Context: an optimization exercise on an open-source flow, tuned for a short achievable clock period and few clock cycles. The choices shown serve that exercise and are no tape-out recipe.
Only simulation tests tie the RTL to the original design; equivalence was not proved.
Some runs may be left out. An edit can pass the tests and still lose a function that they never use.

[flow/constraint.sdc]
create_clock -name core_clock -period 6.8 [get_ports {i_clk}]
set_input_delay 1.3600 -clock core_clock [delete_from_list [all_inputs] [get_ports {i_clk}]]
set_output_delay 1.3600 -clock core_clock [all_outputs]
set_load 0.01 [all_outputs]
[flow/design.v]
module core #(                              
	parameter ADDR_W = 32,
	parameter INST_W = 32,
	parameter DATA_W = 32
)(
	input                   i_clk,
	input                   i_rst_n,
	output [ ADDR_W-1 : 0 ] o_i_addr,
	input  [ INST_W-1 : 0 ] i_i_inst,
	output                  o_d_wen,
	output [ ADDR_W-1 : 0 ] o_d_addr,
	output [ DATA_W-1 : 0 ] o_d_wdata,
	input  [ DATA_W-1 : 0 ] i_d_rdata,
	output [        1 : 0 ] o_status,
	output                  o_status_valid
);
parameter IDLE = 3'd0, INST = 3'd1, ALU = 3'd2, WAIT = 3'd3, LS = 3'd4;
parameter OP_LW = 6'd1;
parameter OP_SW = 6'd2;
parameter OP_ADD = 6'd3;
parameter OP_SUB = 6'd4;
parameter OP_ADDI = 6'd5;
parameter OP_OR = 6'd6;
parameter OP_XOR = 6'd7;
parameter OP_BEQ = 6'd8;
parameter OP_BNE = 6'd9;
parameter OP_EOF = 6'd10;
parameter R_TYPE_SUCCESS = 2'd0;
parameter I_TYPE_SUCCESS = 2'd1;
parameter MIPS_OVERFLOW = 2'd2;
parameter MIPS_END = 2'd3;
reg [ ADDR_W-1 : 0 ] o_i_addr_r;
reg                  o_d_wen_r;
reg [ ADDR_W-1 : 0 ] o_d_addr_r;
reg [ DATA_W-1 : 0 ] o_d_wdata_r;
reg [        1 : 0 ] o_status_r;
reg                  o_status_valid_r;
reg [ ADDR_W-1 : 0 ] inst_tmp;
reg [2:0] state;
reg [2:0] state_n;
wire [    5 : 0 ] op;
wire [    4 : 0 ] s1;
wire [    4 : 0 ] s2;
wire [    4 : 0 ] s3;
wire [       14 : 0 ] im;
reg [   ADDR_W : 0 ] tmp;
reg [ DATA_W-1 : 0 ] reg_file [ DATA_W-1 : 0 ];
integer idx;
assign o_i_addr = o_i_addr_r;
assign o_d_wen = o_d_wen_r;
assign o_d_addr = o_d_addr_r;
assign o_d_wdata = o_d_wdata_r;
assign o_status = o_status_r;
assign o_status_valid = o_status_valid_r;
assign op = inst_tmp[31:26];
assign s2 = inst_tmp[25:21];
assign s1 = inst_tmp[20:16];
assign s3 = inst_tmp[15:11];
assign im = inst_tmp[15:0];
always@(*)begin
    case(state)
        IDLE:begin
            state_n = INST;
        end
        INST:begin
            state_n = ALU;
        end
        ALU:begin
            if(op == OP_EOF) state_n = IDLE;
            else if(op == OP_LW) state_n = WAIT;
            else state_n = LS;
        end
        WAIT:begin
            state_n = LS;
        end
        LS:begin
            state_n = INST;
        end
        default: state_n = IDLE;
    endcase 
end
always@(posedge i_clk or negedge i_rst_n) begin
    if(!i_rst_n) begin
        o_i_addr_r <= 32'd0;
        o_d_wen_r <= 1'b0;
        o_d_addr_r <= 32'd0;
        o_d_wdata_r <= 32'd0;
        o_status_r <= 2'd0;
        o_status_valid_r <= 1'b0;
        inst_tmp <= 32'd0;
        state <= IDLE;
        tmp <= 33'd0;
        for(idx = 0; idx < DATA_W; idx = idx + 1)begin
            reg_file[idx] <= 0;
        end
    end
    else begin
        state <= state_n;
        case(state)
            IDLE:begin
            end
            INST:begin
                o_status_r <= 0;
                o_status_valid_r <= 0;
                o_d_wen_r <= 0;
                inst_tmp <= i_i_inst;
            end
            ALU:begin
                case(op)
                    OP_LW:begin
                        o_d_addr_r <= reg_file[s2] + im;
                        o_i_addr_r <= o_i_addr + 32'd4;
                    end
                    OP_SW:begin
                        o_d_addr_r <= reg_file[s2] + im;
                        o_d_wdata_r <= reg_file[s1];
                        o_i_addr_r <= o_i_addr + 32'd4;
                    end
                    OP_ADD:begin
                        tmp <= reg_file[s2] + reg_file[s1];
                        o_i_addr_r <= o_i_addr + 32'd4;
                    end
                    OP_SUB:begin
                        tmp <= reg_file[s2] - reg_file[s1];
                        o_i_addr_r <= o_i_addr + 32'd4;
                    end
                    OP_ADDI:begin
                        tmp <= reg_file[s2] + im;
                        o_i_addr_r <= o_i_addr + 32'd4;
                    end
                    OP_OR:begin
                        reg_file[s3] <= reg_file[s2] | reg_file[s1];
                        o_i_addr_r <= o_i_addr + 32'd4;
                    end
                    OP_XOR:begin
                        reg_file[s3] <= reg_file[s2] ^ reg_file[s1];
                        o_i_addr_r <= o_i_addr + 32'd4;
                    end
                    OP_BEQ:begin
                        if(reg_file[s1] == reg_file[s2])begin
                            o_i_addr_r <= o_i_addr + 32'd4 + im;
                        end
                        else o_i_addr_r <= o_i_addr + 32'd4;
                    end
                    OP_BNE:begin
                        if(reg_file[s1] != reg_file[s2])begin
                            o_i_addr_r <= o_i_addr + 32'd4 + im;
                        end
                        else o_i_addr_r <= o_i_addr + 32'd4;
                    end
                    OP_EOF:begin
                        o_status_valid_r <= 1'b1;
                        o_status_r <= MIPS_END;
                    end
                    default:begin
                    end
                endcase
            end
            WAIT:begin
            end
            LS:begin
                o_status_valid_r <= 1'b1;
                case(op)
                    OP_LW:begin
                        o_status_r <= I_TYPE_SUCCESS;
                        reg_file[s1] <= i_d_rdata;
                    end
                    OP_SW:begin
                        o_status_r <= I_TYPE_SUCCESS;
                        o_d_wen_r <= 1'd1;
                    end
                    OP_ADD:begin
                        reg_file[s3] = tmp[ADDR_W-1 : 0];
                        if(tmp[ADDR_W]) o_status_r <= MIPS_OVERFLOW;
                        else o_status_r <= R_TYPE_SUCCESS;
                    end
                    OP_SUB:begin
                        reg_file[s3] <= tmp[ADDR_W-1 : 0];
                        if(reg_file[s2] < reg_file[s1]) o_status_r = MIPS_OVERFLOW;
                        else o_status_r <= R_TYPE_SUCCESS;
                    end
                    OP_ADDI:begin
                        reg_file[s1] <= tmp[ADDR_W-1 : 0];
                        if(tmp[ADDR_W]) o_status_r <= MIPS_OVERFLOW;
                        else o_status_r <= I_TYPE_SUCCESS;
                    end
                    OP_OR:begin
                        o_status_r <= R_TYPE_SUCCESS;
                    end
                    OP_XOR:begin
                        o_status_r <= R_TYPE_SUCCESS;
                    end
                    OP_BEQ:begin
                        o_status_r <= I_TYPE_SUCCESS;
                    end
                    OP_BNE:begin
                        o_status_r <= I_TYPE_SUCCESS;
                    end
                    default:begin
                    end
                endcase 
            end
        endcase
    end
end
endmodule
[flow/run.sh]
#!/bin/bash
# synth_recipe.tcl (not shown) runs the flow's synth.tcl, then flattens the netlist and writes it again
# the make line also repeats each setting of config.mk as NAME=value (left out here)
make -C /OpenROAD-flow-scripts/flow DESIGN_CONFIG=/design/flow/config.mk WORK_HOME=/design/flow/orfs CLKGATE_MAP_FILE= SYNTH_SCRIPT=/design/flow/synth_recipe.tcl finish
[flow/config.mk]
export PLATFORM = sky130hd
export DESIGN_NAME = core
export DESIGN_NICKNAME = core
export VERILOG_FILES = /design/flow/design.v
export SDC_FILE = /design/flow/constraint.sdc
export NUM_CORES = 4
export LEC_CHECK = 0
export CAP_MARGIN = 20
export CORE_MARGIN = 2
export CORE_UTILIZATION = 30
export SLEW_MARGIN = 20
Fig. 1: run 1, port wiring
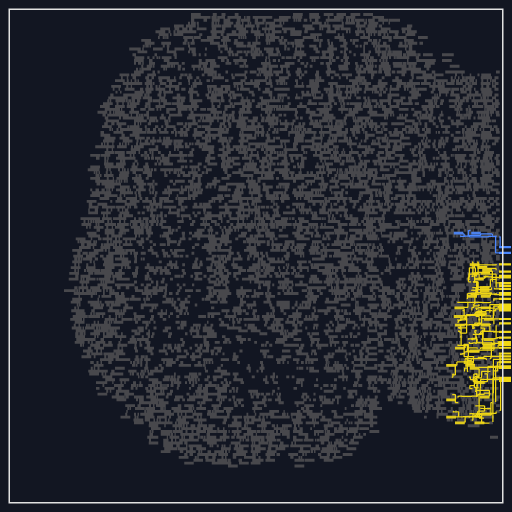
o_status -> blue  # bits 2, direction output, edge east, end cells 2, buffers 2, wire 105 um
o_i_addr -> yellow  # bits 32, direction output, edge east, end cells 32, buffers 32, wire 1980 um
io pins: 166
PortBufs: 165

Fig. 2: run 1, met2 routing
Scale bar: 100 um.
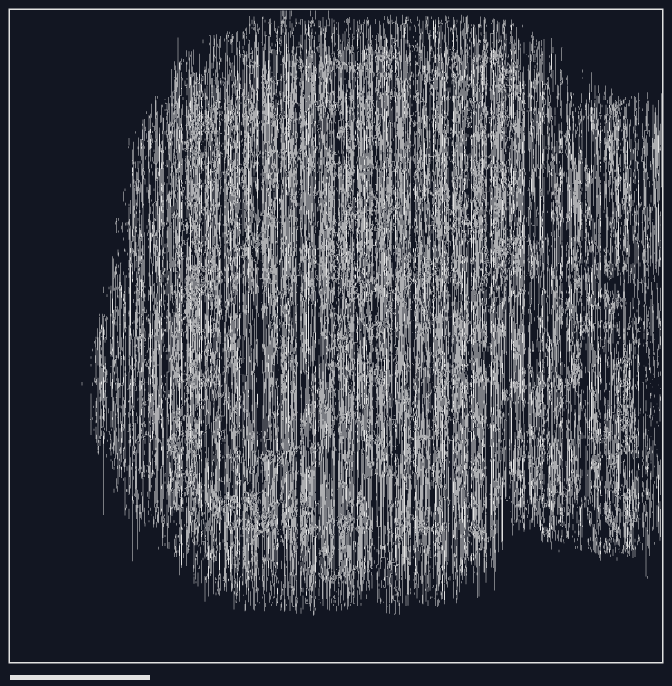
wire length on this layer = 152 mm
longest straight run = 149 um
share of all routed wire = 41%
main direction = vertical
nets with wire on the layer = 6017
vias post-DR: 67104
met2 usage in global routing: 47.8%
Routed WL: 370 mm

==> qor.txt, run 1 <==
Seq cells post-synth = 1192
DRC viols = 0
wire per inst = 34.8 um
Tapcells = 2821
setup ws final = 0.157 ns
Worst Tran Pin Value = 1.26 ns
reg2reg path depth = 26
drt first pass iters = 12
Non-Clock Buffer Area Fraction = 8.92%
Post-synth EDFFs = 0
Top FF cell, synth = dfrtp_1
Hold Path Class = primary input to asynchronous set/reset pin
Top delay family on crit path = compound AO/OA/AOI/OAI gates
Reg clk slew, reported paths = 0.07 ns
Synth Area in XOR/XNOR = 1.41%
outcome = complete, no violations
Skew-Pair Late Insertion Delay = 0.84 ns
initial antenna violation count = 29
Syn Nets = 7638
Crit. path cell count = 26
total track usage = 33.3%
crit path kind = register to register
Yosys warning total = 2
post-synth cell types = 94
max reg flops = 1024
Clock Path Buffers = 3
Adder-Cell Fraction of Synth Area = 2.60%
Synth-to-Final Area Change = 22.0%
GRT overflow = 0
fraction of the mapped netlist area in simple logic gates = 20.3%
setup_tns = 0 ns
gpl congestion = 1.04
Initial Util = 30.1%
cell count after synthesis = 7441
WP data required = 7.46 ns
CTS resizes = 0
r2r endpoint = tmp[21]$_DFFE_PN0P_
WP buf/inv = 7
largest cell class by area = multi-input combinational cells
Via density = 6.31
area of the multi-input gates = 32300 sq um
vias in the first global route = 62607
unrepaired setup endpoints after global routing = false
CTS Buf Count = 140
ant diodes = 22
die width = 465 um
clkbuf count = 194
FFs w/ async S/R, synth = 100%
crit path capture = tmp[21]$_DFFE_PN0P_
Worst Setup End Kind = register
hold buffer count at CTS = 0
Clock Skew = 0.0468 ns
WP data arrival = 7.30 ns
Die ar. = 216000 sq um
CTS H-tree depth = 4
crit-path max FO = 15
share of cells above drive strength 1 = 13.2%
Seq cells = 1192
CTS tree = done
Hold Vio Cnt, Final = 0
max cap viols = 0
Netlist Area Pre-Place = 63800 sq um
sequential area share after synthesis = 46.7%
Die Y = 465 um
multi-input combinational cell count = 5509
Fillers = 21522
setup bufs post-CTS = 0
Placement Rows = 169
Final setup viols = 0
Slew HR = 15.9%
CORE AREA = 212000 sq um
startpoint type of the worst setup path = register
nets@finish = 7882
Clock buf/inv share = 6.20%
Synth Area in Compound Gates = 23.6%
Avg Synthesized Cell Area = 8.58 sq um
worst reg2reg startpoint = inst_tmp[16]$_DFFE_PN0P_
Logic inverters = 93
final worst path period share = 97.7%
Crit-path slowest cell = dfrtp_2
ANT nets after route = 0
pre-CTS setup slack = 0.125 ns
largest net degree at the start of global routing = 172
largest register by flop count = reg_file
r2r setup slk = 0.16 ns
Final Critical Period = 6.64 ns
Largest stage delay, worst path = 0.54 ns
first-pass GRT wire length = 510 mm
clock sinks = 1192
Root Driver = clkbuf_16
Non-Clock Buffer Count = 749
multi-input gate share of total cell area = 41.5%
CP startpoint = inst_tmp[16]$_DFFE_PN0P_
initial drt markers = 11921
largest family of logic cells by synthesized area = compound AO/OA/AOI/OAI gates
Testbench counts for the RTL of run 1, summed over its fixed seeds: cycles 63,632.
Fig. 3: run 1, where the registers sit
Other sequential cells in the stronger grey, the rest of the logic in the fainter grey.
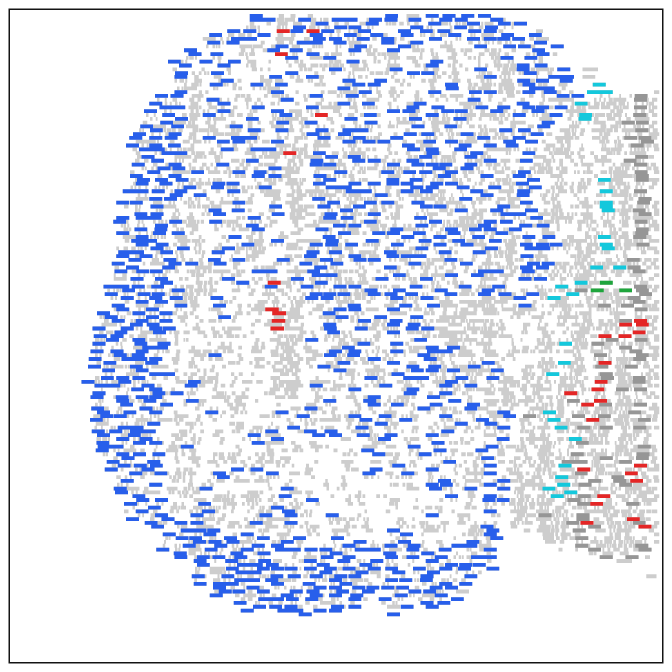
inst_tmp -> red  # placed flops 32
tmp -> cyan  # placed flops 33
reg_file -> blue  # placed flops 1024
state -> green  # placed flops 3
Reg area: 29800 sq um
Final Util: 36.7%
sequential share of cell area: 38.3%

-- run 1: layout by cell type (no fill, tap or decap), types with 26 or more instances in the layout --
cell type and n:
and3_1 158, mux2i_1 26, buf_4 512, nor2b_1 28, clkdlybuf4s50_1 164, xor2_1 32, xnor2_1 71, a31oi_1 30
nand4_1 184, nand2_1 1539, nor2_4 43, a22o_1 60, a21o_1 38, a31oi_2 29, nand2b_1 31, a2111oi_0 46
a22oi_1 579, buf_12 69, clkbuf_8 28, o221ai_4 32, a21oi_1 141, a221oi_1 35, nor3_1 80, nand3_1 383
inv_1 90, dfrtp_1 1188, nor2_1 185, ha_1 128, clkbuf_16 144, o21ai_0 1191, nor4_1 32
-- run 1: metal layers --
metal  wire length [um]  GRT usage [%]  vias to the layer above
met5                161          0.264                        -
met4              29000           21.2                       14
met3              47700           11.6                     1615
met2             152000           47.8                     5523
met1             141000           42.3                    32546
li1                   -              -                    27406
-- run 1: synth_stat cells, drive strengths merged, types with 12 or more instances --
cell     count  area, sq um
nand2     1544         5800
o21ai     1198         6000
dfrtp     1192        29800
a22oi      579         4350
clkbuf     523         1960
nand3      387         1950
nor2       243          935
nand4      186         1180
and3       159          995
a21oi      143          716
ha         128         1600
buf        124          651
inv         91          342
nor3        85          458
xnor2       71          622
a31oi       61          382
a22o        60          526
a2111oi     48          433
a21o        38          285
a221oi      36          322
nor4        34          225
o221ai      34          298
xor2        32          280
nand2b      31          194
nor2b       31          194
mux2i       26          260
o21a        25          188
a222oi      24          240
or3         21          131
and2        20          125
nand3b      19          146
mux2        18          203
o32a        16          160
and4        15          131
a211oi      13          110
o211ai      13         97.6
o22ai       13         81.3
a32oi       12          105
-- run 1: per-stage QoR --
step | instance area [sq um] | hold slack (ns) | instances
floorplan | 63800 | 0.448 | 7441
global placement | 72900 | 0.461 | 10357
detailed placement | 72900 | 0.468 | 10359
CTS | 77700 | 0.480 | 10607
global route | 77800 | 0.494 | 10614
finish | 77900 | 0.447 | 10634
Fig. 4: run 1, placed standard cells
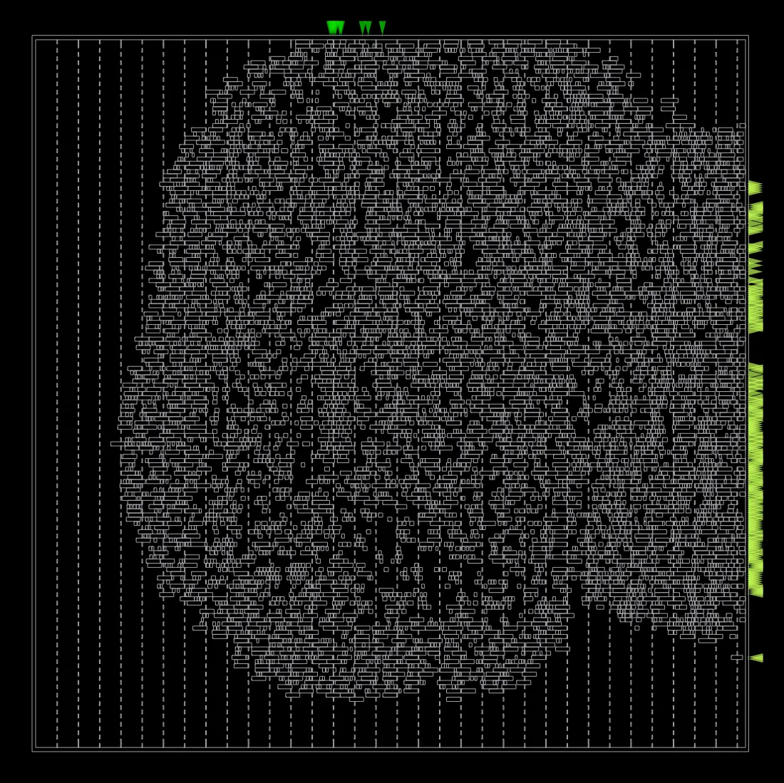

==> run 2, diff against run 1 <==
==> flow/design.v (replaced) <==
module core #(                              
	parameter ADDR_W = 32,
	parameter INST_W = 32,
	parameter DATA_W = 32
)(
	input                   i_clk,
	input                   i_rst_n,
	output [ ADDR_W-1 : 0 ] o_i_addr,
	input  [ INST_W-1 : 0 ] i_i_inst,
	output                  o_d_wen,
	output [ ADDR_W-1 : 0 ] o_d_addr,
	output [ DATA_W-1 : 0 ] o_d_wdata,
	input  [ DATA_W-1 : 0 ] i_d_rdata,
	output [        1 : 0 ] o_status,
	output                  o_status_valid
);
localparam OP_LW   = 6'd1;
localparam OP_SW   = 6'd2;
localparam OP_ADD  = 6'd3;
localparam OP_SUB  = 6'd4;
localparam OP_ADDI = 6'd5;
localparam OP_OR   = 6'd6;
localparam OP_XOR  = 6'd7;
localparam OP_BEQ  = 6'd8;
localparam OP_BNE  = 6'd9;
localparam OP_EOF  = 6'd10;
reg [31:0] rf [0:31];
reg [31:0] fpc;           
reg        halted;        
reg        x_valid;
reg        x_lw, x_sw, x_add, x_sub, x_addi, x_or, x_xor, x_beq, x_bne, x_eof;
reg        x_we;          
reg [4:0]  x_wa;          
reg [31:0] x_a, x_b;      
reg [14:0] x_imm;
reg [31:0] x_target;      
integer i;
wire [31:0] x_bi    = x_addi ? {17'd0, x_imm} : (x_sub ? ~x_b : x_b);
wire [32:0] x_sum   = {1'b0, x_a} + {1'b0, x_bi} + {32'd0, x_sub};
wire [31:0] x_daddr = x_a + {17'd0, x_imm};
wire        x_eq    = (x_a == x_b);
wire        x_taken = x_valid & ((x_beq & x_eq) | (x_bne & ~x_eq));
reg  [31:0] x_res;
always @(*) begin
	if (x_lw)       x_res = i_d_rdata;
	else if (x_or)  x_res = x_a | x_b;
	else if (x_xor) x_res = x_a ^ x_b;
	else            x_res = x_sum[31:0];
end
wire x_wen = x_valid & x_we;
reg [1:0] x_status;
always @(*) begin
	if (x_eof)                      x_status = 2'd3;
	else if (x_add | x_addi)        x_status = x_sum[32] ? 2'd2 : {1'b0, x_addi};
	else if (x_sub)                 x_status = x_sum[32] ? 2'd0 : 2'd2;
	else if (x_lw | x_sw | x_beq | x_bne) x_status = 2'd1;
	else                            x_status = 2'd0;
end
assign o_status       = x_status;
assign o_status_valid = x_valid;
assign o_d_wen        = x_valid & x_sw;
assign o_d_addr       = x_daddr;
assign o_d_wdata      = x_b;
wire [31:0] f_addr = x_taken ? x_target : fpc;
assign o_i_addr = f_addr;
wire [5:0] d_op = i_i_inst[31:26];
wire [4:0] d_rs = i_i_inst[25:21];
wire [4:0] d_rt = i_i_inst[20:16];
wire [4:0] d_rd = i_i_inst[15:11];
wire [14:0] d_imm = i_i_inst[14:0];
wire d_rtype = (d_op == OP_ADD) | (d_op == OP_SUB) | (d_op == OP_OR) | (d_op == OP_XOR);
wire d_itype = (d_op == OP_LW) | (d_op == OP_ADDI);
wire [31:0] d_a = (x_wen && x_wa == d_rs) ? x_res : rf[d_rs];
wire [31:0] d_b = (x_wen && x_wa == d_rt) ? x_res : rf[d_rt];
wire x_stop = x_valid & x_eof;
wire d_go   = ~halted & ~x_stop;
always @(posedge i_clk or negedge i_rst_n) begin
	if (!i_rst_n) begin
		fpc      <= 32'd0;
		halted   <= 1'b0;
		x_valid  <= 1'b0;
		x_lw <= 1'b0; x_sw <= 1'b0; x_add <= 1'b0; x_sub <= 1'b0; x_addi <= 1'b0;
		x_or <= 1'b0; x_xor <= 1'b0; x_beq <= 1'b0; x_bne <= 1'b0; x_eof <= 1'b0;
		x_we     <= 1'b0;
		x_wa     <= 5'd0;
		x_a      <= 32'd0;
		x_b      <= 32'd0;
		x_imm    <= 15'd0;
		x_target <= 32'd0;
	end else begin
		if (x_stop) halted <= 1'b1;
		x_valid  <= d_go;
		if (d_go) begin
			fpc      <= f_addr + 32'd4;
			x_lw     <= (d_op == OP_LW);
			x_sw     <= (d_op == OP_SW);
			x_add    <= (d_op == OP_ADD);
			x_sub    <= (d_op == OP_SUB);
			x_addi   <= (d_op == OP_ADDI);
			x_or     <= (d_op == OP_OR);
			x_xor    <= (d_op == OP_XOR);
			x_beq    <= (d_op == OP_BEQ);
			x_bne    <= (d_op == OP_BNE);
			x_eof    <= (d_op == OP_EOF);
			x_we     <= d_rtype | d_itype;
			x_wa     <= d_rtype ? d_rd : d_rt;
			x_a      <= d_a;
			x_b      <= d_b;
			x_imm    <= d_imm;
			x_target <= f_addr + 32'd4 + {17'd0, d_imm};
		end
	end
end
always @(posedge i_clk or negedge i_rst_n) begin
	if (!i_rst_n) begin
		for (i = 0; i < 32; i = i + 1) rf[i] <= 32'd0;
	end else if (x_wen) begin
		rf[x_wa] <= x_res;
	end
end
endmodule
Fig. 5: run 2, placed standard cells
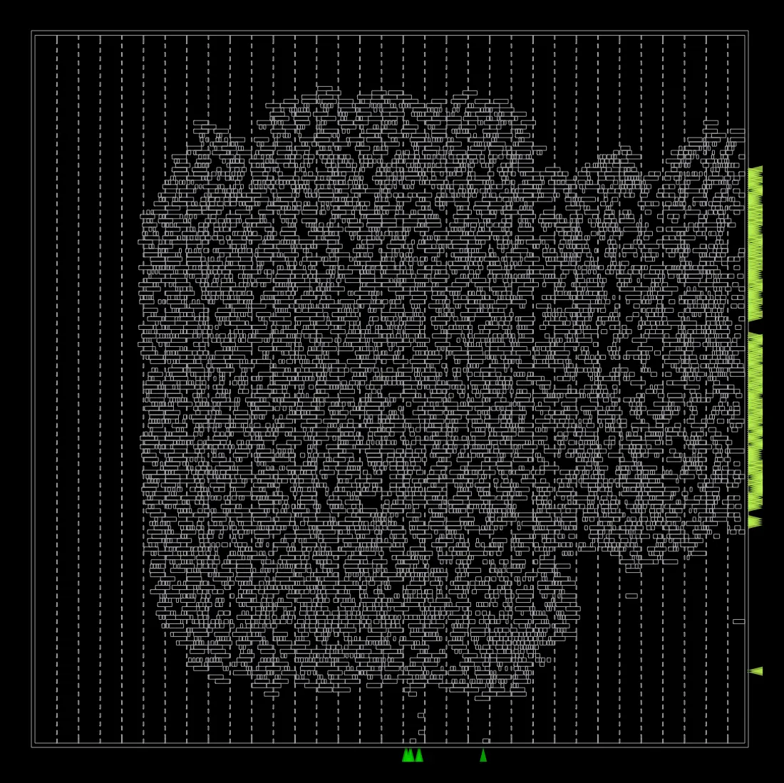
CORE AREA: 204000 sq um
sequential share of cell area: 41.4%
Fillers: 20814
Seq cells: 1185

Fig. 6: run 2, port wiring
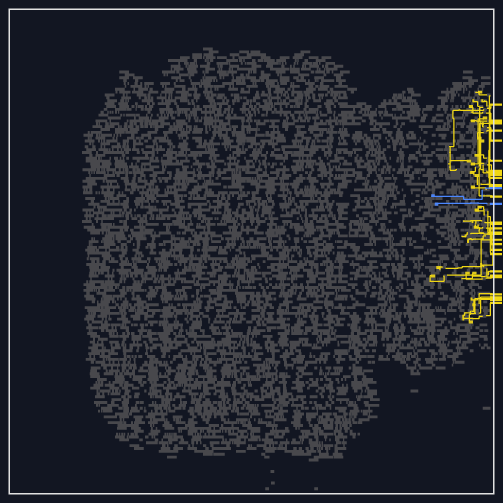
o_i_addr -> yellow  # bits 32, direction output, edge east, end cells 32, buffers 32, wire 1490 um
o_status -> blue  # bits 2, direction output, edge east, end cells 2, buffers 2, wire 119 um

==> qor.txt, run 2 <==
GRT overflow = 0 (unchanged)
area of the multi-input gates = 30000 sq um (was 32300 sq um)
first-pass GRT wire length = 447 mm (was 510 mm)
Top FF cell, synth = dfrtp_1 (unchanged)
largest register by flop count = rf (was reg_file)
Hold Vio Cnt, Final = 0 (unchanged)
Root Driver = clkbuf_16 (unchanged)
setup bufs post-CTS = 0 (unchanged)
pre-CTS setup slack = 0.516 ns (was 0.125 ns)
reg2reg path depth = 23 (was 26)
cell count after placement = 9475 (was 10359)
max cap viols = 0 (unchanged)
Placement Rows = 166 (was 169)
r2r setup slk = 0.51 ns (was 0.16 ns)
crit path capture = o_status[0] (was tmp[21]$_DFFE_PN0P_)
final cell count without fillers = 9726 (was 10634)
setup ws final = 0.316 ns (was 0.157 ns)
Die ar. = 209000 sq um (was 216000 sq um)
Clock Path Buffers = 3 (unchanged)
WP data required = 5.44 ns (was 7.46 ns)
unrepaired setup endpoints after global routing = false (unchanged)
Clock Skew = 0.0340 ns (was 0.0468 ns)
outcome = complete, no violations (unchanged)
ANT nets after route = 0 (unchanged)
Avg Synthesized Cell Area = 8.79 sq um (was 8.58 sq um)
Largest stage delay, worst path = 0.52 ns (was 0.54 ns)
largest net degree at the start of global routing = 182 (was 172)
Final Critical Period = 6.48 ns (was 6.64 ns)
Slew HR = 11.8% (was 15.9%)
initial antenna violation count = 31 (was 29)
Crit-path slowest cell = dfrtp_2 (unchanged)
CP startpoint = x_sub$_DFFE_PN0P_ (was inst_tmp[16]$_DFFE_PN0P_)
WP data arrival = 5.12 ns (was 7.30 ns)
Worst Tran Pin Value = 1.32 ns (was 1.26 ns)
dpl cell area = 67100 sq um (was 72900 sq um)
nets@finish = 7094 (was 7882)
Final setup viols = 0 (unchanged)
io pins = 166 (unchanged)
Skew-Pair Late Insertion Delay = 0.82 ns (was 0.84 ns)
Routed WL = 320 mm (was 370 mm)
Synth-to-Final Area Change = 16.4% (was 22.0%)
crit path kind = register to output pin (was register to register)
Yosys warning total = 2 (unchanged)
setup_tns = 0 ns (unchanged)
die width = 457 um (was 465 um)
Crit. path cell count = 16 (was 26)
Via density = 6.34 (was 6.31)
CTS tree = done (unchanged)
max reg flops = 1024 (unchanged)
drt first pass iters = 14 (was 12)
Hold Path Class = register to register (was primary input to asynchronous set/reset pin)
Design Area, Final = 71700 sq um (was 77900 sq um)
ranking of synthesized cells by area = dfrtp_1, nand2_1, o21ai_0 (was dfrtp_1, o21ai_0, nand2_1)
Syn Nets = 7177 (was 7638)
CTS H-tree depth = 4 (unchanged)
share of cells above drive strength 1 = 8.74% (was 13.2%)
most frequent cells in the layout = nand2_1, dfrtp_1, o21ai_0, a22oi_1, a21oi_1 (was nand2_1, o21ai_0, dfrtp_1, a22oi_1, buf_4)
sequential area share after synthesis = 48.1% (was 46.7%)
Worst Setup End Kind = output pin (was register)
Die Y = 457 um (was 465 um)
Reg area = 29700 sq um (was 29800 sq um)
Initial Util = 30.1% (about the same)
most common cell in the netlist = nand2_1 (unchanged)
FFs w/ async S/R, synth = 100% (unchanged)
vias in the first global route = 57705 (was 62607)
gpl congestion = 0.977 (was 1.04)
clock sinks = 1185 (was 1192)
Netlist Area Pre-Place = 61600 sq um (was 63800 sq um)
leading cell type in the layout, fill and taps excluded = nand2_1 (unchanged)
worst reg2reg startpoint = x_a[16]$_DFFE_PN0P_ (was inst_tmp[16]$_DFFE_PN0P_)
post-synth top area cell = dfrtp_1 (unchanged)
Testbench counts for the RTL of run 2, summed over its fixed seeds: cycles 20,458.
==> run 2: cell count changes after synthesis, sizes merged, moves of 49 or more <==
cell	previous run	this run
nand4	186	94
a221o	3	171
nor4	34	86
nand3	387	50
and3	159	18
xnor2	71	120
a21oi	143	286
a22o	60	177
a31oi	61	9
==> run 2: cell type report <==
class / count / area share (%)
multi-input cells: 5119 / 41.9
flip-flops and latches: 1185 / 41.4
clock buffers: 190 / 5.34
repair buffers: 383 / 5.26
well taps: 2688 / 4.69
clock inverters: 48 / 0.867
inverters: 104 / 0.544
diodes: 9 / 0.0314
==> run 2: worst register-to-register path: stages, from the launching register on <==
cell and delay, ns:
dfrtp_1 0.44, inv_1 0.11, ha_1 0.31, nor4_1 0.48, nand4_1 0.36, nor2_2 0.31
mux2i_4 0.31, mux2_2 0.40, ha_1 0.38, and3_1 0.22, o21a_1 0.18, ha_1 0.30
o21ai_0 0.12, a21boi_1 0.28, buf_4 0.18, nand2_1 0.05, o21bai_1 0.23, o2111ai_1 0.20
a211oi_1 0.30, buf_4 0.20, nand4_1 0.28, nor3b_2 0.28, xor2_1 0.16, o21ai_1 0.07
==> run 2: what timing repair did <==
item / in CTS / in global routing
setup endpoints to repair: 0 / 1
hold buffers: 0 / 0
resized for setup: 0 / 1
==> run 2: kinds of logic after synthesis <==
family / Yosys count / synth area share (%)
buffers and inverters: 707 / 4.42
AND/OR/NAND/NOR: 2216 / 15.2
XOR/XNOR: 156 / 2.22
multiplexers: 57 / 0.999
adder cells (fa/ha/maj): 100 / 2.08
AO/OA/AOI/OAI: 2590 / 26.9
flip-flops: 1185 / 48.1
==> run 2: layer usage <==
| layer | global-route usage, % | vias to the layer above | part of all wire [%] | routed length, um |
|---|---|---|---|---|
| li1 | - | 25112 | - | - |
| met1 | 37.2 | 29769 | 37 | 119000 |
| met2 | 41.6 | 5114 | 40 | 128000 |
| met3 | 12.7 | 1656 | 15 | 47700 |
| met4 | 19.0 | 39 | 8.0 | 25700 |
| met5 | 0.276 | - | 0.10 | 329 |
Fig. 7: run 2, congestion heat map
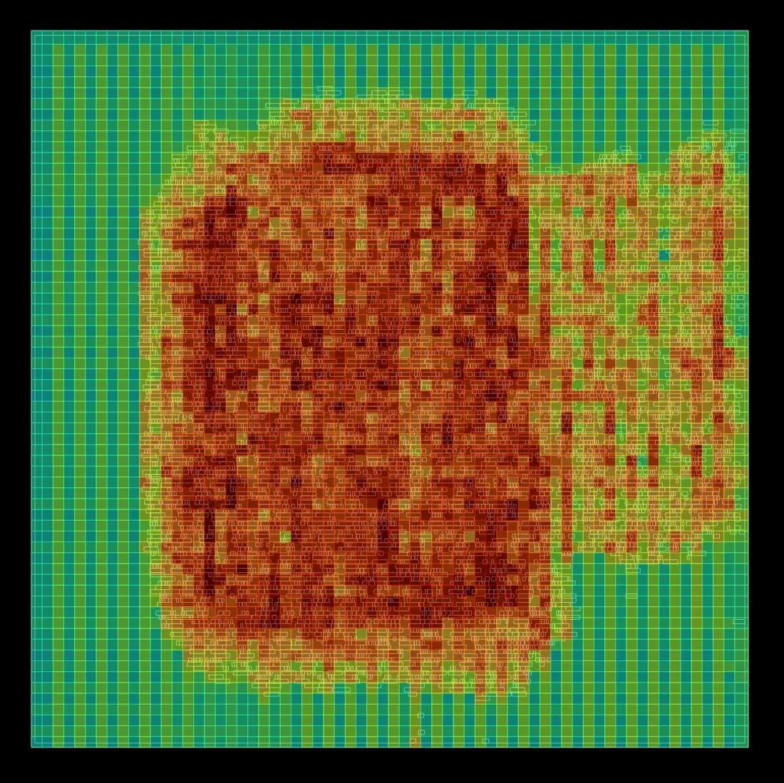

## Run 3: files that changed since run 2, shown whole
removed: flow/run.sh
==> flow/design.v <==
module core #(                              
	parameter ADDR_W = 32,
	parameter INST_W = 32,
	parameter DATA_W = 32
)(
	input                   i_clk,
	input                   i_rst_n,
	output [ ADDR_W-1 : 0 ] o_i_addr,
	input  [ INST_W-1 : 0 ] i_i_inst,
	output                  o_d_wen,
	output [ ADDR_W-1 : 0 ] o_d_addr,
	output [ DATA_W-1 : 0 ] o_d_wdata,
	input  [ DATA_W-1 : 0 ] i_d_rdata,
	output [        1 : 0 ] o_status,
	output                  o_status_valid
);
localparam OP_LW   = 6'd1;
localparam OP_SW   = 6'd2;
localparam OP_ADD  = 6'd3;
localparam OP_SUB  = 6'd4;
localparam OP_ADDI = 6'd5;
localparam OP_OR   = 6'd6;
localparam OP_XOR  = 6'd7;
localparam OP_BEQ  = 6'd8;
localparam OP_BNE  = 6'd9;
localparam OP_EOF  = 6'd10;
reg [31:0] rf [0:31];
reg [31:0] pc;
reg        halted;        
reg        x_valid;
reg        x_lw, x_sw, x_add, x_sub, x_addi, x_or, x_xor, x_br, x_eof;
reg        x_chk;         
reg        x_we;
reg [4:0]  x_wa;
reg        x_fa, x_fb;    
reg [31:0] x_a, x_b;
reg [14:0] x_imm;
reg [31:0] x_alt;         
reg        w_we;
reg        w_lw;
reg [4:0]  w_wa;
reg [31:0] w_res;
reg        st_valid;
reg [1:0]  st_code;
reg        dm_wen;
reg [31:0] dm_addr;
reg [31:0] dm_wdata;
integer i;
assign o_i_addr       = pc;
assign o_status       = st_code;
assign o_status_valid = st_valid;
assign o_d_wen        = dm_wen;
assign o_d_addr       = dm_addr;
assign o_d_wdata      = dm_wdata;
wire [31:0] w_val = w_lw ? i_d_rdata : w_res;
wire [31:0] a = x_fa ? w_val : x_a;
wire [31:0] b = x_fb ? w_val : x_b;
wire [31:0] ximm = {17'd0, x_imm};
wire [31:0] s_add, s_sub, s_addi;
wire        c_add, c_sub, c_addi;
ks_add u_add  (.a(a), .b(b),    .ci(1'b0), .s(s_add),  .co(c_add));
ks_add u_sub  (.a(a), .b(~b),   .ci(1'b1), .s(s_sub),  .co(c_sub));
ks_add u_addi (.a(a), .b(ximm), .ci(1'b0), .s(s_addi), .co(c_addi));
wire eq       = (a == b);
wire mispred  = x_valid & x_chk & eq;
wire x_stop   = x_valid & x_eof;
wire [31:0] res = ({32{x_or}}   & (a | b))
                | ({32{x_xor}}  & (a ^ b))
                | ({32{x_addi}} & s_addi)
                | ({32{x_add}}  & s_add)
                | ({32{x_sub}}  & s_sub);
reg [1:0] code;
always @(*) begin
	if (x_eof)                     code = 2'd3;
	else if (x_add)                code = c_add  ? 2'd2 : 2'd0;
	else if (x_sub)                code = c_sub  ? 2'd0 : 2'd2;
	else if (x_addi)               code = c_addi ? 2'd2 : 2'd1;
	else if (x_lw | x_sw | x_br)   code = 2'd1;
	else                           code = 2'd0;
end
always @(posedge i_clk or negedge i_rst_n) begin
	if (!i_rst_n) begin
		halted   <= 1'b0;
		w_we     <= 1'b0;
		w_lw     <= 1'b0;
		w_wa     <= 5'd0;
		w_res    <= 32'd0;
		st_valid <= 1'b0;
		st_code  <= 2'd0;
		dm_wen   <= 1'b0;
		dm_addr  <= 32'd0;
		dm_wdata <= 32'd0;
	end else begin
		if (x_stop) halted <= 1'b1;
		st_valid <= x_valid;
		st_code  <= code;
		w_we     <= x_valid & x_we;
		w_lw     <= x_lw;
		w_wa     <= x_wa;
		w_res    <= res;
		dm_wen   <= x_valid & x_sw;
		dm_addr  <= s_addi;
		dm_wdata <= b;
	end
end
wire [5:0]  op  = i_i_inst[31:26];
wire [4:0]  rs  = i_i_inst[25:21];
wire [4:0]  rt  = i_i_inst[20:16];
wire [4:0]  rd  = i_i_inst[15:11];
wire [14:0] imm = i_i_inst[14:0];
wire is_lw   = (op == OP_LW);
wire is_sw   = (op == OP_SW);
wire is_add  = (op == OP_ADD);
wire is_sub  = (op == OP_SUB);
wire is_addi = (op == OP_ADDI);
wire is_or   = (op == OP_OR);
wire is_xor  = (op == OP_XOR);
wire is_beq  = (op == OP_BEQ);
wire is_bne  = (op == OP_BNE);
wire is_eof  = (op == OP_EOF);
wire same  = (rs == rt);
wire pred  = (is_beq & same) | (is_bne & ~same);    
wire [31:0] pc4 = pc + 32'd4;
wire [31:0] tgt;
ks_add u_tgt (.a(pc4), .b({17'd0, imm}), .ci(1'b0), .s(tgt), .co());
wire f_valid = ~halted & ~mispred & ~x_stop;
wire [31:0] a_rd = (w_we && w_wa == rs) ? w_val : rf[rs];
wire [31:0] b_rd = (w_we && w_wa == rt) ? w_val : rf[rt];
always @(posedge i_clk or negedge i_rst_n) begin
	if (!i_rst_n) begin
		pc      <= 32'd0;
		x_valid <= 1'b0;
		x_lw <= 1'b0; x_sw <= 1'b0; x_add <= 1'b0; x_sub <= 1'b0; x_addi <= 1'b0;
		x_or <= 1'b0; x_xor <= 1'b0; x_br <= 1'b0; x_eof <= 1'b0;
		x_chk   <= 1'b0;
		x_we    <= 1'b0;
		x_wa    <= 5'd0;
		x_fa    <= 1'b0;
		x_fb    <= 1'b0;
		x_a     <= 32'd0;
		x_b     <= 32'd0;
		x_imm   <= 15'd0;
		x_alt   <= 32'd0;
	end else begin
		x_valid <= f_valid;
		if (mispred)
			pc <= x_alt;
		else if (f_valid)
			pc <= pred ? tgt : pc4;
		x_lw    <= is_lw;
		x_sw    <= is_sw;
		x_add   <= is_add;
		x_sub   <= is_sub;
		x_addi  <= is_addi;
		x_or    <= is_or;
		x_xor   <= is_xor;
		x_br    <= is_beq | is_bne;
		x_eof   <= is_eof;
		x_chk   <= (is_beq | is_bne) & ~same & (|imm);
		x_we    <= is_lw | is_add | is_sub | is_addi | is_or | is_xor;
		x_wa    <= (is_lw | is_addi) ? rt : rd;
		x_fa    <= x_valid & x_we & (x_wa == rs);
		x_fb    <= x_valid & x_we & (x_wa == rt);
		x_a     <= a_rd;
		x_b     <= b_rd;
		x_imm   <= imm;
		x_alt   <= pred ? pc4 : tgt;
	end
end
always @(posedge i_clk or negedge i_rst_n) begin
	if (!i_rst_n) begin
		for (i = 0; i < 32; i = i + 1) rf[i] <= 32'd0;
	end else if (w_we) begin
		rf[w_wa] <= w_val;
	end
end
endmodule
module ks_add (
	input  [31:0] a,
	input  [31:0] b,
	input         ci,
	output [31:0] s,
	output        co
);
	reg [31:0] g, p, gn, pn;
	reg [31:0] p0;
	reg [32:0] c;
	integer k, d;
	always @(*) begin
		p0 = a ^ b;
		g  = a & b;
		p  = p0;
		g[0] = g[0] | (p[0] & ci);
		for (d = 1; d < 32; d = d * 2) begin
			gn = g; pn = p;
			for (k = d; k < 32; k = k + 1) begin
				gn[k] = g[k] | (p[k] & g[k-d]);
				pn[k] = p[k] & p[k-d];
			end
			g = gn; p = pn;
		end
		c[0] = ci;
		for (k = 1; k <= 32; k = k + 1) c[k] = g[k-1];
	end
	assign s  = p0 ^ c[31:0];
	assign co = c[32];
endmodule
==> flow/flow/run.sh <==
#!/bin/bash
# Standard layout (standard.sh), with the synthesis script replaced by
# flow/synth.tcl. All tool output goes to flow_make.log in the work folder
# (ORFS's per-step logs are under orfs/logs/).
set -euo pipefail
W=$(pwd)
bash "$W/standard.sh" SYNTH_SCRIPT="$W/flow/synth.tcl" finish > "$W/flow_make.log" 2>&1
==> flow/flow/fast.abc <==
strash
dch
map {D}
buffer
upsize {D}
dnsize {D}
==> flow/flow/synth.tcl <==
# The standard synthesis (synth_recipe.tcl), with two changes to the
# combinational mapping only: no full/half-adder cell extraction, and an ABC
# script that maps for delay (fast.abc). Registers are untouched.
set flowdir [file dirname [file normalize [info script]]]
unset -nocomplain ::env(ADDER_MAP_FILE)
proc abc {args} {
  global flowdir
  set i [lsearch -exact $args -script]
  lset args [expr {$i + 1}] $flowdir/fast.abc
  yosys abc {*}$args
}
source $flowdir/../synth_recipe.tcl
==> flow/standard.sh <==
#!/bin/bash
# synth_recipe.tcl (not shown) runs the flow's synth.tcl, then flattens the netlist and writes it again
# the make line also repeats each setting of config.mk as NAME=value (left out here)
make -C /OpenROAD-flow-scripts/flow DESIGN_CONFIG=/design/flow/config.mk WORK_HOME=/design/flow/orfs CLKGATE_MAP_FILE= SYNTH_SCRIPT=/design/flow/synth_recipe.tcl "${@:-finish}"
==> flow/config.mk <==
export PLATFORM = sky130hd
export DESIGN_NAME = core
export DESIGN_NICKNAME = core
export VERILOG_FILES = /design/flow/design.v
export SDC_FILE = /design/flow/constraint.sdc
export NUM_CORES = 4
export LEC_CHECK = 0
export ABC_CLOCK_PERIOD_IN_PS = 2000
export CAP_MARGIN = 20
export CORE_MARGIN = 2
export CORE_UTILIZATION = 30
export SETUP_SLACK_MARGIN = 4
export SLEW_MARGIN = 20
Fig. 8: run 3, congestion heat map
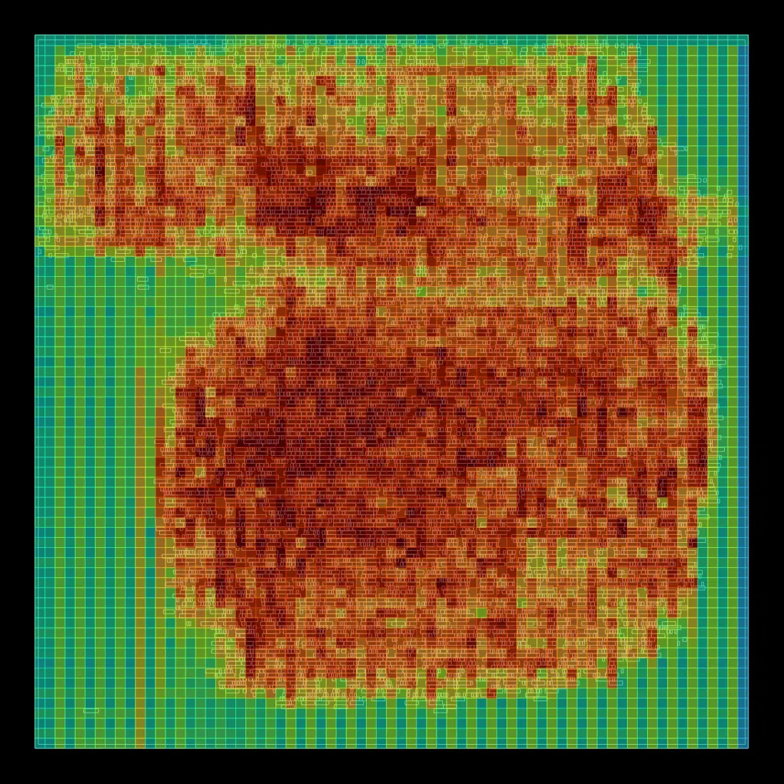
GR met3 Demand/Resource: 16.1%
wire per inst: 34.3 um
met2 usage in global routing: 48.5%
total track usage: 35.8%

Fig. 9: run 3, met2 routing
Scale bar: 100 um.
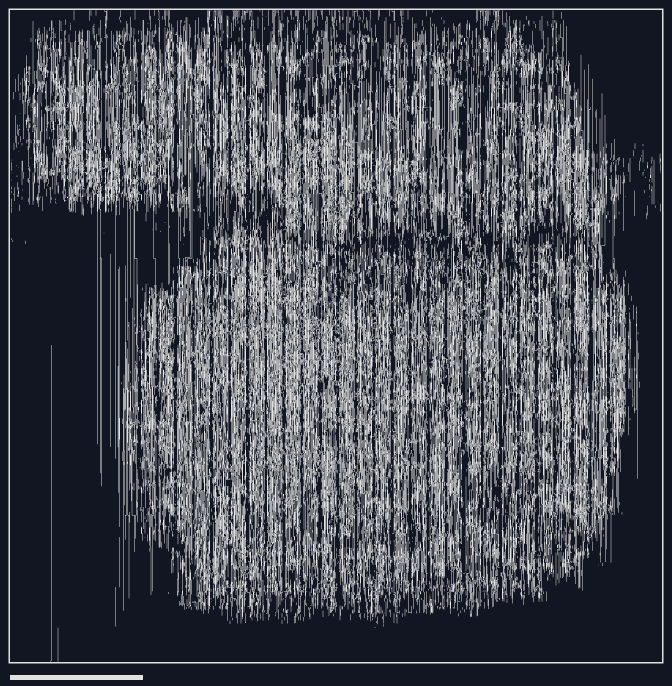
main direction = vertical
wire length on this layer = 177 mm
longest straight run = 237 um
share of all routed wire = 38%
Routed WL: 461 mm
vias post-DR: 85511

==> qor.txt, run 3 <==
fraction of the mapped netlist area in simple logic gates = 20.6% (was 15.2%)
largest family of logic cells by synthesized area = compound AO/OA/AOI/OAI gates (unchanged)
Design Area, Final = 105000 sq um (was 71700 sq um)
Hold Path Class = register to register (unchanged)
Syn Nets = 9091 (was 7177)
GRT overflow = 0 (unchanged)
nets@finish = 10224 (was 7094)
max cap viols = 0 (unchanged)
Initial Util = 30.2% (was 30.1%)
CTS H-tree depth = 4 (unchanged)
ANT nets after route = 0 (unchanged)
vias in the first global route = 78777 (was 57705)
WP data required = 7.56 ns (was 5.44 ns)
first-pass GRT wire length = 614 mm (was 447 mm)
hold_ws = 0.403 ns (was 0.480 ns)
WP data arrival = 4.11 ns (was 5.12 ns)
Yosys warning total = 3 (was 2)
io pins = 166 (unchanged)
met1 Use GR = 44.7% (was 37.2%)
final worst path period share = 49.2% (was 95.4%)
Worst Setup End Kind = register (was output pin)
drt first pass iters = 15 (was 14)
Slew HR = 12.4% (was 11.8%)
Root Driver = clkbuf_16 (unchanged)
Die Y = 490 um (was 457 um)
Adder-Cell Fraction of Synth Area = 0% (was 2.08%)
crit-path max FO = 8 (unchanged)
unrepaired setup endpoints after global routing = true (was false)
Met3 Wirelength = 73.0 mm (was 47.7 mm)
Netlist Area Pre-Place = 70900 sq um (was 61600 sq um)
sequential area share after synthesis = 45.7% (was 48.1%)
largest net degree at the start of global routing = 177 (was 182)
DRC viols = 0 (unchanged)
most frequent cells in the layout = nand2_1, dfrtp_1, o21ai_0, buf_4, inv_1 (was nand2_1, dfrtp_1, o21ai_0, a22oi_1, a21oi_1)
setup_tns = 0 ns (unchanged)
most common cell in the netlist = nand2_1 (unchanged)
outcome = complete, no violations (unchanged)
Final Util = 44.4% (was 35.1%)
Final Critical Period = 3.35 ns (was 6.48 ns)
max reg flops = 1024 (unchanged)
Placement Rows = 178 (was 166)
leading cell type in the layout, fill and taps excluded = nand2_1 (unchanged)
metal2 WL = 177 mm (was 128 mm)
top layer used by detailed routing = met5 (unchanged)
FFs w/ async S/R, synth = 100% (unchanged)
PortBufs = 165 (unchanged)
most used routing layer = met2 (unchanged)
largest register by flop count = rf (unchanged)
hold buffer count at CTS = 0 (unchanged)
Testbench counts for the RTL of run 3, summed over its fixed seeds: cycles 20,832.
run 3: cell types whose count changed after synthesis, sizes merged, moves of 96 or more:
cell and change:
a21oi +148, a221o -171, a221oi +192, a22o -163
a22oi -387, dfrtp +109, ha -96, inv +719
nand2 +380, nand3 +375, nand4 +261, nor2 +218
o22ai +379, xnor2 -112
run 3: worst max-delay path, stage by stage (launching register included):
cell and delay (ns):
dfrtp_4 0.59, clkinvlp_4 0.30, buf_6 0.22, buf_12 0.15, nand2_4 0.06, nand4_1 0.22, nand2_4 0.18, nand4_4 0.21
nor4_4 0.38, buf_4 0.18, nand3_4 0.10, buf_8 0.16, nand2_8 0.08, buf_12 0.11, buf_12 0.13, a21oi_2 0.04
nand2_1 0.08, nand2_1 0.06
run 3: what timing repair did:
action,CTS,global route
gates cloned,50,16
setup buffers,758,355
resized for setup,1970,725
endpoints found under the setup margin,759,467
pin swaps,454,415
run 3: final cells by class:
| cell class | instances | area, sq um | area share (%) |
|---|---|---|---|
| repair buffers | 1537 | 16500 | 15.8 |
| inverters | 828 | 3640 | 3.48 |
| clock inverters | 50 | 722 | 0.691 |
| diodes | 22 | 55.1 | 0.0527 |
| repair inverters | 11 | 143 | 0.136 |
| well taps | 3150 | 3940 | 3.77 |
| multi-input cells | 6333 | 42700 | 40.9 |
| clock buffers | 217 | 4390 | 4.20 |
| flip-flops and latches | 1294 | 32400 | 31.0 |
run 3: path summary, 6_finish.rpt:
path                       slack (ns)  cells after the start            from                    end
setup / recovery                 3.45                     17  x_fb$_DFF_PN0_     pc[20]$_DFFE_PN0P_
max in group asynchronous        4.55                      3         i_rst_n    w_res[15]$_DFF_PN0_
hold / removal                   0.40                      0  x_lw$_DFF_PN0_         w_lw$_DFF_PN0_
min in group asynchronous        0.53                      1         i_rst_n  rf[22][1]$_DFFE_PN0P_
setup reg to reg                 3.45                     17  x_fb$_DFF_PN0_     pc[20]$_DFFE_PN0P_
hold reg to reg                  0.40                      0  x_lw$_DFF_PN0_         w_lw$_DFF_PN0_
Fig. 10: run 3, placed standard cells
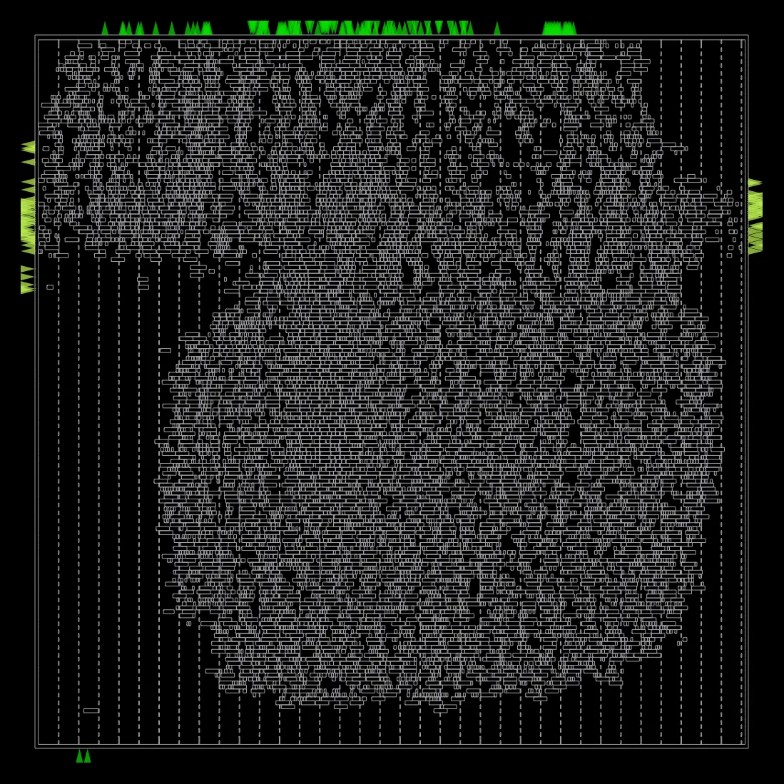

==> run 4, diff against run 3 <==
--- a/flow/design.v
+++ b/flow/design.v
@@ -30,8 +30,9 @@
 reg        x_valid;
 reg        x_lw, x_sw, x_add, x_sub, x_addi, x_or, x_xor, x_br, x_eof;
-reg        x_chk;         
 reg        x_we;
 reg [4:0]  x_wa;
-reg        x_fa, x_fb;    
+reg        x_ald, x_ares, x_areg;    
+reg        x_bld, x_bres, x_breg;    
+reg        e_ldb, e_resb, e_lda, e_resa, e_reg;   
 reg [31:0] x_a, x_b;
 reg [14:0] x_imm;
@@ -54,6 +55,6 @@
 assign o_d_wdata      = dm_wdata;
 wire [31:0] w_val = w_lw ? i_d_rdata : w_res;
-wire [31:0] a = x_fa ? w_val : x_a;
-wire [31:0] b = x_fb ? w_val : x_b;
+wire [31:0] a = ({32{x_ald}} & i_d_rdata) | ({32{x_ares}} & w_res) | ({32{x_areg}} & x_a);
+wire [31:0] b = ({32{x_bld}} & i_d_rdata) | ({32{x_bres}} & w_res) | ({32{x_breg}} & x_b);
 wire [31:0] ximm = {17'd0, x_imm};
 wire [31:0] s_add, s_sub, s_addi;
@@ -62,6 +63,10 @@
 ks_add u_sub  (.a(a), .b(~b),   .ci(1'b1), .s(s_sub),  .co(c_sub));
 ks_add u_addi (.a(a), .b(ximm), .ci(1'b0), .s(s_addi), .co(c_addi));
-wire eq       = (a == b);
-wire mispred  = x_valid & x_chk & eq;
+wire eq_chk   = (e_ldb  & (i_d_rdata == x_b))
+              | (e_resb & (w_res     == x_b))
+              | (e_lda  & (x_a == i_d_rdata))
+              | (e_resa & (x_a == w_res))
+              | (e_reg  & (x_a == x_b));
+wire mispred  = x_valid & eq_chk;
 wire x_stop   = x_valid & x_eof;
 wire [31:0] res = ({32{x_or}}   & (a | b))
@@ -125,4 +130,7 @@
 ks_add u_tgt (.a(pc4), .b({17'd0, imm}), .ci(1'b0), .s(tgt), .co());
 wire f_valid = ~halted & ~mispred & ~x_stop;
+wire chk   = (is_beq | is_bne) & ~same & (|imm);
+wire fwd_a = x_valid & x_we & (x_wa == rs);
+wire fwd_b = x_valid & x_we & (x_wa == rt);
 wire [31:0] a_rd = (w_we && w_wa == rs) ? w_val : rf[rs];
 wire [31:0] b_rd = (w_we && w_wa == rt) ? w_val : rf[rt];
@@ -133,9 +141,9 @@
 		x_lw <= 1'b0; x_sw <= 1'b0; x_add <= 1'b0; x_sub <= 1'b0; x_addi <= 1'b0;
 		x_or <= 1'b0; x_xor <= 1'b0; x_br <= 1'b0; x_eof <= 1'b0;
-		x_chk   <= 1'b0;
 		x_we    <= 1'b0;
 		x_wa    <= 5'd0;
-		x_fa    <= 1'b0;
-		x_fb    <= 1'b0;
+		x_ald   <= 1'b0; x_ares <= 1'b0; x_areg <= 1'b0;
+		x_bld   <= 1'b0; x_bres <= 1'b0; x_breg <= 1'b0;
+		e_ldb   <= 1'b0; e_resb <= 1'b0; e_lda <= 1'b0; e_resa <= 1'b0; e_reg <= 1'b0;
 		x_a     <= 32'd0;
 		x_b     <= 32'd0;
@@ -157,9 +165,17 @@
 		x_br    <= is_beq | is_bne;
 		x_eof   <= is_eof;
-		x_chk   <= (is_beq | is_bne) & ~same & (|imm);
 		x_we    <= is_lw | is_add | is_sub | is_addi | is_or | is_xor;
 		x_wa    <= (is_lw | is_addi) ? rt : rd;
-		x_fa    <= x_valid & x_we & (x_wa == rs);
-		x_fb    <= x_valid & x_we & (x_wa == rt);
+		x_ald   <=  fwd_a &  x_lw;
+		x_ares  <=  fwd_a & ~x_lw;
+		x_areg  <= ~fwd_a;
+		x_bld   <=  fwd_b &  x_lw;
+		x_bres  <=  fwd_b & ~x_lw;
+		x_breg  <= ~fwd_b;
+		e_ldb   <= chk &  fwd_a & ~fwd_b &  x_lw;
+		e_resb  <= chk &  fwd_a & ~fwd_b & ~x_lw;
+		e_lda   <= chk & ~fwd_a &  fwd_b &  x_lw;
+		e_resa  <= chk & ~fwd_a &  fwd_b & ~x_lw;
+		e_reg   <= chk & ~fwd_a & ~fwd_b;
 		x_a     <= a_rd;
 		x_b     <= b_rd;
==> flow/flow/run.sh (replaced) <==
#!/bin/bash
# Standard layout (standard.sh) with two changes to how it is made:
#  - synthesis script flow/synth.tcl (the standard flow's synthesis; combinational logic
#    mapped for delay, no adder-cell extraction; registers untouched),
#  - port buffers are buf_8 rather than the smallest buffer.
# All tool output goes to flow_make.log in the work folder (ORFS's per-step
# logs are under orfs/logs/).
set -euo pipefail
W=$(pwd)
bash "$W/standard.sh" SYNTH_SCRIPT="$W/flow/synth.tcl" \
  "BUFFER_PORTS_ARGS=-buffer_cell sky130_fd_sc_hd__buf_8" \
  finish > "$W/flow_make.log" 2>&1
--- a/flow/config.mk
+++ b/flow/config.mk
@@ -9,5 +9,5 @@
 export CAP_MARGIN = 20
 export CORE_MARGIN = 2
-export CORE_UTILIZATION = 30
+export CORE_UTILIZATION = 40
 export SETUP_SLACK_MARGIN = 4
 export SLEW_MARGIN = 20
Fig. 11: run 4, placed standard cells
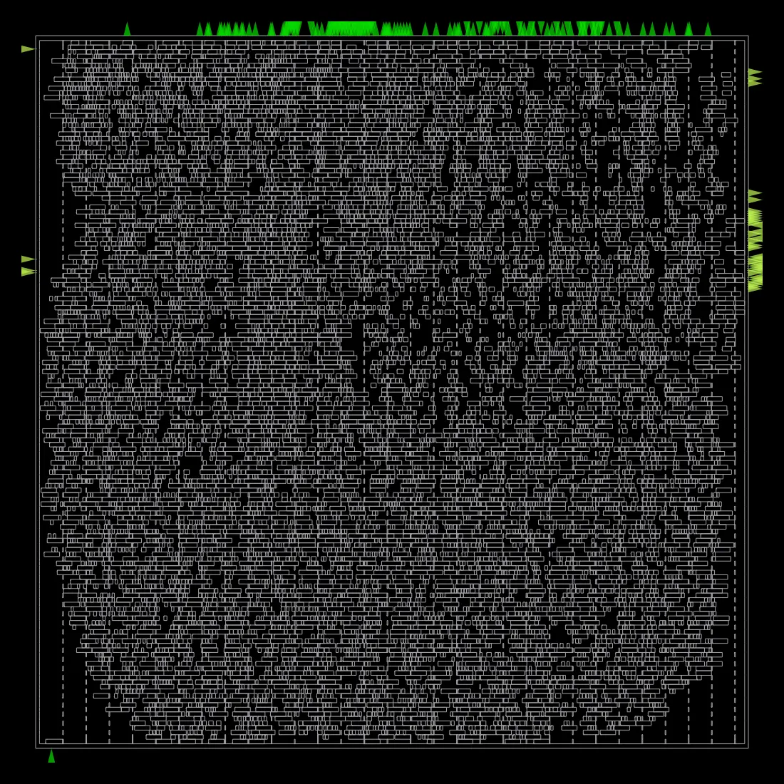
Final Util: 54.6%
Placement Rows: 154

==> qor.txt, run 4 <==
first-pass GRT wire length = 577 mm (was 614 mm)
initial drt markers = 14931 (was 14767)
Die Y = 424 um (was 490 um)
vias in the first global route = 73047 (was 78777)
DRC viols = 0 (unchanged)
WP data required = 7.50 ns (was 7.56 ns)
dpl cell area = 77400 sq um (was 78100 sq um)
final worst path period share = 46.4% (was 49.2%)
Slew HR = 18.4% (was 12.4%)
leading cell type in the layout, fill and taps excluded = nand2_1 (unchanged)
setup_tns = 0 ns (unchanged)
outcome = complete, no violations (unchanged)
Crit-path slowest cell = nor4_4 (was dfrtp_4)
GRT overflow = 0 (unchanged)
WP data arrival = 3.85 ns (was 4.11 ns)
cell count after synthesis = 8780 (was 9025)
CTS tree = done (unchanged)
Logic inverters = 488 (was 839)
Worst Tran Pin Value = 1.22 ns (was 1.31 ns)
Netlist Area Pre-Place = 70700 sq um (was 70900 sq um)
Yosys warning total = 3 (unchanged)
post-synth cell types = 83 (was 71)
crit path kind = primary input to register (was register to register)
max reg flops = 1024 (unchanged)
largest net degree at the start of global routing = 175 (was 177)
sequential area share after synthesis = 46.1% (was 45.7%)
Worst Setup End Kind = register (unchanged)
sequential share of cell area = 34.1% (was 31.0%)
nets@finish = 9437 (was 10224)
Hold Vio Cnt, Final = 0 (unchanged)
max cap viols = 0 (unchanged)
PortBufs = 165 (unchanged)
Final setup viols = 0 (unchanged)
startpoint type of the worst setup path = primary input (was register)
pre-CTS setup slack = 1.66 ns (was 1.31 ns)
unrepaired setup endpoints after global routing = true (unchanged)
CORE AREA = 176000 sq um (was 235000 sq um)
Top FF cell, synth = dfrtp_1 (unchanged)
r2r endpoint = st_code[1]$_DFF_PN0_ (was pc[20]$_DFFE_PN0P_)
Initial Util = 40.2% (was 30.2%)
post-synth top area cell = dfrtp_1 (unchanged)
clock sinks = 1302 (was 1294)
Hold Path End = w_wa[0]$_DFF_PN0_ (was w_lw$_DFF_PN0_)
Non-Clock Buffer Area Fraction = 11.3% (was 15.8%)
largest cell class by area = multi-input combinational cells (unchanged)
reg2reg path depth = 12 (was 17)
crit-path cells = buf_8 > clkinvlp_4 > buf_12 > nor2_4 > nand3_4 > inv_16 > buf_12 > a221oi_2 > nand3_2 > nor4_4 > nand4_1 > o211ai_1 > o21ai_1 (was clkinvlp_4 > buf_6 > buf_12 > nand2_4 > nand4_1 > nand2_4 > nand4_4 > nor4_4 > buf_4 > nand3_4 > buf_8 > nand2_8 > buf_12 > buf_12 > a21oi_2 > nand2_1 > nand2_1)
Die ar. = 180000 sq um (was 240000 sq um)
ANT nets after route = 0 (unchanged)
Syn Nets = 8846 (was 9091)
total track usage = 45.3% (was 35.8%)
Avg Synthesized Cell Area = 8.05 sq um (was 7.86 sq um)
Non-Clock Buffer Count = 975 (was 1537)
Final Critical Period = 3.15 ns (was 3.35 ns)
Clock Skew = 0.0621 ns (was 0.0693 ns)
gpl congestion = 1.10 (was 1.04)
clkbuf count = 206 (was 217)
Reg clk slew, reported paths = 0.06 ns (about the same)
die width = 424 um (was 490 um)
Seq cells = 1302 (was 1294)
area of the multi-input gates = 41700 sq um (was 42700 sq um)
multi-input combinational cell count = 6453 (was 6333)
Skew-Pair Late Insertion Delay = 0.87 ns (was 0.89 ns)
setup ws final = 3.65 ns (was 3.45 ns)
ranking of synthesized cells by area = dfrtp_1, nand2_1, o21ai_0 (unchanged)
Hold Path Class = register to register (unchanged)
Fillers = 15920 (was 22373)
CTS H-tree depth = 4 (unchanged)
initial antenna violation count = 27 (was 39)
Design Area, Final = 96000 sq um (was 105000 sq um)
share of cells above drive strength 1 = 27.0% (was 31.2%)
Reg area = 32700 sq um (was 32400 sq um)
share of the synthesized area in the top cell type = 46.1% (was 45.7%)
Largest stage delay, worst path = 0.69 ns (was 0.59 ns)
drt first pass iters = 12 (was 15)
Seq cells post-synth = 1302 (was 1294)
Clock buf/inv share = 5.27% (was 4.89%)
CTS Buf Count = 151 (was 153)
Clock Path Buffers = 3 (unchanged)
largest register by flop count = rf (unchanged)
Tapcells = 2340 (was 3150)
hold buffer count at CTS = 0 (unchanged)
Synth-to-Final Area Change = 35.7% (was 47.4%)
wire per inst = 36.8 um (was 34.3 um)
Crit path top cell by count = buf_12 (unchanged)
hold path cells = 0 (unchanged)
most common cell in the netlist = nand2_1 (unchanged)
r2r setup slk = 3.81 ns (was 3.45 ns)
hold path startpoint = x_wa[0]$_DFF_PN0_ (was x_lw$_DFF_PN0_)
multi-input gate share of total cell area = 43.5% (was 40.9%)
CP startpoint = i_i_inst[17] (was x_fb$_DFF_PN0_)
io pins = 166 (unchanged)
ant diodes = 20 (was 22)
most frequent cells in the layout = nand2_1, dfrtp_1, o21ai_0, buf_4, a22oi_1 (was nand2_1, dfrtp_1, o21ai_0, buf_4, inv_1)
FFs w/ async S/R, synth = 100% (unchanged)
top post-synthesis cells by count = nand2_1, o21ai_0, dfrtp_1 (was nand2_1, dfrtp_1, o21ai_0)
worst reg2reg startpoint = x_a[19]$_DFF_PN0_ (was x_fb$_DFF_PN0_)
Root Driver = clkbuf_16 (unchanged)
Via density = 6.88 (was 6.36)
Testbench counts for the RTL of run 4, summed over its fixed seeds: cycles 20,832.
Fig. 12: run 4, met2 routing
Scale bar: 100 um.
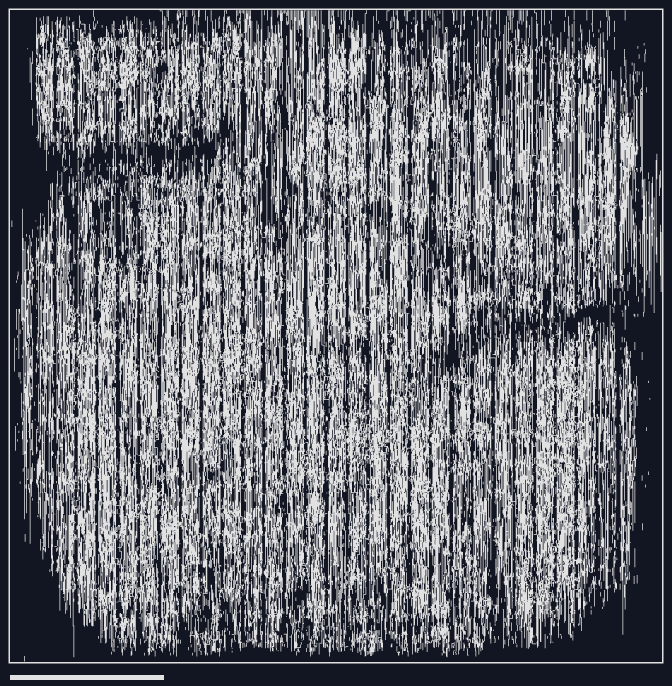
wire length on this layer = 169 mm
main direction = vertical
Routed WL: 436 mm
met2 usage in global routing: 61.0%
vias post-DR: 81539

==> run 4: cell types whose count changed after synthesis, moves of 149 or more <==
| cell | change |
|---|---|
| a21oi_1 | -149 |
| nand2_1 | +159 |
| inv_1 | -368 |
| a22oi_1 | +402 |
| o22ai_1 | -270 |
| o21ai_0 | +155 |
==> run 4: timing repair <==
| action | in CTS | in global routing |
|---|---|---|
| setup buffers | 303 | 320 |
| pin swaps | 137 | 363 |
| gates resized for setup | 691 | 917 |
| gates cloned | 17 | 25 |
| endpoints found under the setup margin | 237 | 429 |
==> run 4: layer usage <==
layer / wire, um / track usage, % / share of wire (%) / vias up
li1: - / - / - / 32657
met1: 161000 / 59.7 / 37 / 39493
met2: 169000 / 61.0 / 39 / 7367
met3: 68300 / 18.0 / 16 / 1988
met4: 37600 / 29.0 / 8.6 / 34
met5: 807 / 0.529 / 0.18 / -
==> run 4: cells by family after synthesis <==
family | after synthesis | share of synthesized area (%)
compound gates | 2919 | 25.6
xor+xnor | 100 | 1.42
buf+inv | 1035 | 5.68
flops | 1302 | 46.1
mux | 3 | 0.0425
simple gates | 3421 | 21.2
==> run 4: worst max-delay path by stage <==
| stage | to | slack [ns] | cells past startpoint |
|---|---|---|---|
| floorplan | x_b[14]$_DFF_PN0_ | 3.84 | 12 |
| detailed placement | x_a[2]$_DFF_PN0_ | 1.66 | 14 |
| finish | x_b[4]$_DFF_PN0_ | 3.65 | 13 |
| CTS | x_a[2]$_DFF_PN0_ | 3.87 | 13 |
| global placement | x_a[2]$_DFF_PN0_ | 1.68 | 14 |
| global route | x_b[2]$_DFF_PN0_ | 3.70 | 14 |
==> run 4: critical path: cells and delay by family <==
family | cells | cell delay (ns)
compound gates | 3 | 0.52
simple gates | 5 | 1.35
buf+inv | 5 | 0.59
==> run 4: stage by stage <==
| step | hold WS [ns] | cells |
|---|---|---|
| floorplan | 0.354 | 8780 |
| global placement | 0.364 | 10892 |
| detailed placement | 0.360 | 10892 |
| CTS | 0.374 | 11477 |
| global route | 0.391 | 11831 |
| finish | 0.375 | 11843 |
Fig. 13: run 4, M3 wires
Scale bar: 100 um. Cells faint in the background.
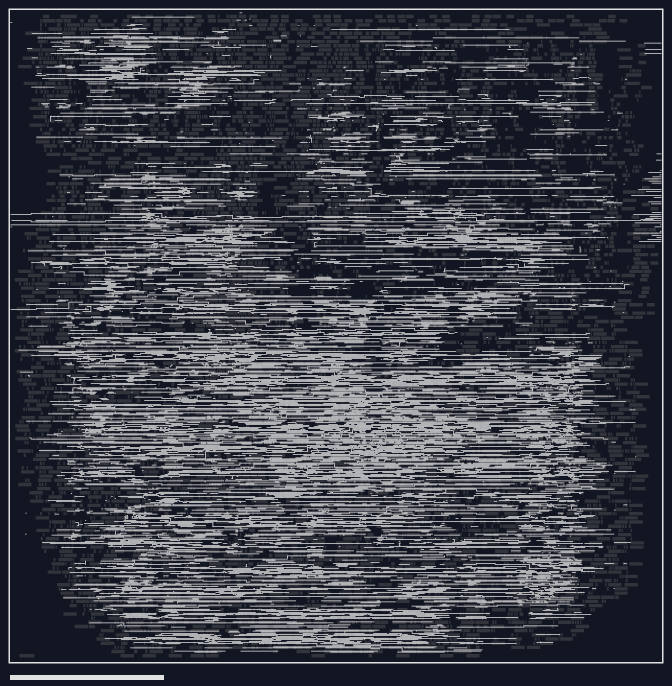

## Run 5: files that changed since run 4, shown whole
==> flow/design.v <==
module core #(                              
	parameter ADDR_W = 32,
	parameter INST_W = 32,
	parameter DATA_W = 32
)(
	input                   i_clk,
	input                   i_rst_n,
	output [ ADDR_W-1 : 0 ] o_i_addr,
	input  [ INST_W-1 : 0 ] i_i_inst,
	output                  o_d_wen,
	output [ ADDR_W-1 : 0 ] o_d_addr,
	output [ DATA_W-1 : 0 ] o_d_wdata,
	input  [ DATA_W-1 : 0 ] i_d_rdata,
	output [        1 : 0 ] o_status,
	output                  o_status_valid
);
localparam OP_LW   = 6'd1;
localparam OP_SW   = 6'd2;
localparam OP_ADD  = 6'd3;
localparam OP_SUB  = 6'd4;
localparam OP_ADDI = 6'd5;
localparam OP_OR   = 6'd6;
localparam OP_XOR  = 6'd7;
localparam OP_BEQ  = 6'd8;
localparam OP_BNE  = 6'd9;
localparam OP_EOF  = 6'd10;
reg [31:0] rf [0:31];
reg [31:0] pc;            
reg [31:0] pc4;           
reg        halted;        
reg        x_valid;
reg        x_lw, x_sw, x_add, x_sub, x_addi, x_or, x_xor, x_br, x_eof;
reg        x_we;
reg [4:0]  x_wa;
reg        x_ald, x_asum, x_algc, x_aw2, x_areg;
reg        x_bld, x_bsum, x_blgc, x_bw2, x_breg;    
reg        x_cld, x_csum, x_clgc, x_cw2, x_creg, x_cimm;
reg [14:0] x_imm;
reg        x_chk;         
reg [31:0] x_a, x_b;
reg [31:0] x_alt;         
reg [31:0] x_alt4;        
reg        w_we;
reg        w_lw;
reg [4:0]  w_wa;
reg [31:0] w_sum;         
reg [31:0] w_lgc;         
reg        w_islgc;       
reg [31:0] w2_val;        
reg        st_valid;
reg [1:0]  st_code;
reg        dm_wen;
reg [31:0] dm_addr;
reg [31:0] dm_wdata;
integer i;
assign o_i_addr       = pc;
assign o_status       = st_code;
assign o_status_valid = st_valid;
assign o_d_wen        = dm_wen;
assign o_d_addr       = dm_addr;
assign o_d_wdata      = dm_wdata;
wire [31:0] w_res = w_islgc ? w_lgc : w_sum;
wire [31:0] w_val = w_lw ? i_d_rdata : w_res;
wire [31:0] a = ({32{x_ald}} & i_d_rdata) | ({32{x_asum}} & w_sum) | ({32{x_algc}} & w_lgc)
              | ({32{x_aw2}} & w2_val)    | ({32{x_areg}} & x_a);
wire [31:0] b = ({32{x_bld}} & i_d_rdata) | ({32{x_bsum}} & w_sum) | ({32{x_blgc}} & w_lgc)
              | ({32{x_bw2}} & w2_val)    | ({32{x_breg}} & x_b);
wire [31:0] c = ({32{x_cld}} & i_d_rdata) | ({32{x_csum}} & w_sum) | ({32{x_clgc}} & w_lgc)
              | ({32{x_cw2}} & w2_val)    | ({32{x_creg}} & x_b)
              | ({32{x_cimm}} & {17'd0, x_imm});
wire [31:0] s_add, s_sub;
wire        c_add, c_sub;
ks_add u_add  (.a(a), .b(c),    .ci(1'b0), .s(s_add),  .co(c_add));
ks_add u_sub  (.a(a), .b(~b),   .ci(1'b1), .s(s_sub),  .co(c_sub));
wire mispred  = x_valid & x_chk & (a == b);
wire x_stop   = x_valid & x_eof;
wire [31:0] sum = x_sub ? s_sub : s_add;
wire [31:0] lgc = x_or ? (a | b) : (a ^ b);
reg [1:0] code;
always @(*) begin
	if (x_eof)                     code = 2'd3;
	else if (x_add)                code = c_add ? 2'd2 : 2'd0;
	else if (x_sub)                code = c_sub ? 2'd0 : 2'd2;
	else if (x_addi)               code = c_add ? 2'd2 : 2'd1;
	else if (x_lw | x_sw | x_br)   code = 2'd1;
	else                           code = 2'd0;
end
always @(posedge i_clk or negedge i_rst_n) begin
	if (!i_rst_n) begin
		halted   <= 1'b0;
		w_we     <= 1'b0;
		w_lw     <= 1'b0;
		w_wa     <= 5'd0;
		w_sum    <= 32'd0;
		w_lgc    <= 32'd0;
		w_islgc  <= 1'b0;
		w2_val   <= 32'd0;
		st_valid <= 1'b0;
		st_code  <= 2'd0;
		dm_wen   <= 1'b0;
		dm_addr  <= 32'd0;
		dm_wdata <= 32'd0;
	end else begin
		if (x_stop) halted <= 1'b1;
		st_valid <= x_valid;
		st_code  <= code;
		w_we     <= x_valid & x_we;
		w_lw     <= x_lw;
		w_wa     <= x_wa;
		w_sum    <= sum;
		w_lgc    <= lgc;
		w_islgc  <= x_or | x_xor;
		w2_val   <= w_val;
		dm_wen   <= x_valid & x_sw;
		dm_addr  <= s_add;
		dm_wdata <= b;
	end
end
wire [5:0]  op  = i_i_inst[31:26];
wire [4:0]  rs  = i_i_inst[25:21];
wire [4:0]  rt  = i_i_inst[20:16];
wire [4:0]  rd  = i_i_inst[15:11];
wire [14:0] imm = i_i_inst[14:0];
wire is_lw   = (op == OP_LW);
wire is_sw   = (op == OP_SW);
wire is_add  = (op == OP_ADD);
wire is_sub  = (op == OP_SUB);
wire is_addi = (op == OP_ADDI);
wire is_or   = (op == OP_OR);
wire is_xor  = (op == OP_XOR);
wire is_beq  = (op == OP_BEQ);
wire is_bne  = (op == OP_BNE);
wire is_eof  = (op == OP_EOF);
wire same  = (rs == rt);
wire pred  = (is_beq & same) | (is_bne & ~same);    
wire [31:0] pc8 = pc4 + 32'd4;
wire [31:0] tgt, tgt4;
ks_add u_tgt  (.a(pc4), .b({17'd0, imm}), .ci(1'b0), .s(tgt),  .co());
ks_add u_tgt4 (.a(pc8), .b({17'd0, imm}), .ci(1'b0), .s(tgt4), .co());
wire f_valid = ~halted & ~mispred & ~x_stop;
wire chk   = (is_beq | is_bne) & ~same & (|imm);
wire fwd_a = x_valid & x_we & (x_wa == rs);
wire fwd_b = x_valid & x_we & (x_wa == rt);
wire x_lgc = x_or | x_xor;
wire use_imm = is_addi | is_lw | is_sw;
wire fw2_a = w_we & (w_wa == rs);
wire fw2_b = w_we & (w_wa == rt);
wire [31:0] a_rd = rf[rs];
wire [31:0] b_rd = rf[rt];
always @(posedge i_clk or negedge i_rst_n) begin
	if (!i_rst_n) begin
		pc      <= 32'd0;
		pc4     <= 32'd4;
		x_alt4  <= 32'd0;
		x_valid <= 1'b0;
		x_lw <= 1'b0; x_sw <= 1'b0; x_add <= 1'b0; x_sub <= 1'b0; x_addi <= 1'b0;
		x_or <= 1'b0; x_xor <= 1'b0; x_br <= 1'b0; x_eof <= 1'b0;
		x_we    <= 1'b0;
		x_wa    <= 5'd0;
		x_ald   <= 1'b0; x_asum <= 1'b0; x_algc <= 1'b0; x_aw2 <= 1'b0; x_areg <= 1'b0;
		x_bld   <= 1'b0; x_bsum <= 1'b0; x_blgc <= 1'b0; x_bw2 <= 1'b0; x_breg <= 1'b0;
		x_cld   <= 1'b0; x_csum <= 1'b0; x_clgc <= 1'b0; x_cw2 <= 1'b0; x_creg <= 1'b0;
		x_cimm  <= 1'b0;
		x_imm   <= 15'd0;
		x_chk   <= 1'b0;
		x_a     <= 32'd0;
		x_b     <= 32'd0;
		x_alt   <= 32'd0;
	end else begin
		x_valid <= f_valid;
		if (mispred) begin
			pc  <= x_alt;
			pc4 <= x_alt4;
		end else if (f_valid) begin
			pc  <= pred ? tgt  : pc4;
			pc4 <= pred ? tgt4 : pc8;
		end
		x_lw    <= is_lw;
		x_sw    <= is_sw;
		x_add   <= is_add;
		x_sub   <= is_sub;
		x_addi  <= is_addi;
		x_or    <= is_or;
		x_xor   <= is_xor;
		x_br    <= is_beq | is_bne;
		x_eof   <= is_eof;
		x_we    <= is_lw | is_add | is_sub | is_addi | is_or | is_xor;
		x_wa    <= (is_lw | is_addi) ? rt : rd;
		x_ald   <=  fwd_a &  x_lw;
		x_asum  <=  fwd_a & ~x_lw & ~x_lgc;
		x_algc  <=  fwd_a &  x_lgc;
		x_aw2   <= ~fwd_a &  fw2_a;
		x_areg  <= ~fwd_a & ~fw2_a;
		x_bld   <=  fwd_b &  x_lw;
		x_bsum  <=  fwd_b & ~x_lw & ~x_lgc;
		x_blgc  <=  fwd_b &  x_lgc;
		x_bw2   <= ~fwd_b &  fw2_b;
		x_breg  <= ~fwd_b & ~fw2_b;
		x_cld   <= ~use_imm &  fwd_b &  x_lw;
		x_csum  <= ~use_imm &  fwd_b & ~x_lw & ~x_lgc;
		x_clgc  <= ~use_imm &  fwd_b &  x_lgc;
		x_cw2   <= ~use_imm & ~fwd_b &  fw2_b;
		x_creg  <= ~use_imm & ~fwd_b & ~fw2_b;
		x_cimm  <=  use_imm;
		x_imm   <= imm;
		x_chk   <= chk;
		x_a     <= a_rd;
		x_b     <= b_rd;
		x_alt   <= pred ? pc4 : tgt;
		x_alt4  <= pred ? pc8 : tgt4;
	end
end
always @(posedge i_clk or negedge i_rst_n) begin
	if (!i_rst_n) begin
		for (i = 0; i < 32; i = i + 1) rf[i] <= 32'd0;
	end else if (w_we) begin
		rf[w_wa] <= w_val;
	end
end
endmodule
module ks_add (
	input  [31:0] a,
	input  [31:0] b,
	input         ci,
	output [31:0] s,
	output        co
);
	reg [31:0] g, p, gn, pn;
	reg [31:0] p0;
	reg [32:0] c;
	integer k, d;
	always @(*) begin
		p0 = a ^ b;
		g  = a & b;
		p  = p0;
		g[0] = g[0] | (p[0] & ci);
		for (d = 1; d < 32; d = d * 2) begin
			gn = g; pn = p;
			for (k = d; k < 32; k = k + 1) begin
				gn[k] = g[k] | (p[k] & g[k-d]);
				pn[k] = p[k] & p[k-d];
			end
			g = gn; p = pn;
		end
		c[0] = ci;
		for (k = 1; k <= 32; k = k + 1) c[k] = g[k-1];
	end
	assign s  = p0 ^ c[31:0];
	assign co = c[32];
endmodule
Fig. 14: run 5, M3 wires
Scale bar: 100 um. Cells faint in the background.
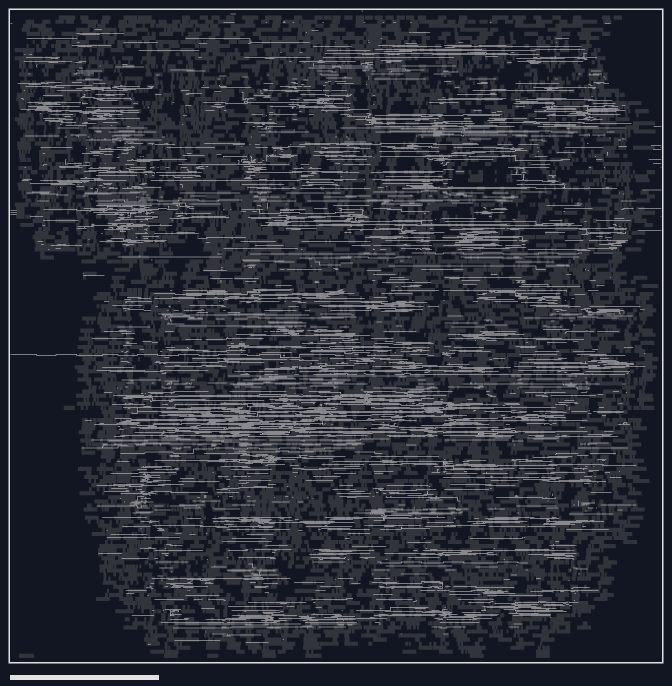
main direction = horizontal
longest straight run = 203 um
share of all routed wire = 10%
Routed WL: 357 mm
GR met3 Demand/Resource: 7.99%
vias post-DR: 77461

==> qor.txt, run 5 <==
final worst path period share = 45.9% (was 46.4%)
max cap viols = 0 (unchanged)
Avg Synthesized Cell Area = 8.18 sq um (was 8.05 sq um)
Crit-path slowest cell = dfrtp_2 (was nor4_4)
Reg clk slew, reported paths = 0.07 ns (was 0.06 ns)
r2r endpoint = pc4[14]$_DFFE_PN0P_ (was st_code[1]$_DFF_PN0_)
Slew HR = 22.9% (was 18.4%)
startpoint type of the worst setup path = register (was primary input)
Syn Nets = 9198 (was 8846)
gpl congestion = 0.997 (was 1.10)
Top delay family on crit path = simple AND/OR/NAND/NOR gates (unchanged)
final cell count without fillers = 12025 (was 11843)
crit-path cells = buf_12 > buf_8 > a22oi_2 > nand4_1 > nand3b_1 > nand4_1 > nor2_4 > nand3_2 > nor3_4 > buf_12 > nor2_4 > buf_8 > a22oi_1 > nand2_1 (was buf_8 > clkinvlp_4 > buf_12 > nor2_4 > nand3_4 > inv_16 > buf_12 > a221oi_2 > nand3_2 > nor4_4 > nand4_1 > o211ai_1 > o21ai_1)
WP data required = 7.49 ns (was 7.50 ns)
initial antenna violation count = 6 (was 27)
CTS resizes = 547 (was 691)
worst reg2reg startpoint = x_asum$_DFF_PN0_ (was x_a[19]$_DFF_PN0_)
WP data arrival = 3.81 ns (was 3.85 ns)
post-synth cell types = 63 (was 83)
met1 Use GR = 47.6% (was 59.7%)
Via density = 6.44 (was 6.88)
Clock Path Buffers = 3 (unchanged)
Initial Util = 40.3% (was 40.2%)
DRC viols = 0 (unchanged)
crit-path max FO = 10 (was 8)
ranking of synthesized cells by area = dfrtp_1, nand2_1, a22oi_1 (was dfrtp_1, nand2_1, o21ai_0)
Synth-to-Final Area Change = 26.5% (was 35.7%)
r2r setup slk = 3.68 ns (was 3.81 ns)
nets@finish = 9476 (was 9437)
Final setup viols = 0 (unchanged)
setup_tns = 0 ns (unchanged)
largest net degree at the start of global routing = 152 (was 175)
io pins = 166 (unchanged)
Top FF cell, synth = dfrtp_1 (unchanged)
first-pass GRT wire length = 506 mm (was 577 mm)
hold buffer count at CTS = 0 (unchanged)
Root Driver = clkbuf_16 (unchanged)
clock sinks = 1435 (was 1302)
hold path startpoint = x_wa[0]$_DFF_PN0_ (unchanged)
Post-synth EDFFs = 0 (unchanged)
outcome = complete, no violations (unchanged)
Skew-Pair Late Insertion Delay = 0.86 ns (was 0.87 ns)
initial drt markers = 11681 (was 14931)
most frequent cells in the layout = nand2_1, dfrtp_1, o21ai_0, a22oi_1, buf_4 (was nand2_1, dfrtp_1, o21ai_0, buf_4, a22oi_1)
cell count after synthesis = 9132 (was 8780)
wire per inst = 29.7 um (was 36.8 um)
post-synth top area cell = dfrtp_1 (unchanged)
most common cell in the netlist = nand2_1 (unchanged)
largest register by flop count = rf (unchanged)
unrepaired setup endpoints after global routing = true (unchanged)
Worst Tran Pin Value = 1.15 ns (was 1.22 ns)
vias in the first global route = 72230 (was 73047)
drt first pass iters = 9 (was 12)
met2 usage in global routing = 52.5% (was 61.0%)
most used routing layer = met2 (unchanged)
FFs w/ async S/R, synth = 100% (unchanged)
Die Y = 436 um (was 424 um)
Hold Vio Cnt, Final = 0 (unchanged)
top post-synthesis cells by count = nand2_1, dfrtp_1, o21ai_0 (was nand2_1, o21ai_0, dfrtp_1)
Seq cells post-synth = 1435 (was 1302)
Final Critical Period = 3.12 ns (was 3.15 ns)
Worst Setup End Kind = register (unchanged)
CORE AREA = 185000 sq um (was 176000 sq um)
hold path cells = 0 (unchanged)
CTS tree = done (unchanged)
CTS Buf Count = 164 (was 151)
cell count after placement = 11320 (was 10892)
die width = 436 um (was 424 um)
total track usage = 35.8% (was 45.3%)
Testbench counts for the RTL of run 5, summed over its fixed seeds: cycles 20,832.
Fig. 15: run 5, placed standard cells
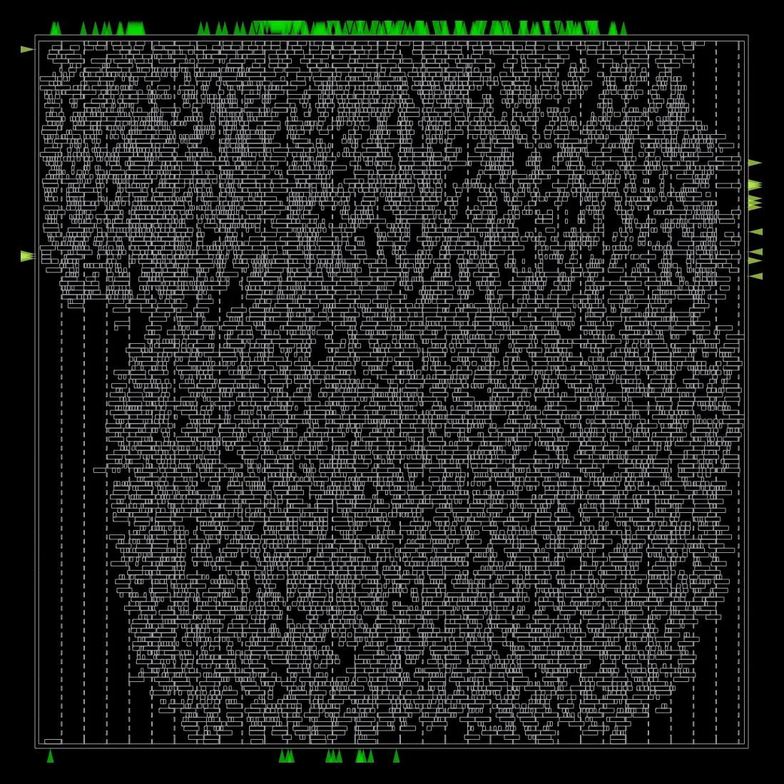
Placement Rows: 158
Fillers: 17353

[run 5: changes by cell type after synthesis, sizes merged, moves of 41 or more]
cell,change
a22oi,+355
dfrtp,+132
nand4,+121
nand2,+98
a221oi,-96
a21oi,-82
clkbuf,+76
o22ai,-61
xnor2,-52
nor2,-47
o21ai,+41
[run 5: worst max path at each step]
| stage | from | cells after the start | to |
|---|---|---|---|
| global placement | i_i_inst[31] | 10 | pc[5]$_DFFE_PN0P_ |
| global route | x_ald$_DFF_PN0_ | 13 | pc4[20]$_DFFE_PN0P_ |
| detailed placement | i_i_inst[31] | 9 | pc[1]$_DFFE_PN0P_ |
| floorplan | i_d_rdata[15] | 12 | pc[12]$_DFFE_PN0P_ |
| finish | x_asum$_DFF_PN0_ | 14 | pc4[14]$_DFFE_PN0P_ |
| CTS | x_ald$_DFF_PN0_ | 15 | pc4[20]$_DFFE_PN0P_ |
[run 5: cell type report]
cell class	instances	area, sq um	share of cell area [%]
multi-input combinational	6604	39600	41.9
sequential	1435	36000	38.1
timing repair buffer	741	8130	8.60
clock buffer	226	4640	4.91
tap	2480	3100	3.28
inverter	464	1940	2.05
clock inverter	72	1150	1.21
antenna	3	7.51	0.00794
[run 5: per-layer routing]
metal | wire [um] | share of wire, %
met3 | 37200 | 10
met4 | 28400 | 7.9
met1 | 139000 | 39
met2 | 152000 | 43
met5 | 20 | 0.0056
[run 5: kinds of logic (layout without fill, tap and decap cells)]
| logic type | count (synthesis) | in the layout | synth area share (%) |
|---|---|---|---|
| other | 0 | 3 | 0 |
| AND/OR/NAND/NOR | 3568 | 3573 | 20.8 |
| buffers and inverters | 1098 | 1503 | 5.67 |
| flip-flops | 1435 | 1435 | 48.1 |
| AO/OA/AOI/OAI | 2981 | 2981 | 24.7 |
| XOR/XNOR | 50 | 50 | 0.754 |
[run 5: metrics by stage]
step / setup WS [ns] / hold slack, ns / instance area (sq um) / utilization, %
after floorplan: 3.57 / 0.354 / 75900 / -
after global placement: 1.07 / 0.374 / 80500 / 43.4
after detailed placement: 1.58 / 0.380 / 80500 / 43.4
after CTS: 3.82 / 0.383 / 90400 / 48.8
after global routing: 3.63 / 0.390 / 94500 / 51.0
final: 3.68 / 0.390 / 94500 / 51.0
Fig. 16: run 5, met2 routing
Scale bar: 100 um.
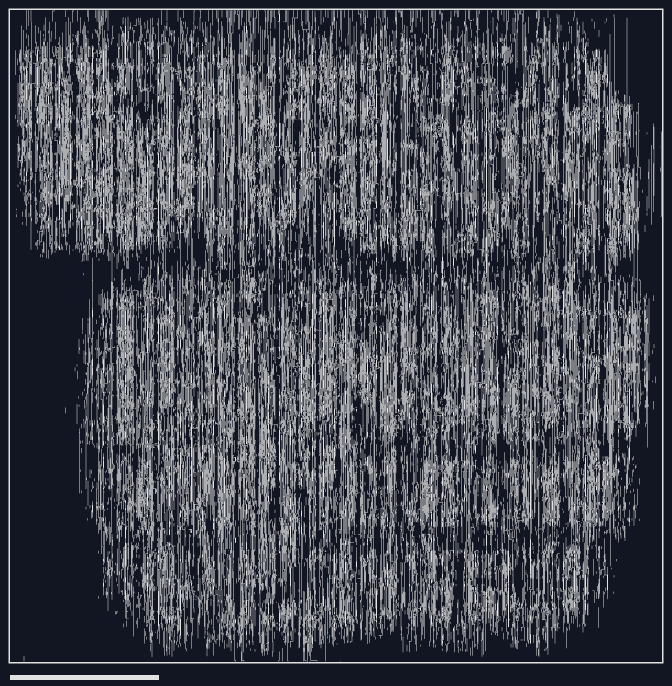

==> run 6, diff against run 5 <==
--- a/flow/config.mk
+++ b/flow/config.mk
@@ -9,5 +9,5 @@
 export CAP_MARGIN = 20
 export CORE_MARGIN = 2
-export CORE_UTILIZATION = 40
+export CORE_UTILIZATION = 35
 export SETUP_SLACK_MARGIN = 4
 export SLEW_MARGIN = 20
Fig. 17: run 6, met2 routing
Scale bar: 100 um.
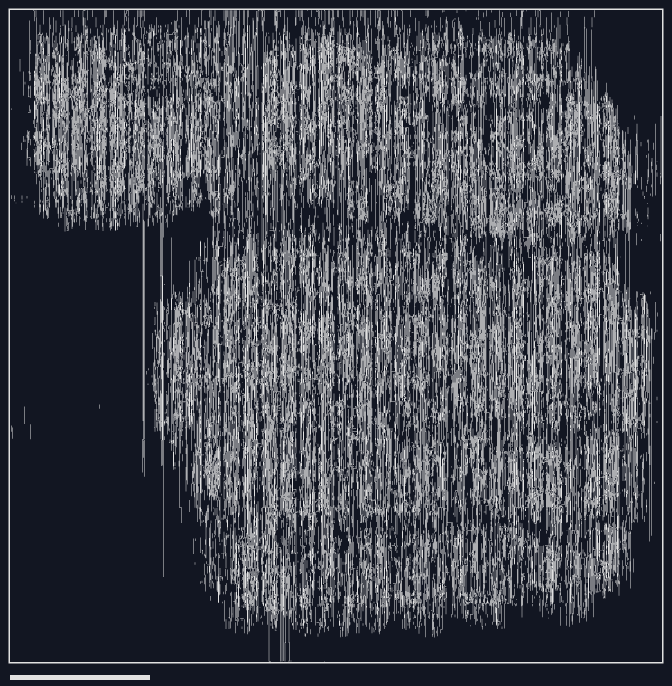
wire length on this layer = 154 mm
nets with wire on the layer = 7856
main direction = vertical
longest straight run = 231 um
share of all routed wire = 43%
Routed WL: 358 mm
met2 usage in global routing: 47.1%
vias post-DR: 77750

Fig. 18: run 6, placed standard cells
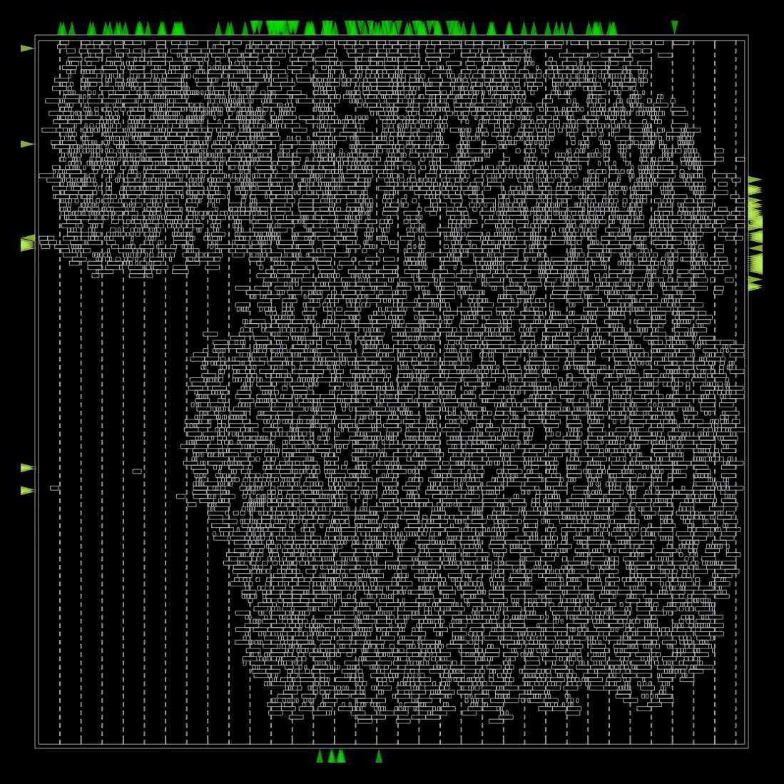
Fillers: 20345
Seq cells: 1435
sequential share of cell area: 37.6%
CORE AREA: 212000 sq um

==> qor.txt, run 6 <==
Reg clk slew, reported paths = 0.06 ns (was 0.07 ns)
first-pass GRT wire length = 508 mm (was 506 mm)
ranking of synthesized cells by area = dfrtp_1, nand2_1, a22oi_1 (unchanged)
Syn Nets = 9198 (unchanged)
Synth Area in Compound Gates = 24.7% (unchanged)
CTS tree = done (unchanged)
hold_ws = 0.360 ns (was 0.390 ns)
Worst Tran Pin Value = 1.19 ns (was 1.15 ns)
final worst path period share = 48.6% (was 45.9%)
fraction of the mapped netlist area in simple logic gates = 20.8% (unchanged)
cell count after placement = 11657 (was 11320)
setup ws final = 3.49 ns (was 3.68 ns)
nets@finish = 9539 (was 9476)
Synth-to-Final Area Change = 28.1% (was 26.5%)
outcome = complete, no violations (unchanged)
Slew HR = 21.0% (was 22.9%)
share of the synthesized area in the top cell type = 48.0% (unchanged)
Top FF cell, synth = dfrtp_1 (unchanged)
Design Area, Final = 95700 sq um (was 94500 sq um)
sequential area share after synthesis = 48.1% (unchanged)
Final setup viols = 0 (unchanged)
leading cell type in the layout, fill and taps excluded = nand2_1 (unchanged)
hold path startpoint = x_wa[0]$_DFF_PN0_ (unchanged)
vias in the first global route = 73579 (was 72230)
FFs w/ async S/R, synth = 100% (unchanged)
PortBufs = 165 (unchanged)
mux share of post-synthesis cell area = 0% (unchanged)
Netlist Area Pre-Place = 74700 sq um (unchanged)
worst reg2reg startpoint = x_bld$_DFF_PN0_ (was x_asum$_DFF_PN0_)
max reg flops = 1024 (unchanged)
Post-synth EDFFs = 0 (unchanged)
Clock Skew = 0.0894 ns (was 0.0646 ns)
wire per inst = 28.8 um (was 29.7 um)
Synth Area in XOR/XNOR = 0.754% (unchanged)
clock sinks = 1435 (unchanged)
CTS H-tree depth = 4 (unchanged)
Avg Synthesized Cell Area = 8.18 sq um (unchanged)
gpl congestion = 1.01 (was 0.997)
Skew-Pair Late Insertion Delay = 0.87 ns (was 0.86 ns)
die width = 466 um (was 436 um)
r2r setup slk = 3.49 ns (was 3.68 ns)
unrepaired setup endpoints after global routing = true (unchanged)
Hold Path End = w_wa[0]$_DFF_PN0_ (unchanged)
WP data required = 7.50 ns (was 7.49 ns)
largest net degree at the start of global routing = 190 (was 152)
Initial Util = 35.2% (was 40.3%)
r2r endpoint = pc4[13]$_DFFE_PN0P_ (was pc4[14]$_DFFE_PN0P_)
post-synth top area cell = dfrtp_1 (unchanged)
Via density = 6.26 (was 6.44)
DRC viols = 0 (unchanged)
pre-CTS setup slack = 1.33 ns (was 1.58 ns)
Die Y = 466 um (was 436 um)
CTS Buf Count = 165 (was 164)
most frequent cells in the layout = nand2_1, dfrtp_1, o21ai_0, a22oi_1, buf_4 (unchanged)
Yosys warning total = 3 (unchanged)
hold path cells = 0 (unchanged)
Die ar. = 217000 sq um (was 190000 sq um)
drt first pass iters = 10 (was 9)
WP data arrival = 4.00 ns (was 3.81 ns)
Placement Rows = 169 (was 158)
largest register by flop count = rf (unchanged)
Clock Path Buffers = 3 (unchanged)
Final Critical Period = 3.31 ns (was 3.12 ns)
crit-path max FO = 7 (was 10)
dpl cell area = 80900 sq um (was 80500 sq um)
crit path kind = register to register (unchanged)
## run 6: cell counts after synthesis
No cell type changed its count.
## run 6: worst max-delay path by stage
stage	start	end	slack, ns	depth (start not counted)
5_1_grt	x_areg$_DFF_PN0_	pc4[13]$_DFFE_PN0P_	3.42	17
3_3_place_gp	i_i_inst[31]	pc4[22]$_DFFE_PN0P_	1.37	11
6_report	x_bld$_DFF_PN0_	pc4[13]$_DFFE_PN0P_	3.49	16
3_5_place_dp	i_i_inst[31]	pc4[2]$_DFFE_PN1P_	1.33	11
4_1_cts	x_bld$_DFF_PN0_	pc4[13]$_DFFE_PN0P_	3.61	16
2_1_floorplan	i_d_rdata[15]	pc[12]$_DFFE_PN0P_	3.57	12
## run 6: cell type report
cell class,instances,area (sq um),area share (%)
Antenna cell,4,10.0,0.0105
Clock buffer,229,4690,4.90
Clock inverter,65,928,0.970
Inverter,464,1980,2.07
Multi-Input combinational cell,6603,39400,41.2
Sequential cell,1435,36000,37.6
Tap cell,2821,3530,3.69
Timing Repair Buffer,802,9140,9.55
Timing Repair inverter,2,25.0,0.0261
## run 6: layer usage
layer	vias up	global-route usage, %	wire, um
li1	33401	-	-
met5	-	0	12
met3	1214	7.08	39600
met4	2	21.4	29000
met1	37850	40.7	136000
met2	5283	47.1	154000
## run 6: timing repair
action | CTS | global route
resized for setup | 616 | 538
pin swaps | 181 | 253
gates cloned | 22 | 14
hold buffers | 0 | 0
buffers inserted | 253 | 179
endpoints found under the hold margin | 0 | 0
setup endpoints to repair | 1325 | 538
## run 6: critical path, cell delays in order (launching register included)
cell,delay (ns)
dfrtp_4,0.61
buf_16,0.21
a22oi_1,0.18
nand4_1,0.26
nand2_2,0.19
nand4_1,0.19
nor2_4,0.22
nand3_2,0.13
nor3_4,0.25
buf_12,0.15
buf_12,0.10
nor2_4,0.03
buf_12,0.18
buf_12,0.14
buf_16,0.14
o211ai_1,0.08
nand2_1,0.07
Fig. 19: run 6, port wiring
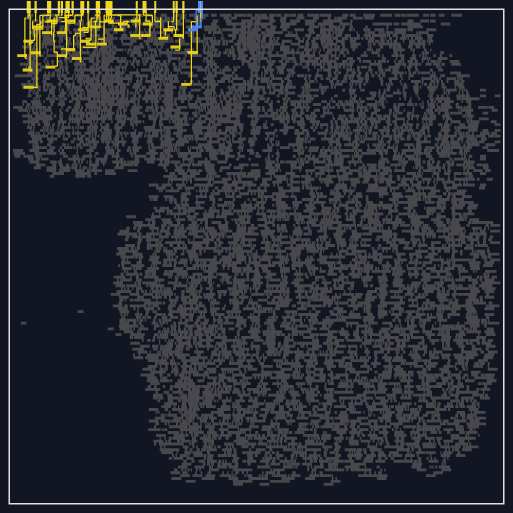

==> run 7, diff against run 6 <==
--- a/flow/config.mk
+++ b/flow/config.mk
@@ -9,5 +9,5 @@
 export CAP_MARGIN = 20
 export CORE_MARGIN = 2
-export CORE_UTILIZATION = 35
+export CORE_UTILIZATION = 46
 export SETUP_SLACK_MARGIN = 4
 export SLEW_MARGIN = 20
Fig. 20: run 7, port wiring
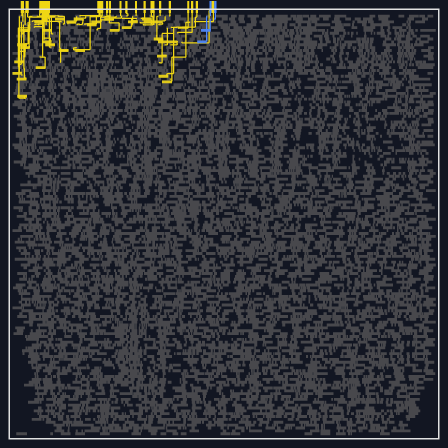
o_i_addr -> yellow  # bits 32, direction output, edge north, end cells 32, buffers 32, wire 1610 um
o_status -> blue  # bits 2, direction output, edge north, end cells 2, buffers 2, wire 49.0 um

Fig. 21: run 7, congestion heat map
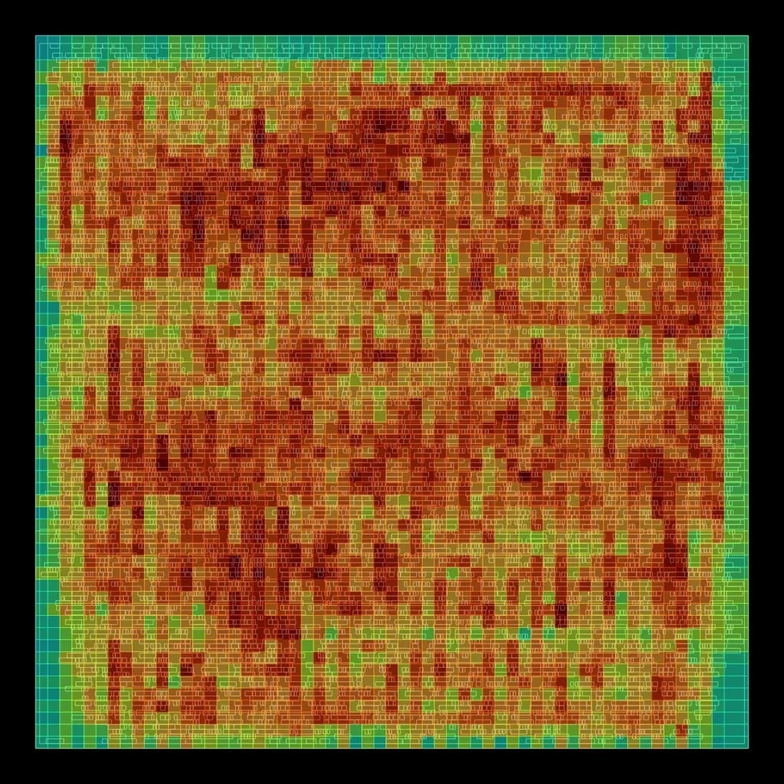
Final Util: 58.0%
GR met3 Demand/Resource: 10.7%
met2 usage in global routing: 58.9%
total track usage: 41.2%

==> qor.txt, run 7 <==
Syn Nets = 9198 (unchanged)
Top FF cell, synth = dfrtp_1 (unchanged)
hold path startpoint = x_lw$_DFF_PN0_ (was x_wa[0]$_DFF_PN0_)
crit path capture = w_sum[28]$_DFF_PN0_ (was pc4[13]$_DFFE_PN0P_)
outcome = complete, no violations (unchanged)
metal2 WL = 149 mm (was 154 mm)
gpl congestion = 1.03 (was 1.01)
max cap viols = 0 (unchanged)
DRC viols = 0 (unchanged)
Crit. path cell count = 16 (unchanged)
post-synth top area cell = dfrtp_1 (unchanged)
Via density = 6.63 (was 6.26)
Clock Skew = 0.0465 ns (was 0.0894 ns)
wire per inst = 30.4 um (was 28.8 um)
ANT nets after route = 0 (unchanged)
reg2reg path depth = 16 (unchanged)
WL met1 = 136 mm (about the same)
vias post-DR = 77336 (was 77750)
Top delay family on crit path = simple AND/OR/NAND/NOR gates (unchanged)
share of cells above drive strength 1 = 19.2% (was 20.7%)
share of the synthesized area in the top cell type = 48.0% (unchanged)
Final Critical Period = 3.23 ns (was 3.31 ns)
crit path kind = register to register (unchanged)
setup_tns = 0 ns (unchanged)
Hold Path Class = register to register (unchanged)
Worst Setup End Kind = register (unchanged)
Hold Path End = w_lw$_DFF_PN0_ (was w_wa[0]$_DFF_PN0_)
top layer used by detailed routing = met5 (unchanged)
Placement Rows = 147 (was 169)
final worst path period share = 47.6% (was 48.6%)
leading cell type in the layout, fill and taps excluded = nand2_1 (unchanged)
CORE AREA = 161000 sq um (was 212000 sq um)
Yosys warning total = 3 (unchanged)
hold path cells = 0 (unchanged)
WP buf/inv = 4 (was 6)
Root Driver = clkbuf_16 (unchanged)
Crit-path slowest cell = dfrtp_4 (unchanged)
Design Area, Final = 93300 sq um (was 95700 sq um)
Die Y = 407 um (was 466 um)
Netlist Area Pre-Place = 74700 sq um (unchanged)
r2r setup slk = 3.57 ns (was 3.49 ns)
Avg Synthesized Cell Area = 8.18 sq um (unchanged)
Routed WL = 354 mm (was 358 mm)
hold buffer count at CTS = 0 (unchanged)
initial drt markers = 12499 (was 11380)
Initial Util = 46.4% (was 35.2%)
Worst Tran Pin Value = 1.11 ns (was 1.19 ns)
Crit path top cell by count = nand2_4 (was buf_12)
Hold Vio Cnt, Final = 0 (unchanged)
clock sinks = 1435 (unchanged)
CTS tree = done (unchanged)
Largest stage delay, worst path = 0.58 ns (was 0.61 ns)
WP data required = 7.58 ns (was 7.50 ns)
largest net degree at the start of global routing = 167 (was 190)
ranking of synthesized cells by area = dfrtp_1, nand2_1, a22oi_1 (unchanged)
worst reg2reg startpoint = x_areg$_DFF_PN0_ (was x_bld$_DFF_PN0_)
Synth-to-Final Area Change = 24.9% (was 28.1%)
io pins = 166 (unchanged)
r2r endpoint = w_sum[28]$_DFF_PN0_ (was pc4[13]$_DFFE_PN0P_)
largest register by flop count = rf (unchanged)
dpl cell area = 79900 sq um (was 80900 sq um)
Fillers = 14505 (was 20345)
first-pass GRT wire length = 499 mm (was 508 mm)
-- run 7: cell families after synthesis --
group / after synthesis / synth area share (%)
simple gates: 3568 / 20.8
compound gates: 2981 / 24.7
flops: 1435 / 48.1
buf+inv: 1098 / 5.67
xor+xnor: 50 / 0.754
-- run 7: routing by layer --
| layer | track usage [%] | vias up |
|---|---|---|
| li1 | - | 33190 |
| met1 | 55.0 | 37706 |
| met2 | 58.9 | 5255 |
| met3 | 10.7 | 1179 |
| met4 | 27.6 | 6 |
| met5 | 0 | - |
-- run 7: layout make-up --
type / count / area [sq um] / area share [%]
Tap cell: 2160 / 2700 / 2.90
Antenna cell: 6 / 15.0 / 0.0161
Multi-Input combinational cell: 6604 / 39200 / 42.0
Inverter: 464 / 2020 / 2.16
Clock buffer: 232 / 4580 / 4.91
Clock inverter: 52 / 722 / 0.773
Timing Repair inverter: 3 / 31.3 / 0.0335
Timing Repair Buffer: 712 / 8050 / 8.62
Sequential cell: 1435 / 36000 / 38.5
-- run 7: metrics by stage --
| step | std cells | setup slack [ns] |
|---|---|---|
| finish | 11668 | 3.57 |
| global route | 11662 | 3.53 |
| floorplan | 9132 | 3.57 |
| CTS | 11477 | 3.61 |
| detailed placement | 10981 | 1.30 |
| global placement | 10979 | 1.33 |
-- run 7: repair_timing --
item                       4_1_cts  5_1_grt
setup buffers                  199      165
pin swaps                       97      226
setup endpoints to repair      276      245
gates cloned                    13       20
resized for setup              529      524
hold endpoints to repair         0        0
-- run 7: worst reg2reg max path, delay by kind of cell, from the launching register on --
| kind | cells | cell delay [ns] |
|---|---|---|
| simple gates | 10 | 1.66 |
| buf+inv | 4 | 0.62 |
| flops | 1 | 0.58 |
| compound gates | 2 | 0.32 |
Fig. 22: run 7, M3 wires
Scale bar: 100 um. Cells faint in the background.
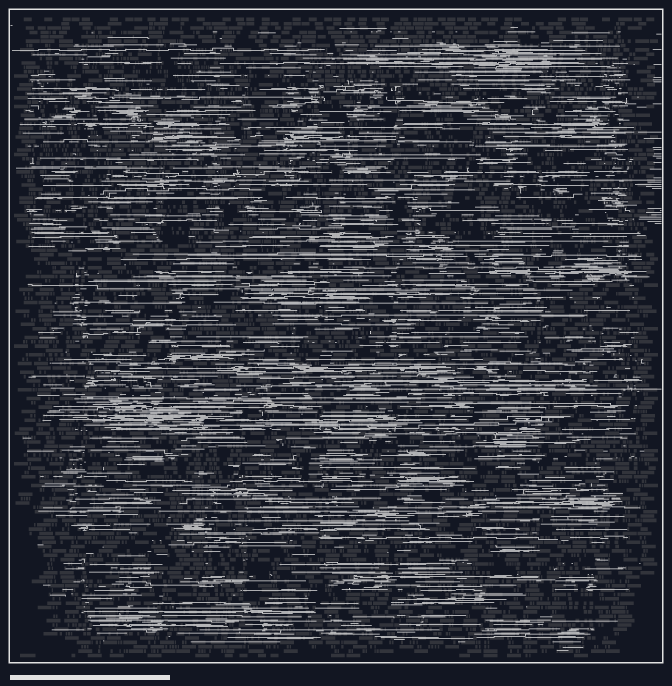

==> run 8, diff against run 7 <==
--- a/flow/config.mk
+++ b/flow/config.mk
@@ -9,5 +9,6 @@
 export CAP_MARGIN = 20
 export CORE_MARGIN = 2
-export CORE_UTILIZATION = 46
+export CORE_UTILIZATION = 40
+export PLACE_DENSITY = 0.72
 export SETUP_SLACK_MARGIN = 4
 export SLEW_MARGIN = 20
Fig. 23: run 8, M3 wires
Scale bar: 100 um. Cells faint in the background.
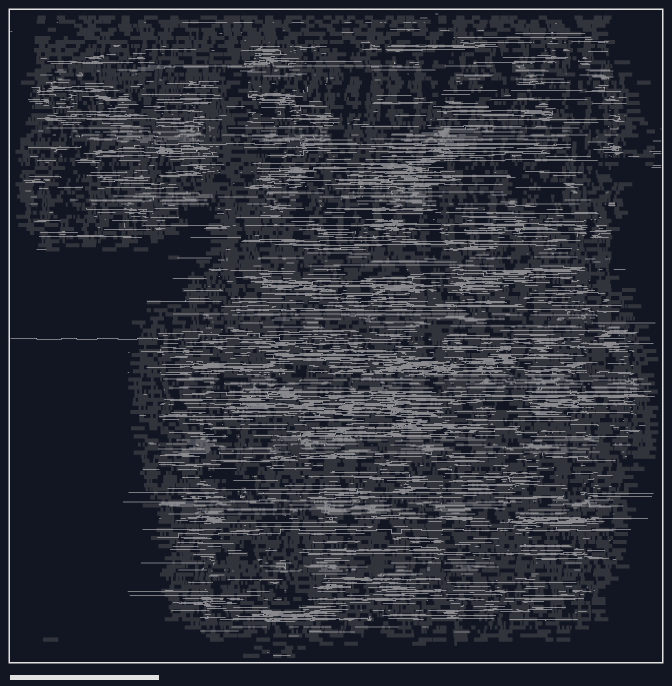
longest straight run = 144 um
nets with wire on the layer = 1426
main direction = horizontal
share of all routed wire = 12%
wire length on this layer = 41.9 mm
GR met3 Demand/Resource: 9.36%
Routed WL: 356 mm

==> qor.txt, run 8 <==
cell count after placement = 11305 (was 10981)
most common cell in the netlist = nand2_1 (unchanged)
WP data arrival = 4.01 ns (about the same)
outcome = complete, no violations (unchanged)
CORE AREA = 185000 sq um (was 161000 sq um)
Netlist Area Pre-Place = 74700 sq um (unchanged)
pre-CTS setup slack = 1.21 ns (was 1.30 ns)
clock sinks = 1435 (unchanged)
initial antenna violation count = 9 (was 7)
Worst Setup End Kind = register (unchanged)
CTS tree = done (unchanged)
met1 Use GR = 44.4% (was 55.0%)
GRT overflow = 0 (unchanged)
first-pass GRT wire length = 506 mm (was 499 mm)
largest net degree at the start of global routing = 189 (was 167)
gpl congestion = 1.05 (was 1.03)
Top FF cell, synth = dfrtp_1 (unchanged)
Avg Synthesized Cell Area = 8.18 sq um (unchanged)
Hold Vio Cnt, Final = 0 (unchanged)
hold_ws = 0.390 ns (was 0.428 ns)
Final setup viols = 0 (unchanged)
ANT nets after route = 0 (unchanged)
dpl cell area = 80400 sq um (was 79900 sq um)
Top delay family on crit path = simple AND/OR/NAND/NOR gates (unchanged)
Post-synth EDFFs = 0 (unchanged)
WP buf/inv = 6 (was 4)
vias post-DR = 78680 (was 77336)
Syn Nets = 9198 (unchanged)
hold path startpoint = x_wa[0]$_DFF_PN0_ (was x_lw$_DFF_PN0_)
Crit-path slowest cell = buf_6 (was dfrtp_4)
setup ws final = 3.49 ns (was 3.57 ns)
unrepaired setup endpoints after global routing = true (unchanged)
Die Y = 436 um (was 407 um)
max cap viols = 0 (unchanged)
CTS H-tree depth = 4 (unchanged)
io pins = 166 (unchanged)
Hold Path End = w_wa[0]$_DFF_PN0_ (was w_lw$_DFF_PN0_)
final worst path period share = 48.6% (was 47.6%)
share of the synthesized area in the top cell type = 48.0% (unchanged)
Root Driver = clkbuf_16 (unchanged)
nets@finish = 9488 (was 9446)
r2r setup slk = 3.49 ns (was 3.57 ns)
top post-synthesis cells by count = nand2_1, dfrtp_1, o21ai_0 (unchanged)
met2 usage in global routing = 52.8% (was 58.9%)
reg2reg path depth = 16 (unchanged)
Skew-Pair Late Insertion Delay = 0.85 ns (about the same)
Worst Tran Pin Value = 1.09 ns (was 1.11 ns)
Clock Path Buffers = 3 (unchanged)
Reg clk slew, reported paths = 0.06 ns (about the same)
Placement Rows = 158 (was 147)
r2r endpoint = pc[5]$_DFFE_PN0P_ (was w_sum[28]$_DFF_PN0_)
post-synth cell types = 63 (unchanged)
vias in the first global route = 73740 (was 71799)
sequential area share after synthesis = 48.1% (unchanged)
setup_tns = 0 ns (unchanged)
Slew HR = 27.0% (was 25.8%)
die width = 436 um (was 407 um)
most used routing layer = met2 (unchanged)
Die ar. = 190000 sq um (was 166000 sq um)
Final Critical Period = 3.31 ns (was 3.23 ns)
WP data required = 7.51 ns (was 7.58 ns)
worst reg2reg startpoint = x_bw2$_DFF_PN0_ (was x_areg$_DFF_PN0_)
most frequent cells in the layout = nand2_1, dfrtp_1, o21ai_0, a22oi_1, buf_4 (was nand2_1, dfrtp_1, o21ai_0, a22oi_1, nand4_1)
leading cell type in the layout, fill and taps excluded = nand2_1 (unchanged)
Synth-to-Final Area Change = 25.8% (was 24.9%)
post-synth top area cell = dfrtp_1 (unchanged)
crit path kind = register to register (unchanged)
wire per inst = 29.6 um (was 30.4 um)
Clock Skew = 0.0860 ns (was 0.0465 ns)
CTS Buf Count = 162 (was 160)
crit-path cells = buf_6 > nand2_1 > nand4_1 > inv_2 > nand2_2 > nand4_1 > nor2_4 > nand3_4 > nor3_4 > buf_12 > buf_12 > nor2_4 > buf_12 > buf_6 > a22oi_1 > nand2_1 (was buf_12 > buf_16 > a22oi_2 > nand4_1 > buf_4 > nand2_4 > buf_4 > a21oi_2 > nand2_1 > nand2_4 > nand2_4 > nand3_4 > nand4_1 > nand3b_1 > nand3_4 > nand2_2)
Largest stage delay, worst path = 0.42 ns (was 0.58 ns)
share of cells above drive strength 1 = 20.1% (was 19.2%)
max reg flops = 1024 (unchanged)
FFs w/ async S/R, synth = 100% (unchanged)
Hold Path Class = register to register (unchanged)
hold buffer count at CTS = 0 (unchanged)
Via density = 6.53 (was 6.63)
crit-path max FO = 32 (was 7)
Crit path top cell by count = buf_12 (was nand2_4)
largest register by flop count = rf (unchanged)
PortBufs = 165 (unchanged)
DRC viols = 0 (unchanged)
Initial Util = 40.3% (was 46.4%)
startpoint type of the worst setup path = register (unchanged)
ranking of synthesized cells by area = dfrtp_1, nand2_1, a22oi_1 (unchanged)
total track usage = 35.8% (was 41.2%)
Design Area, Final = 94000 sq um (was 93300 sq um)
hold path cells = 0 (unchanged)
Seq cells post-synth = 1435 (unchanged)
drt first pass iters = 10 (was 9)
Yosys warning total = 3 (unchanged)
Fig. 24: run 8, placed standard cells
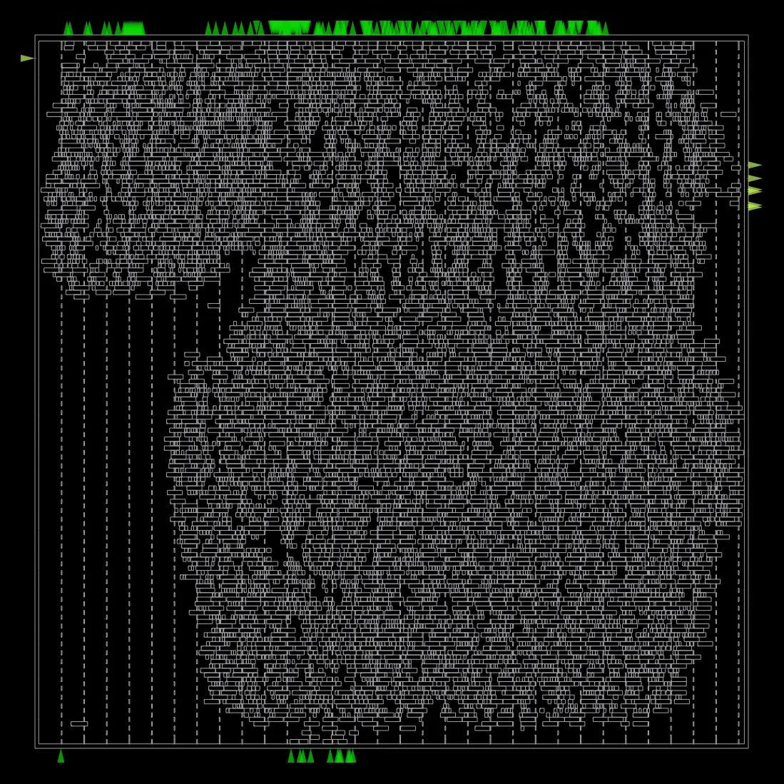
Tapcells: 2480
sequential share of cell area: 38.3%
final cell count without fillers: 12042
Final Util: 50.7%
Fillers: 17238

-- run 8: repair_timing --
action                                  in CTS  in global routing
endpoints found under the hold margin        0                  0
endpoints found under the setup margin    1180                242
gates cloned                                12                 13
buffers inserted                           202                203
pin swaps                                  118                204
gates resized for setup                    491                521
-- run 8: metal layers --
metal / up-vias / routed length (um)
li1: 33279 / -
met1: 38010 / 128000
met2: 5873 / 151000
met3: 1512 / 41900
met4: 6 / 35500
met5: - / 34
-- run 8: how the worst max path moves through the flow --
| stage | endpoint | start | cells past startpoint | slack (ns) |
|---|---|---|---|---|
| 2_1_floorplan | pc[12]$_DFFE_PN0P_ | i_d_rdata[15] | 12 | 3.57 |
| 6_report | pc[5]$_DFFE_PN0P_ | x_bw2$_DFF_PN0_ | 16 | 3.49 |
| 5_1_grt | pc[5]$_DFFE_PN0P_ | x_ald$_DFF_PN0_ | 16 | 3.47 |
| 3_5_place_dp | pc[1]$_DFFE_PN0P_ | i_i_inst[31] | 9 | 1.21 |
| 4_1_cts | pc[31]$_DFFE_PN0P_ | x_breg$_DFF_PN0_ | 14 | 3.63 |
| 3_3_place_gp | pc[5]$_DFFE_PN0P_ | i_i_inst[31] | 10 | 1.25 |
-- run 8: kinds of logic (layout without fill, tap and decap cells) --
family                    after synthesis  in the layout  synth area share, %
DFF                                  1435           1435                 48.1
buffers and inverters                1098           1516                 5.67
and+or+nand+nor                      3568           3571                 20.8
AOI/OAI and AO/OA                    2981           2986                 24.7
other                                   0              4                    0
xor gates and xnor gates               50             50                0.754
-- run 8: layout make-up --
class                      count  area [sq um]  area share [%]
inverter                     464          1970            2.10
timing repair buffer         752          8220            8.74
tap                         2480          3100            3.30
sequential                  1435         36000            38.3
clock inverter                84          1050            1.12
antenna                        4          10.0          0.0106
clock buffer                 216          4570            4.86
multi-input combinational   6607         39100            41.6
-- run 8: through the flow --
step / util [%]
floorplan: -
global placement: 43.4
detailed placement: 43.4
CTS: 48.5
global route: 50.7
finish: 50.7

## Gallery

Congestion heat map.
(a)
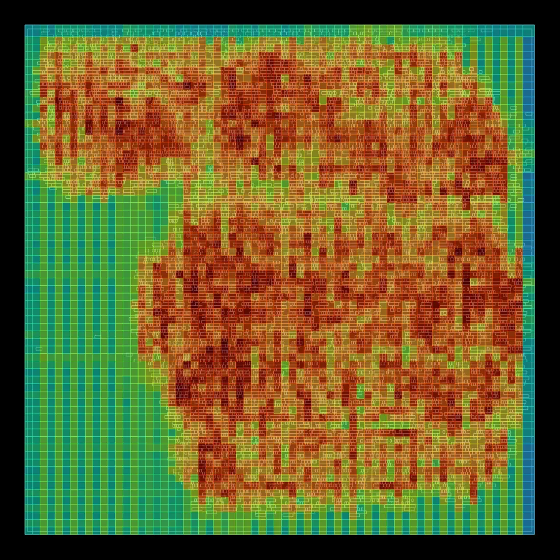
(b)
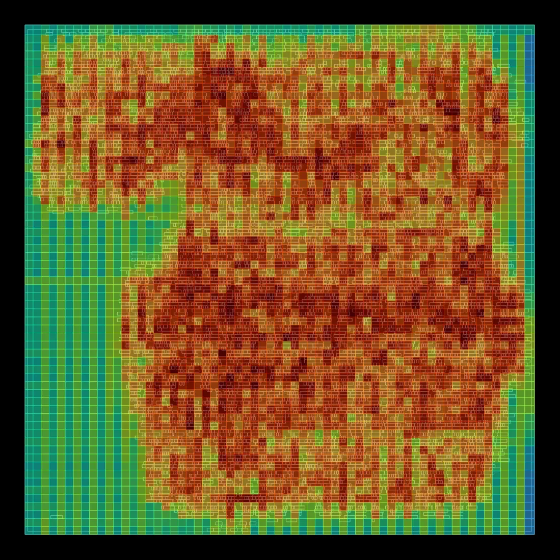
(c)
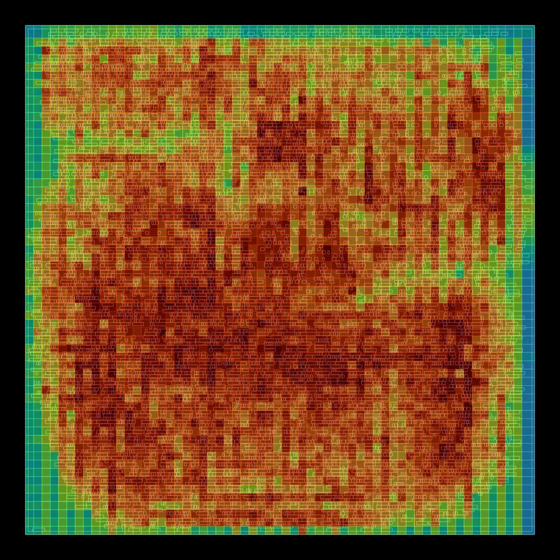
(d)
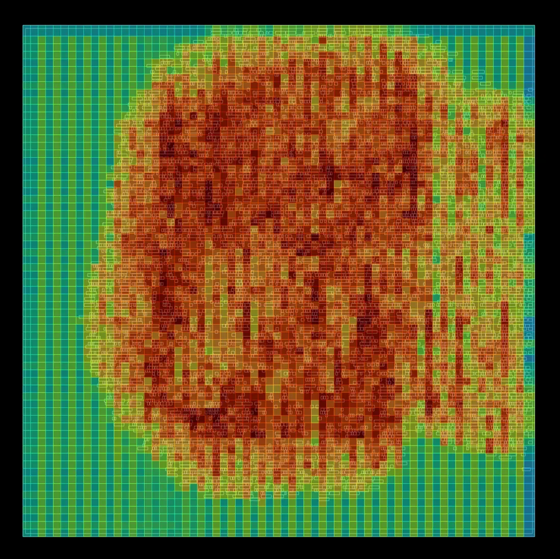
(d) comes from run 1.
(c) comes from run 4.
(a) comes from run 6.
(b) comes from run 8.
The one with the highest track usage is (c).


==> layout pictures side by side <==
M3 wires.
Scale bar: 100 um. Cells faint in the background.
panel A
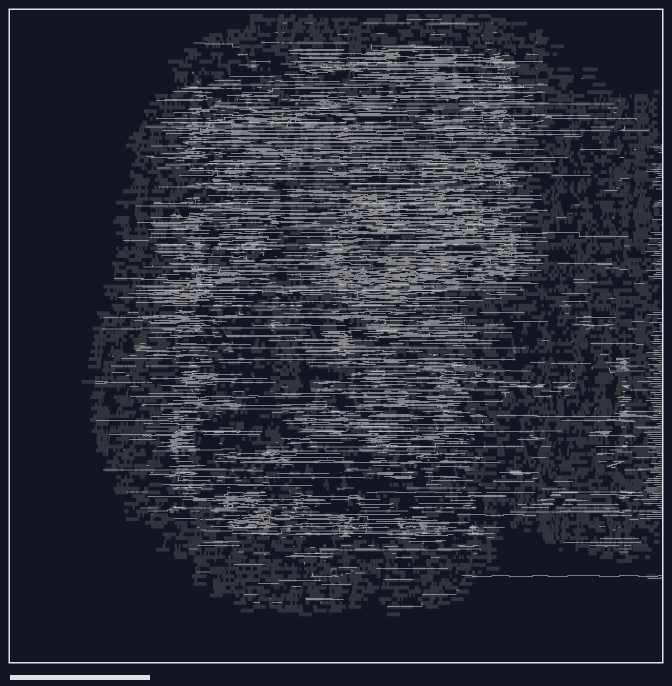
panel B
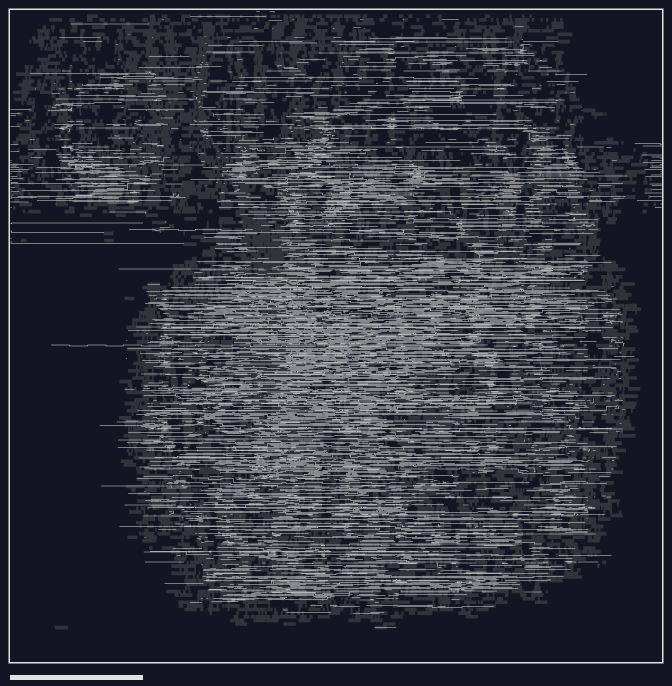
panel C
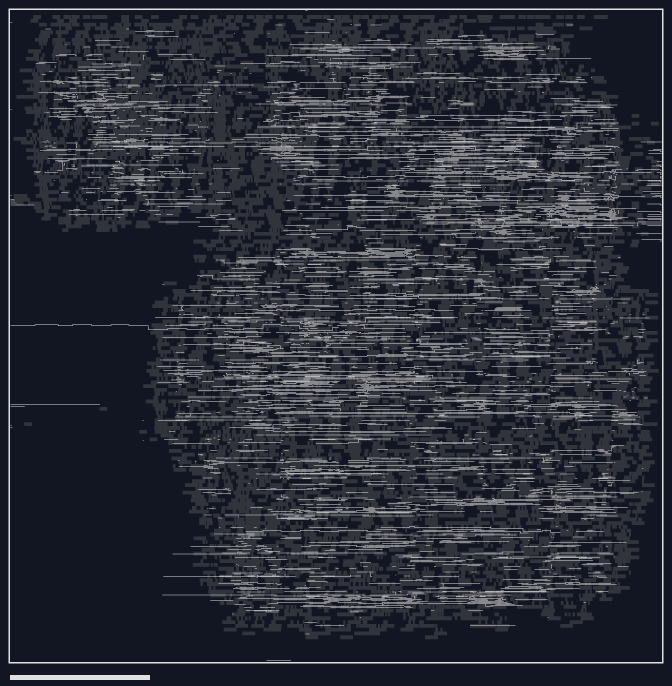
panel D
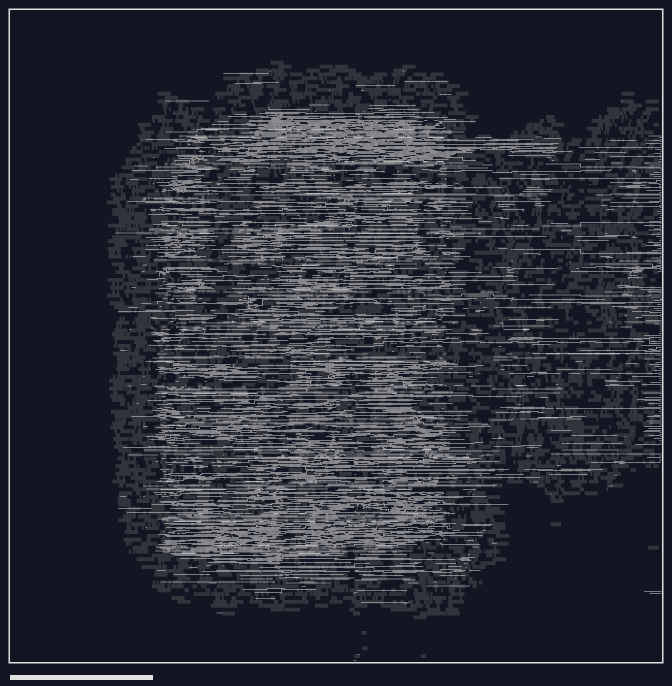
Panel A is run 1.
Panel D is run 2.
Panel B is run 3.
Panel C is run 6.

## what the ideal ports hide
No port has a modelled driver above. Below, the same layouts with a new extraction and two added sets of constraints. Step 1 assumes that a clkbuf_16 drives the clock port and a buf_2 every other input. Step 2 times the ports against the registers' clock, not the clock port: input delays grow and output delays shrink by t, the midpoint of the rising clock arrivals with the driver on. Slacks: ideal / step 1 / step 2; pairs: ideal / step 1.
run	t (ns)	setup WS [ns]	latest minus earliest clock arrival (ns)
run 1	0.911	0.157 / 0.157 / 0.157	0.047 / 0.047
run 2	0.889	0.316 / 0.227 / 0.509	0.038 / 0.039
run 3	0.939	3.451 / 3.451 / 2.667	0.073 / 0.073
run 4	0.939	3.646 / 3.635 / 2.696	0.062 / 0.062
run 5	0.914	3.678 / 3.678 / 2.840	0.065 / 0.066
run 6	0.910	3.494 / 3.494 / 2.786	0.093 / 0.093
run 7	0.925	3.566 / 3.566 / 2.812	0.048 / 0.049
run 8	0.903	3.493 / 3.493 / 2.703	0.103 / 0.103
After both steps every run listed still meets setup and hold. The setup slack of run 4, which loses most, moves by -0.011 ns with the drivers and by -0.950 ns with both steps.
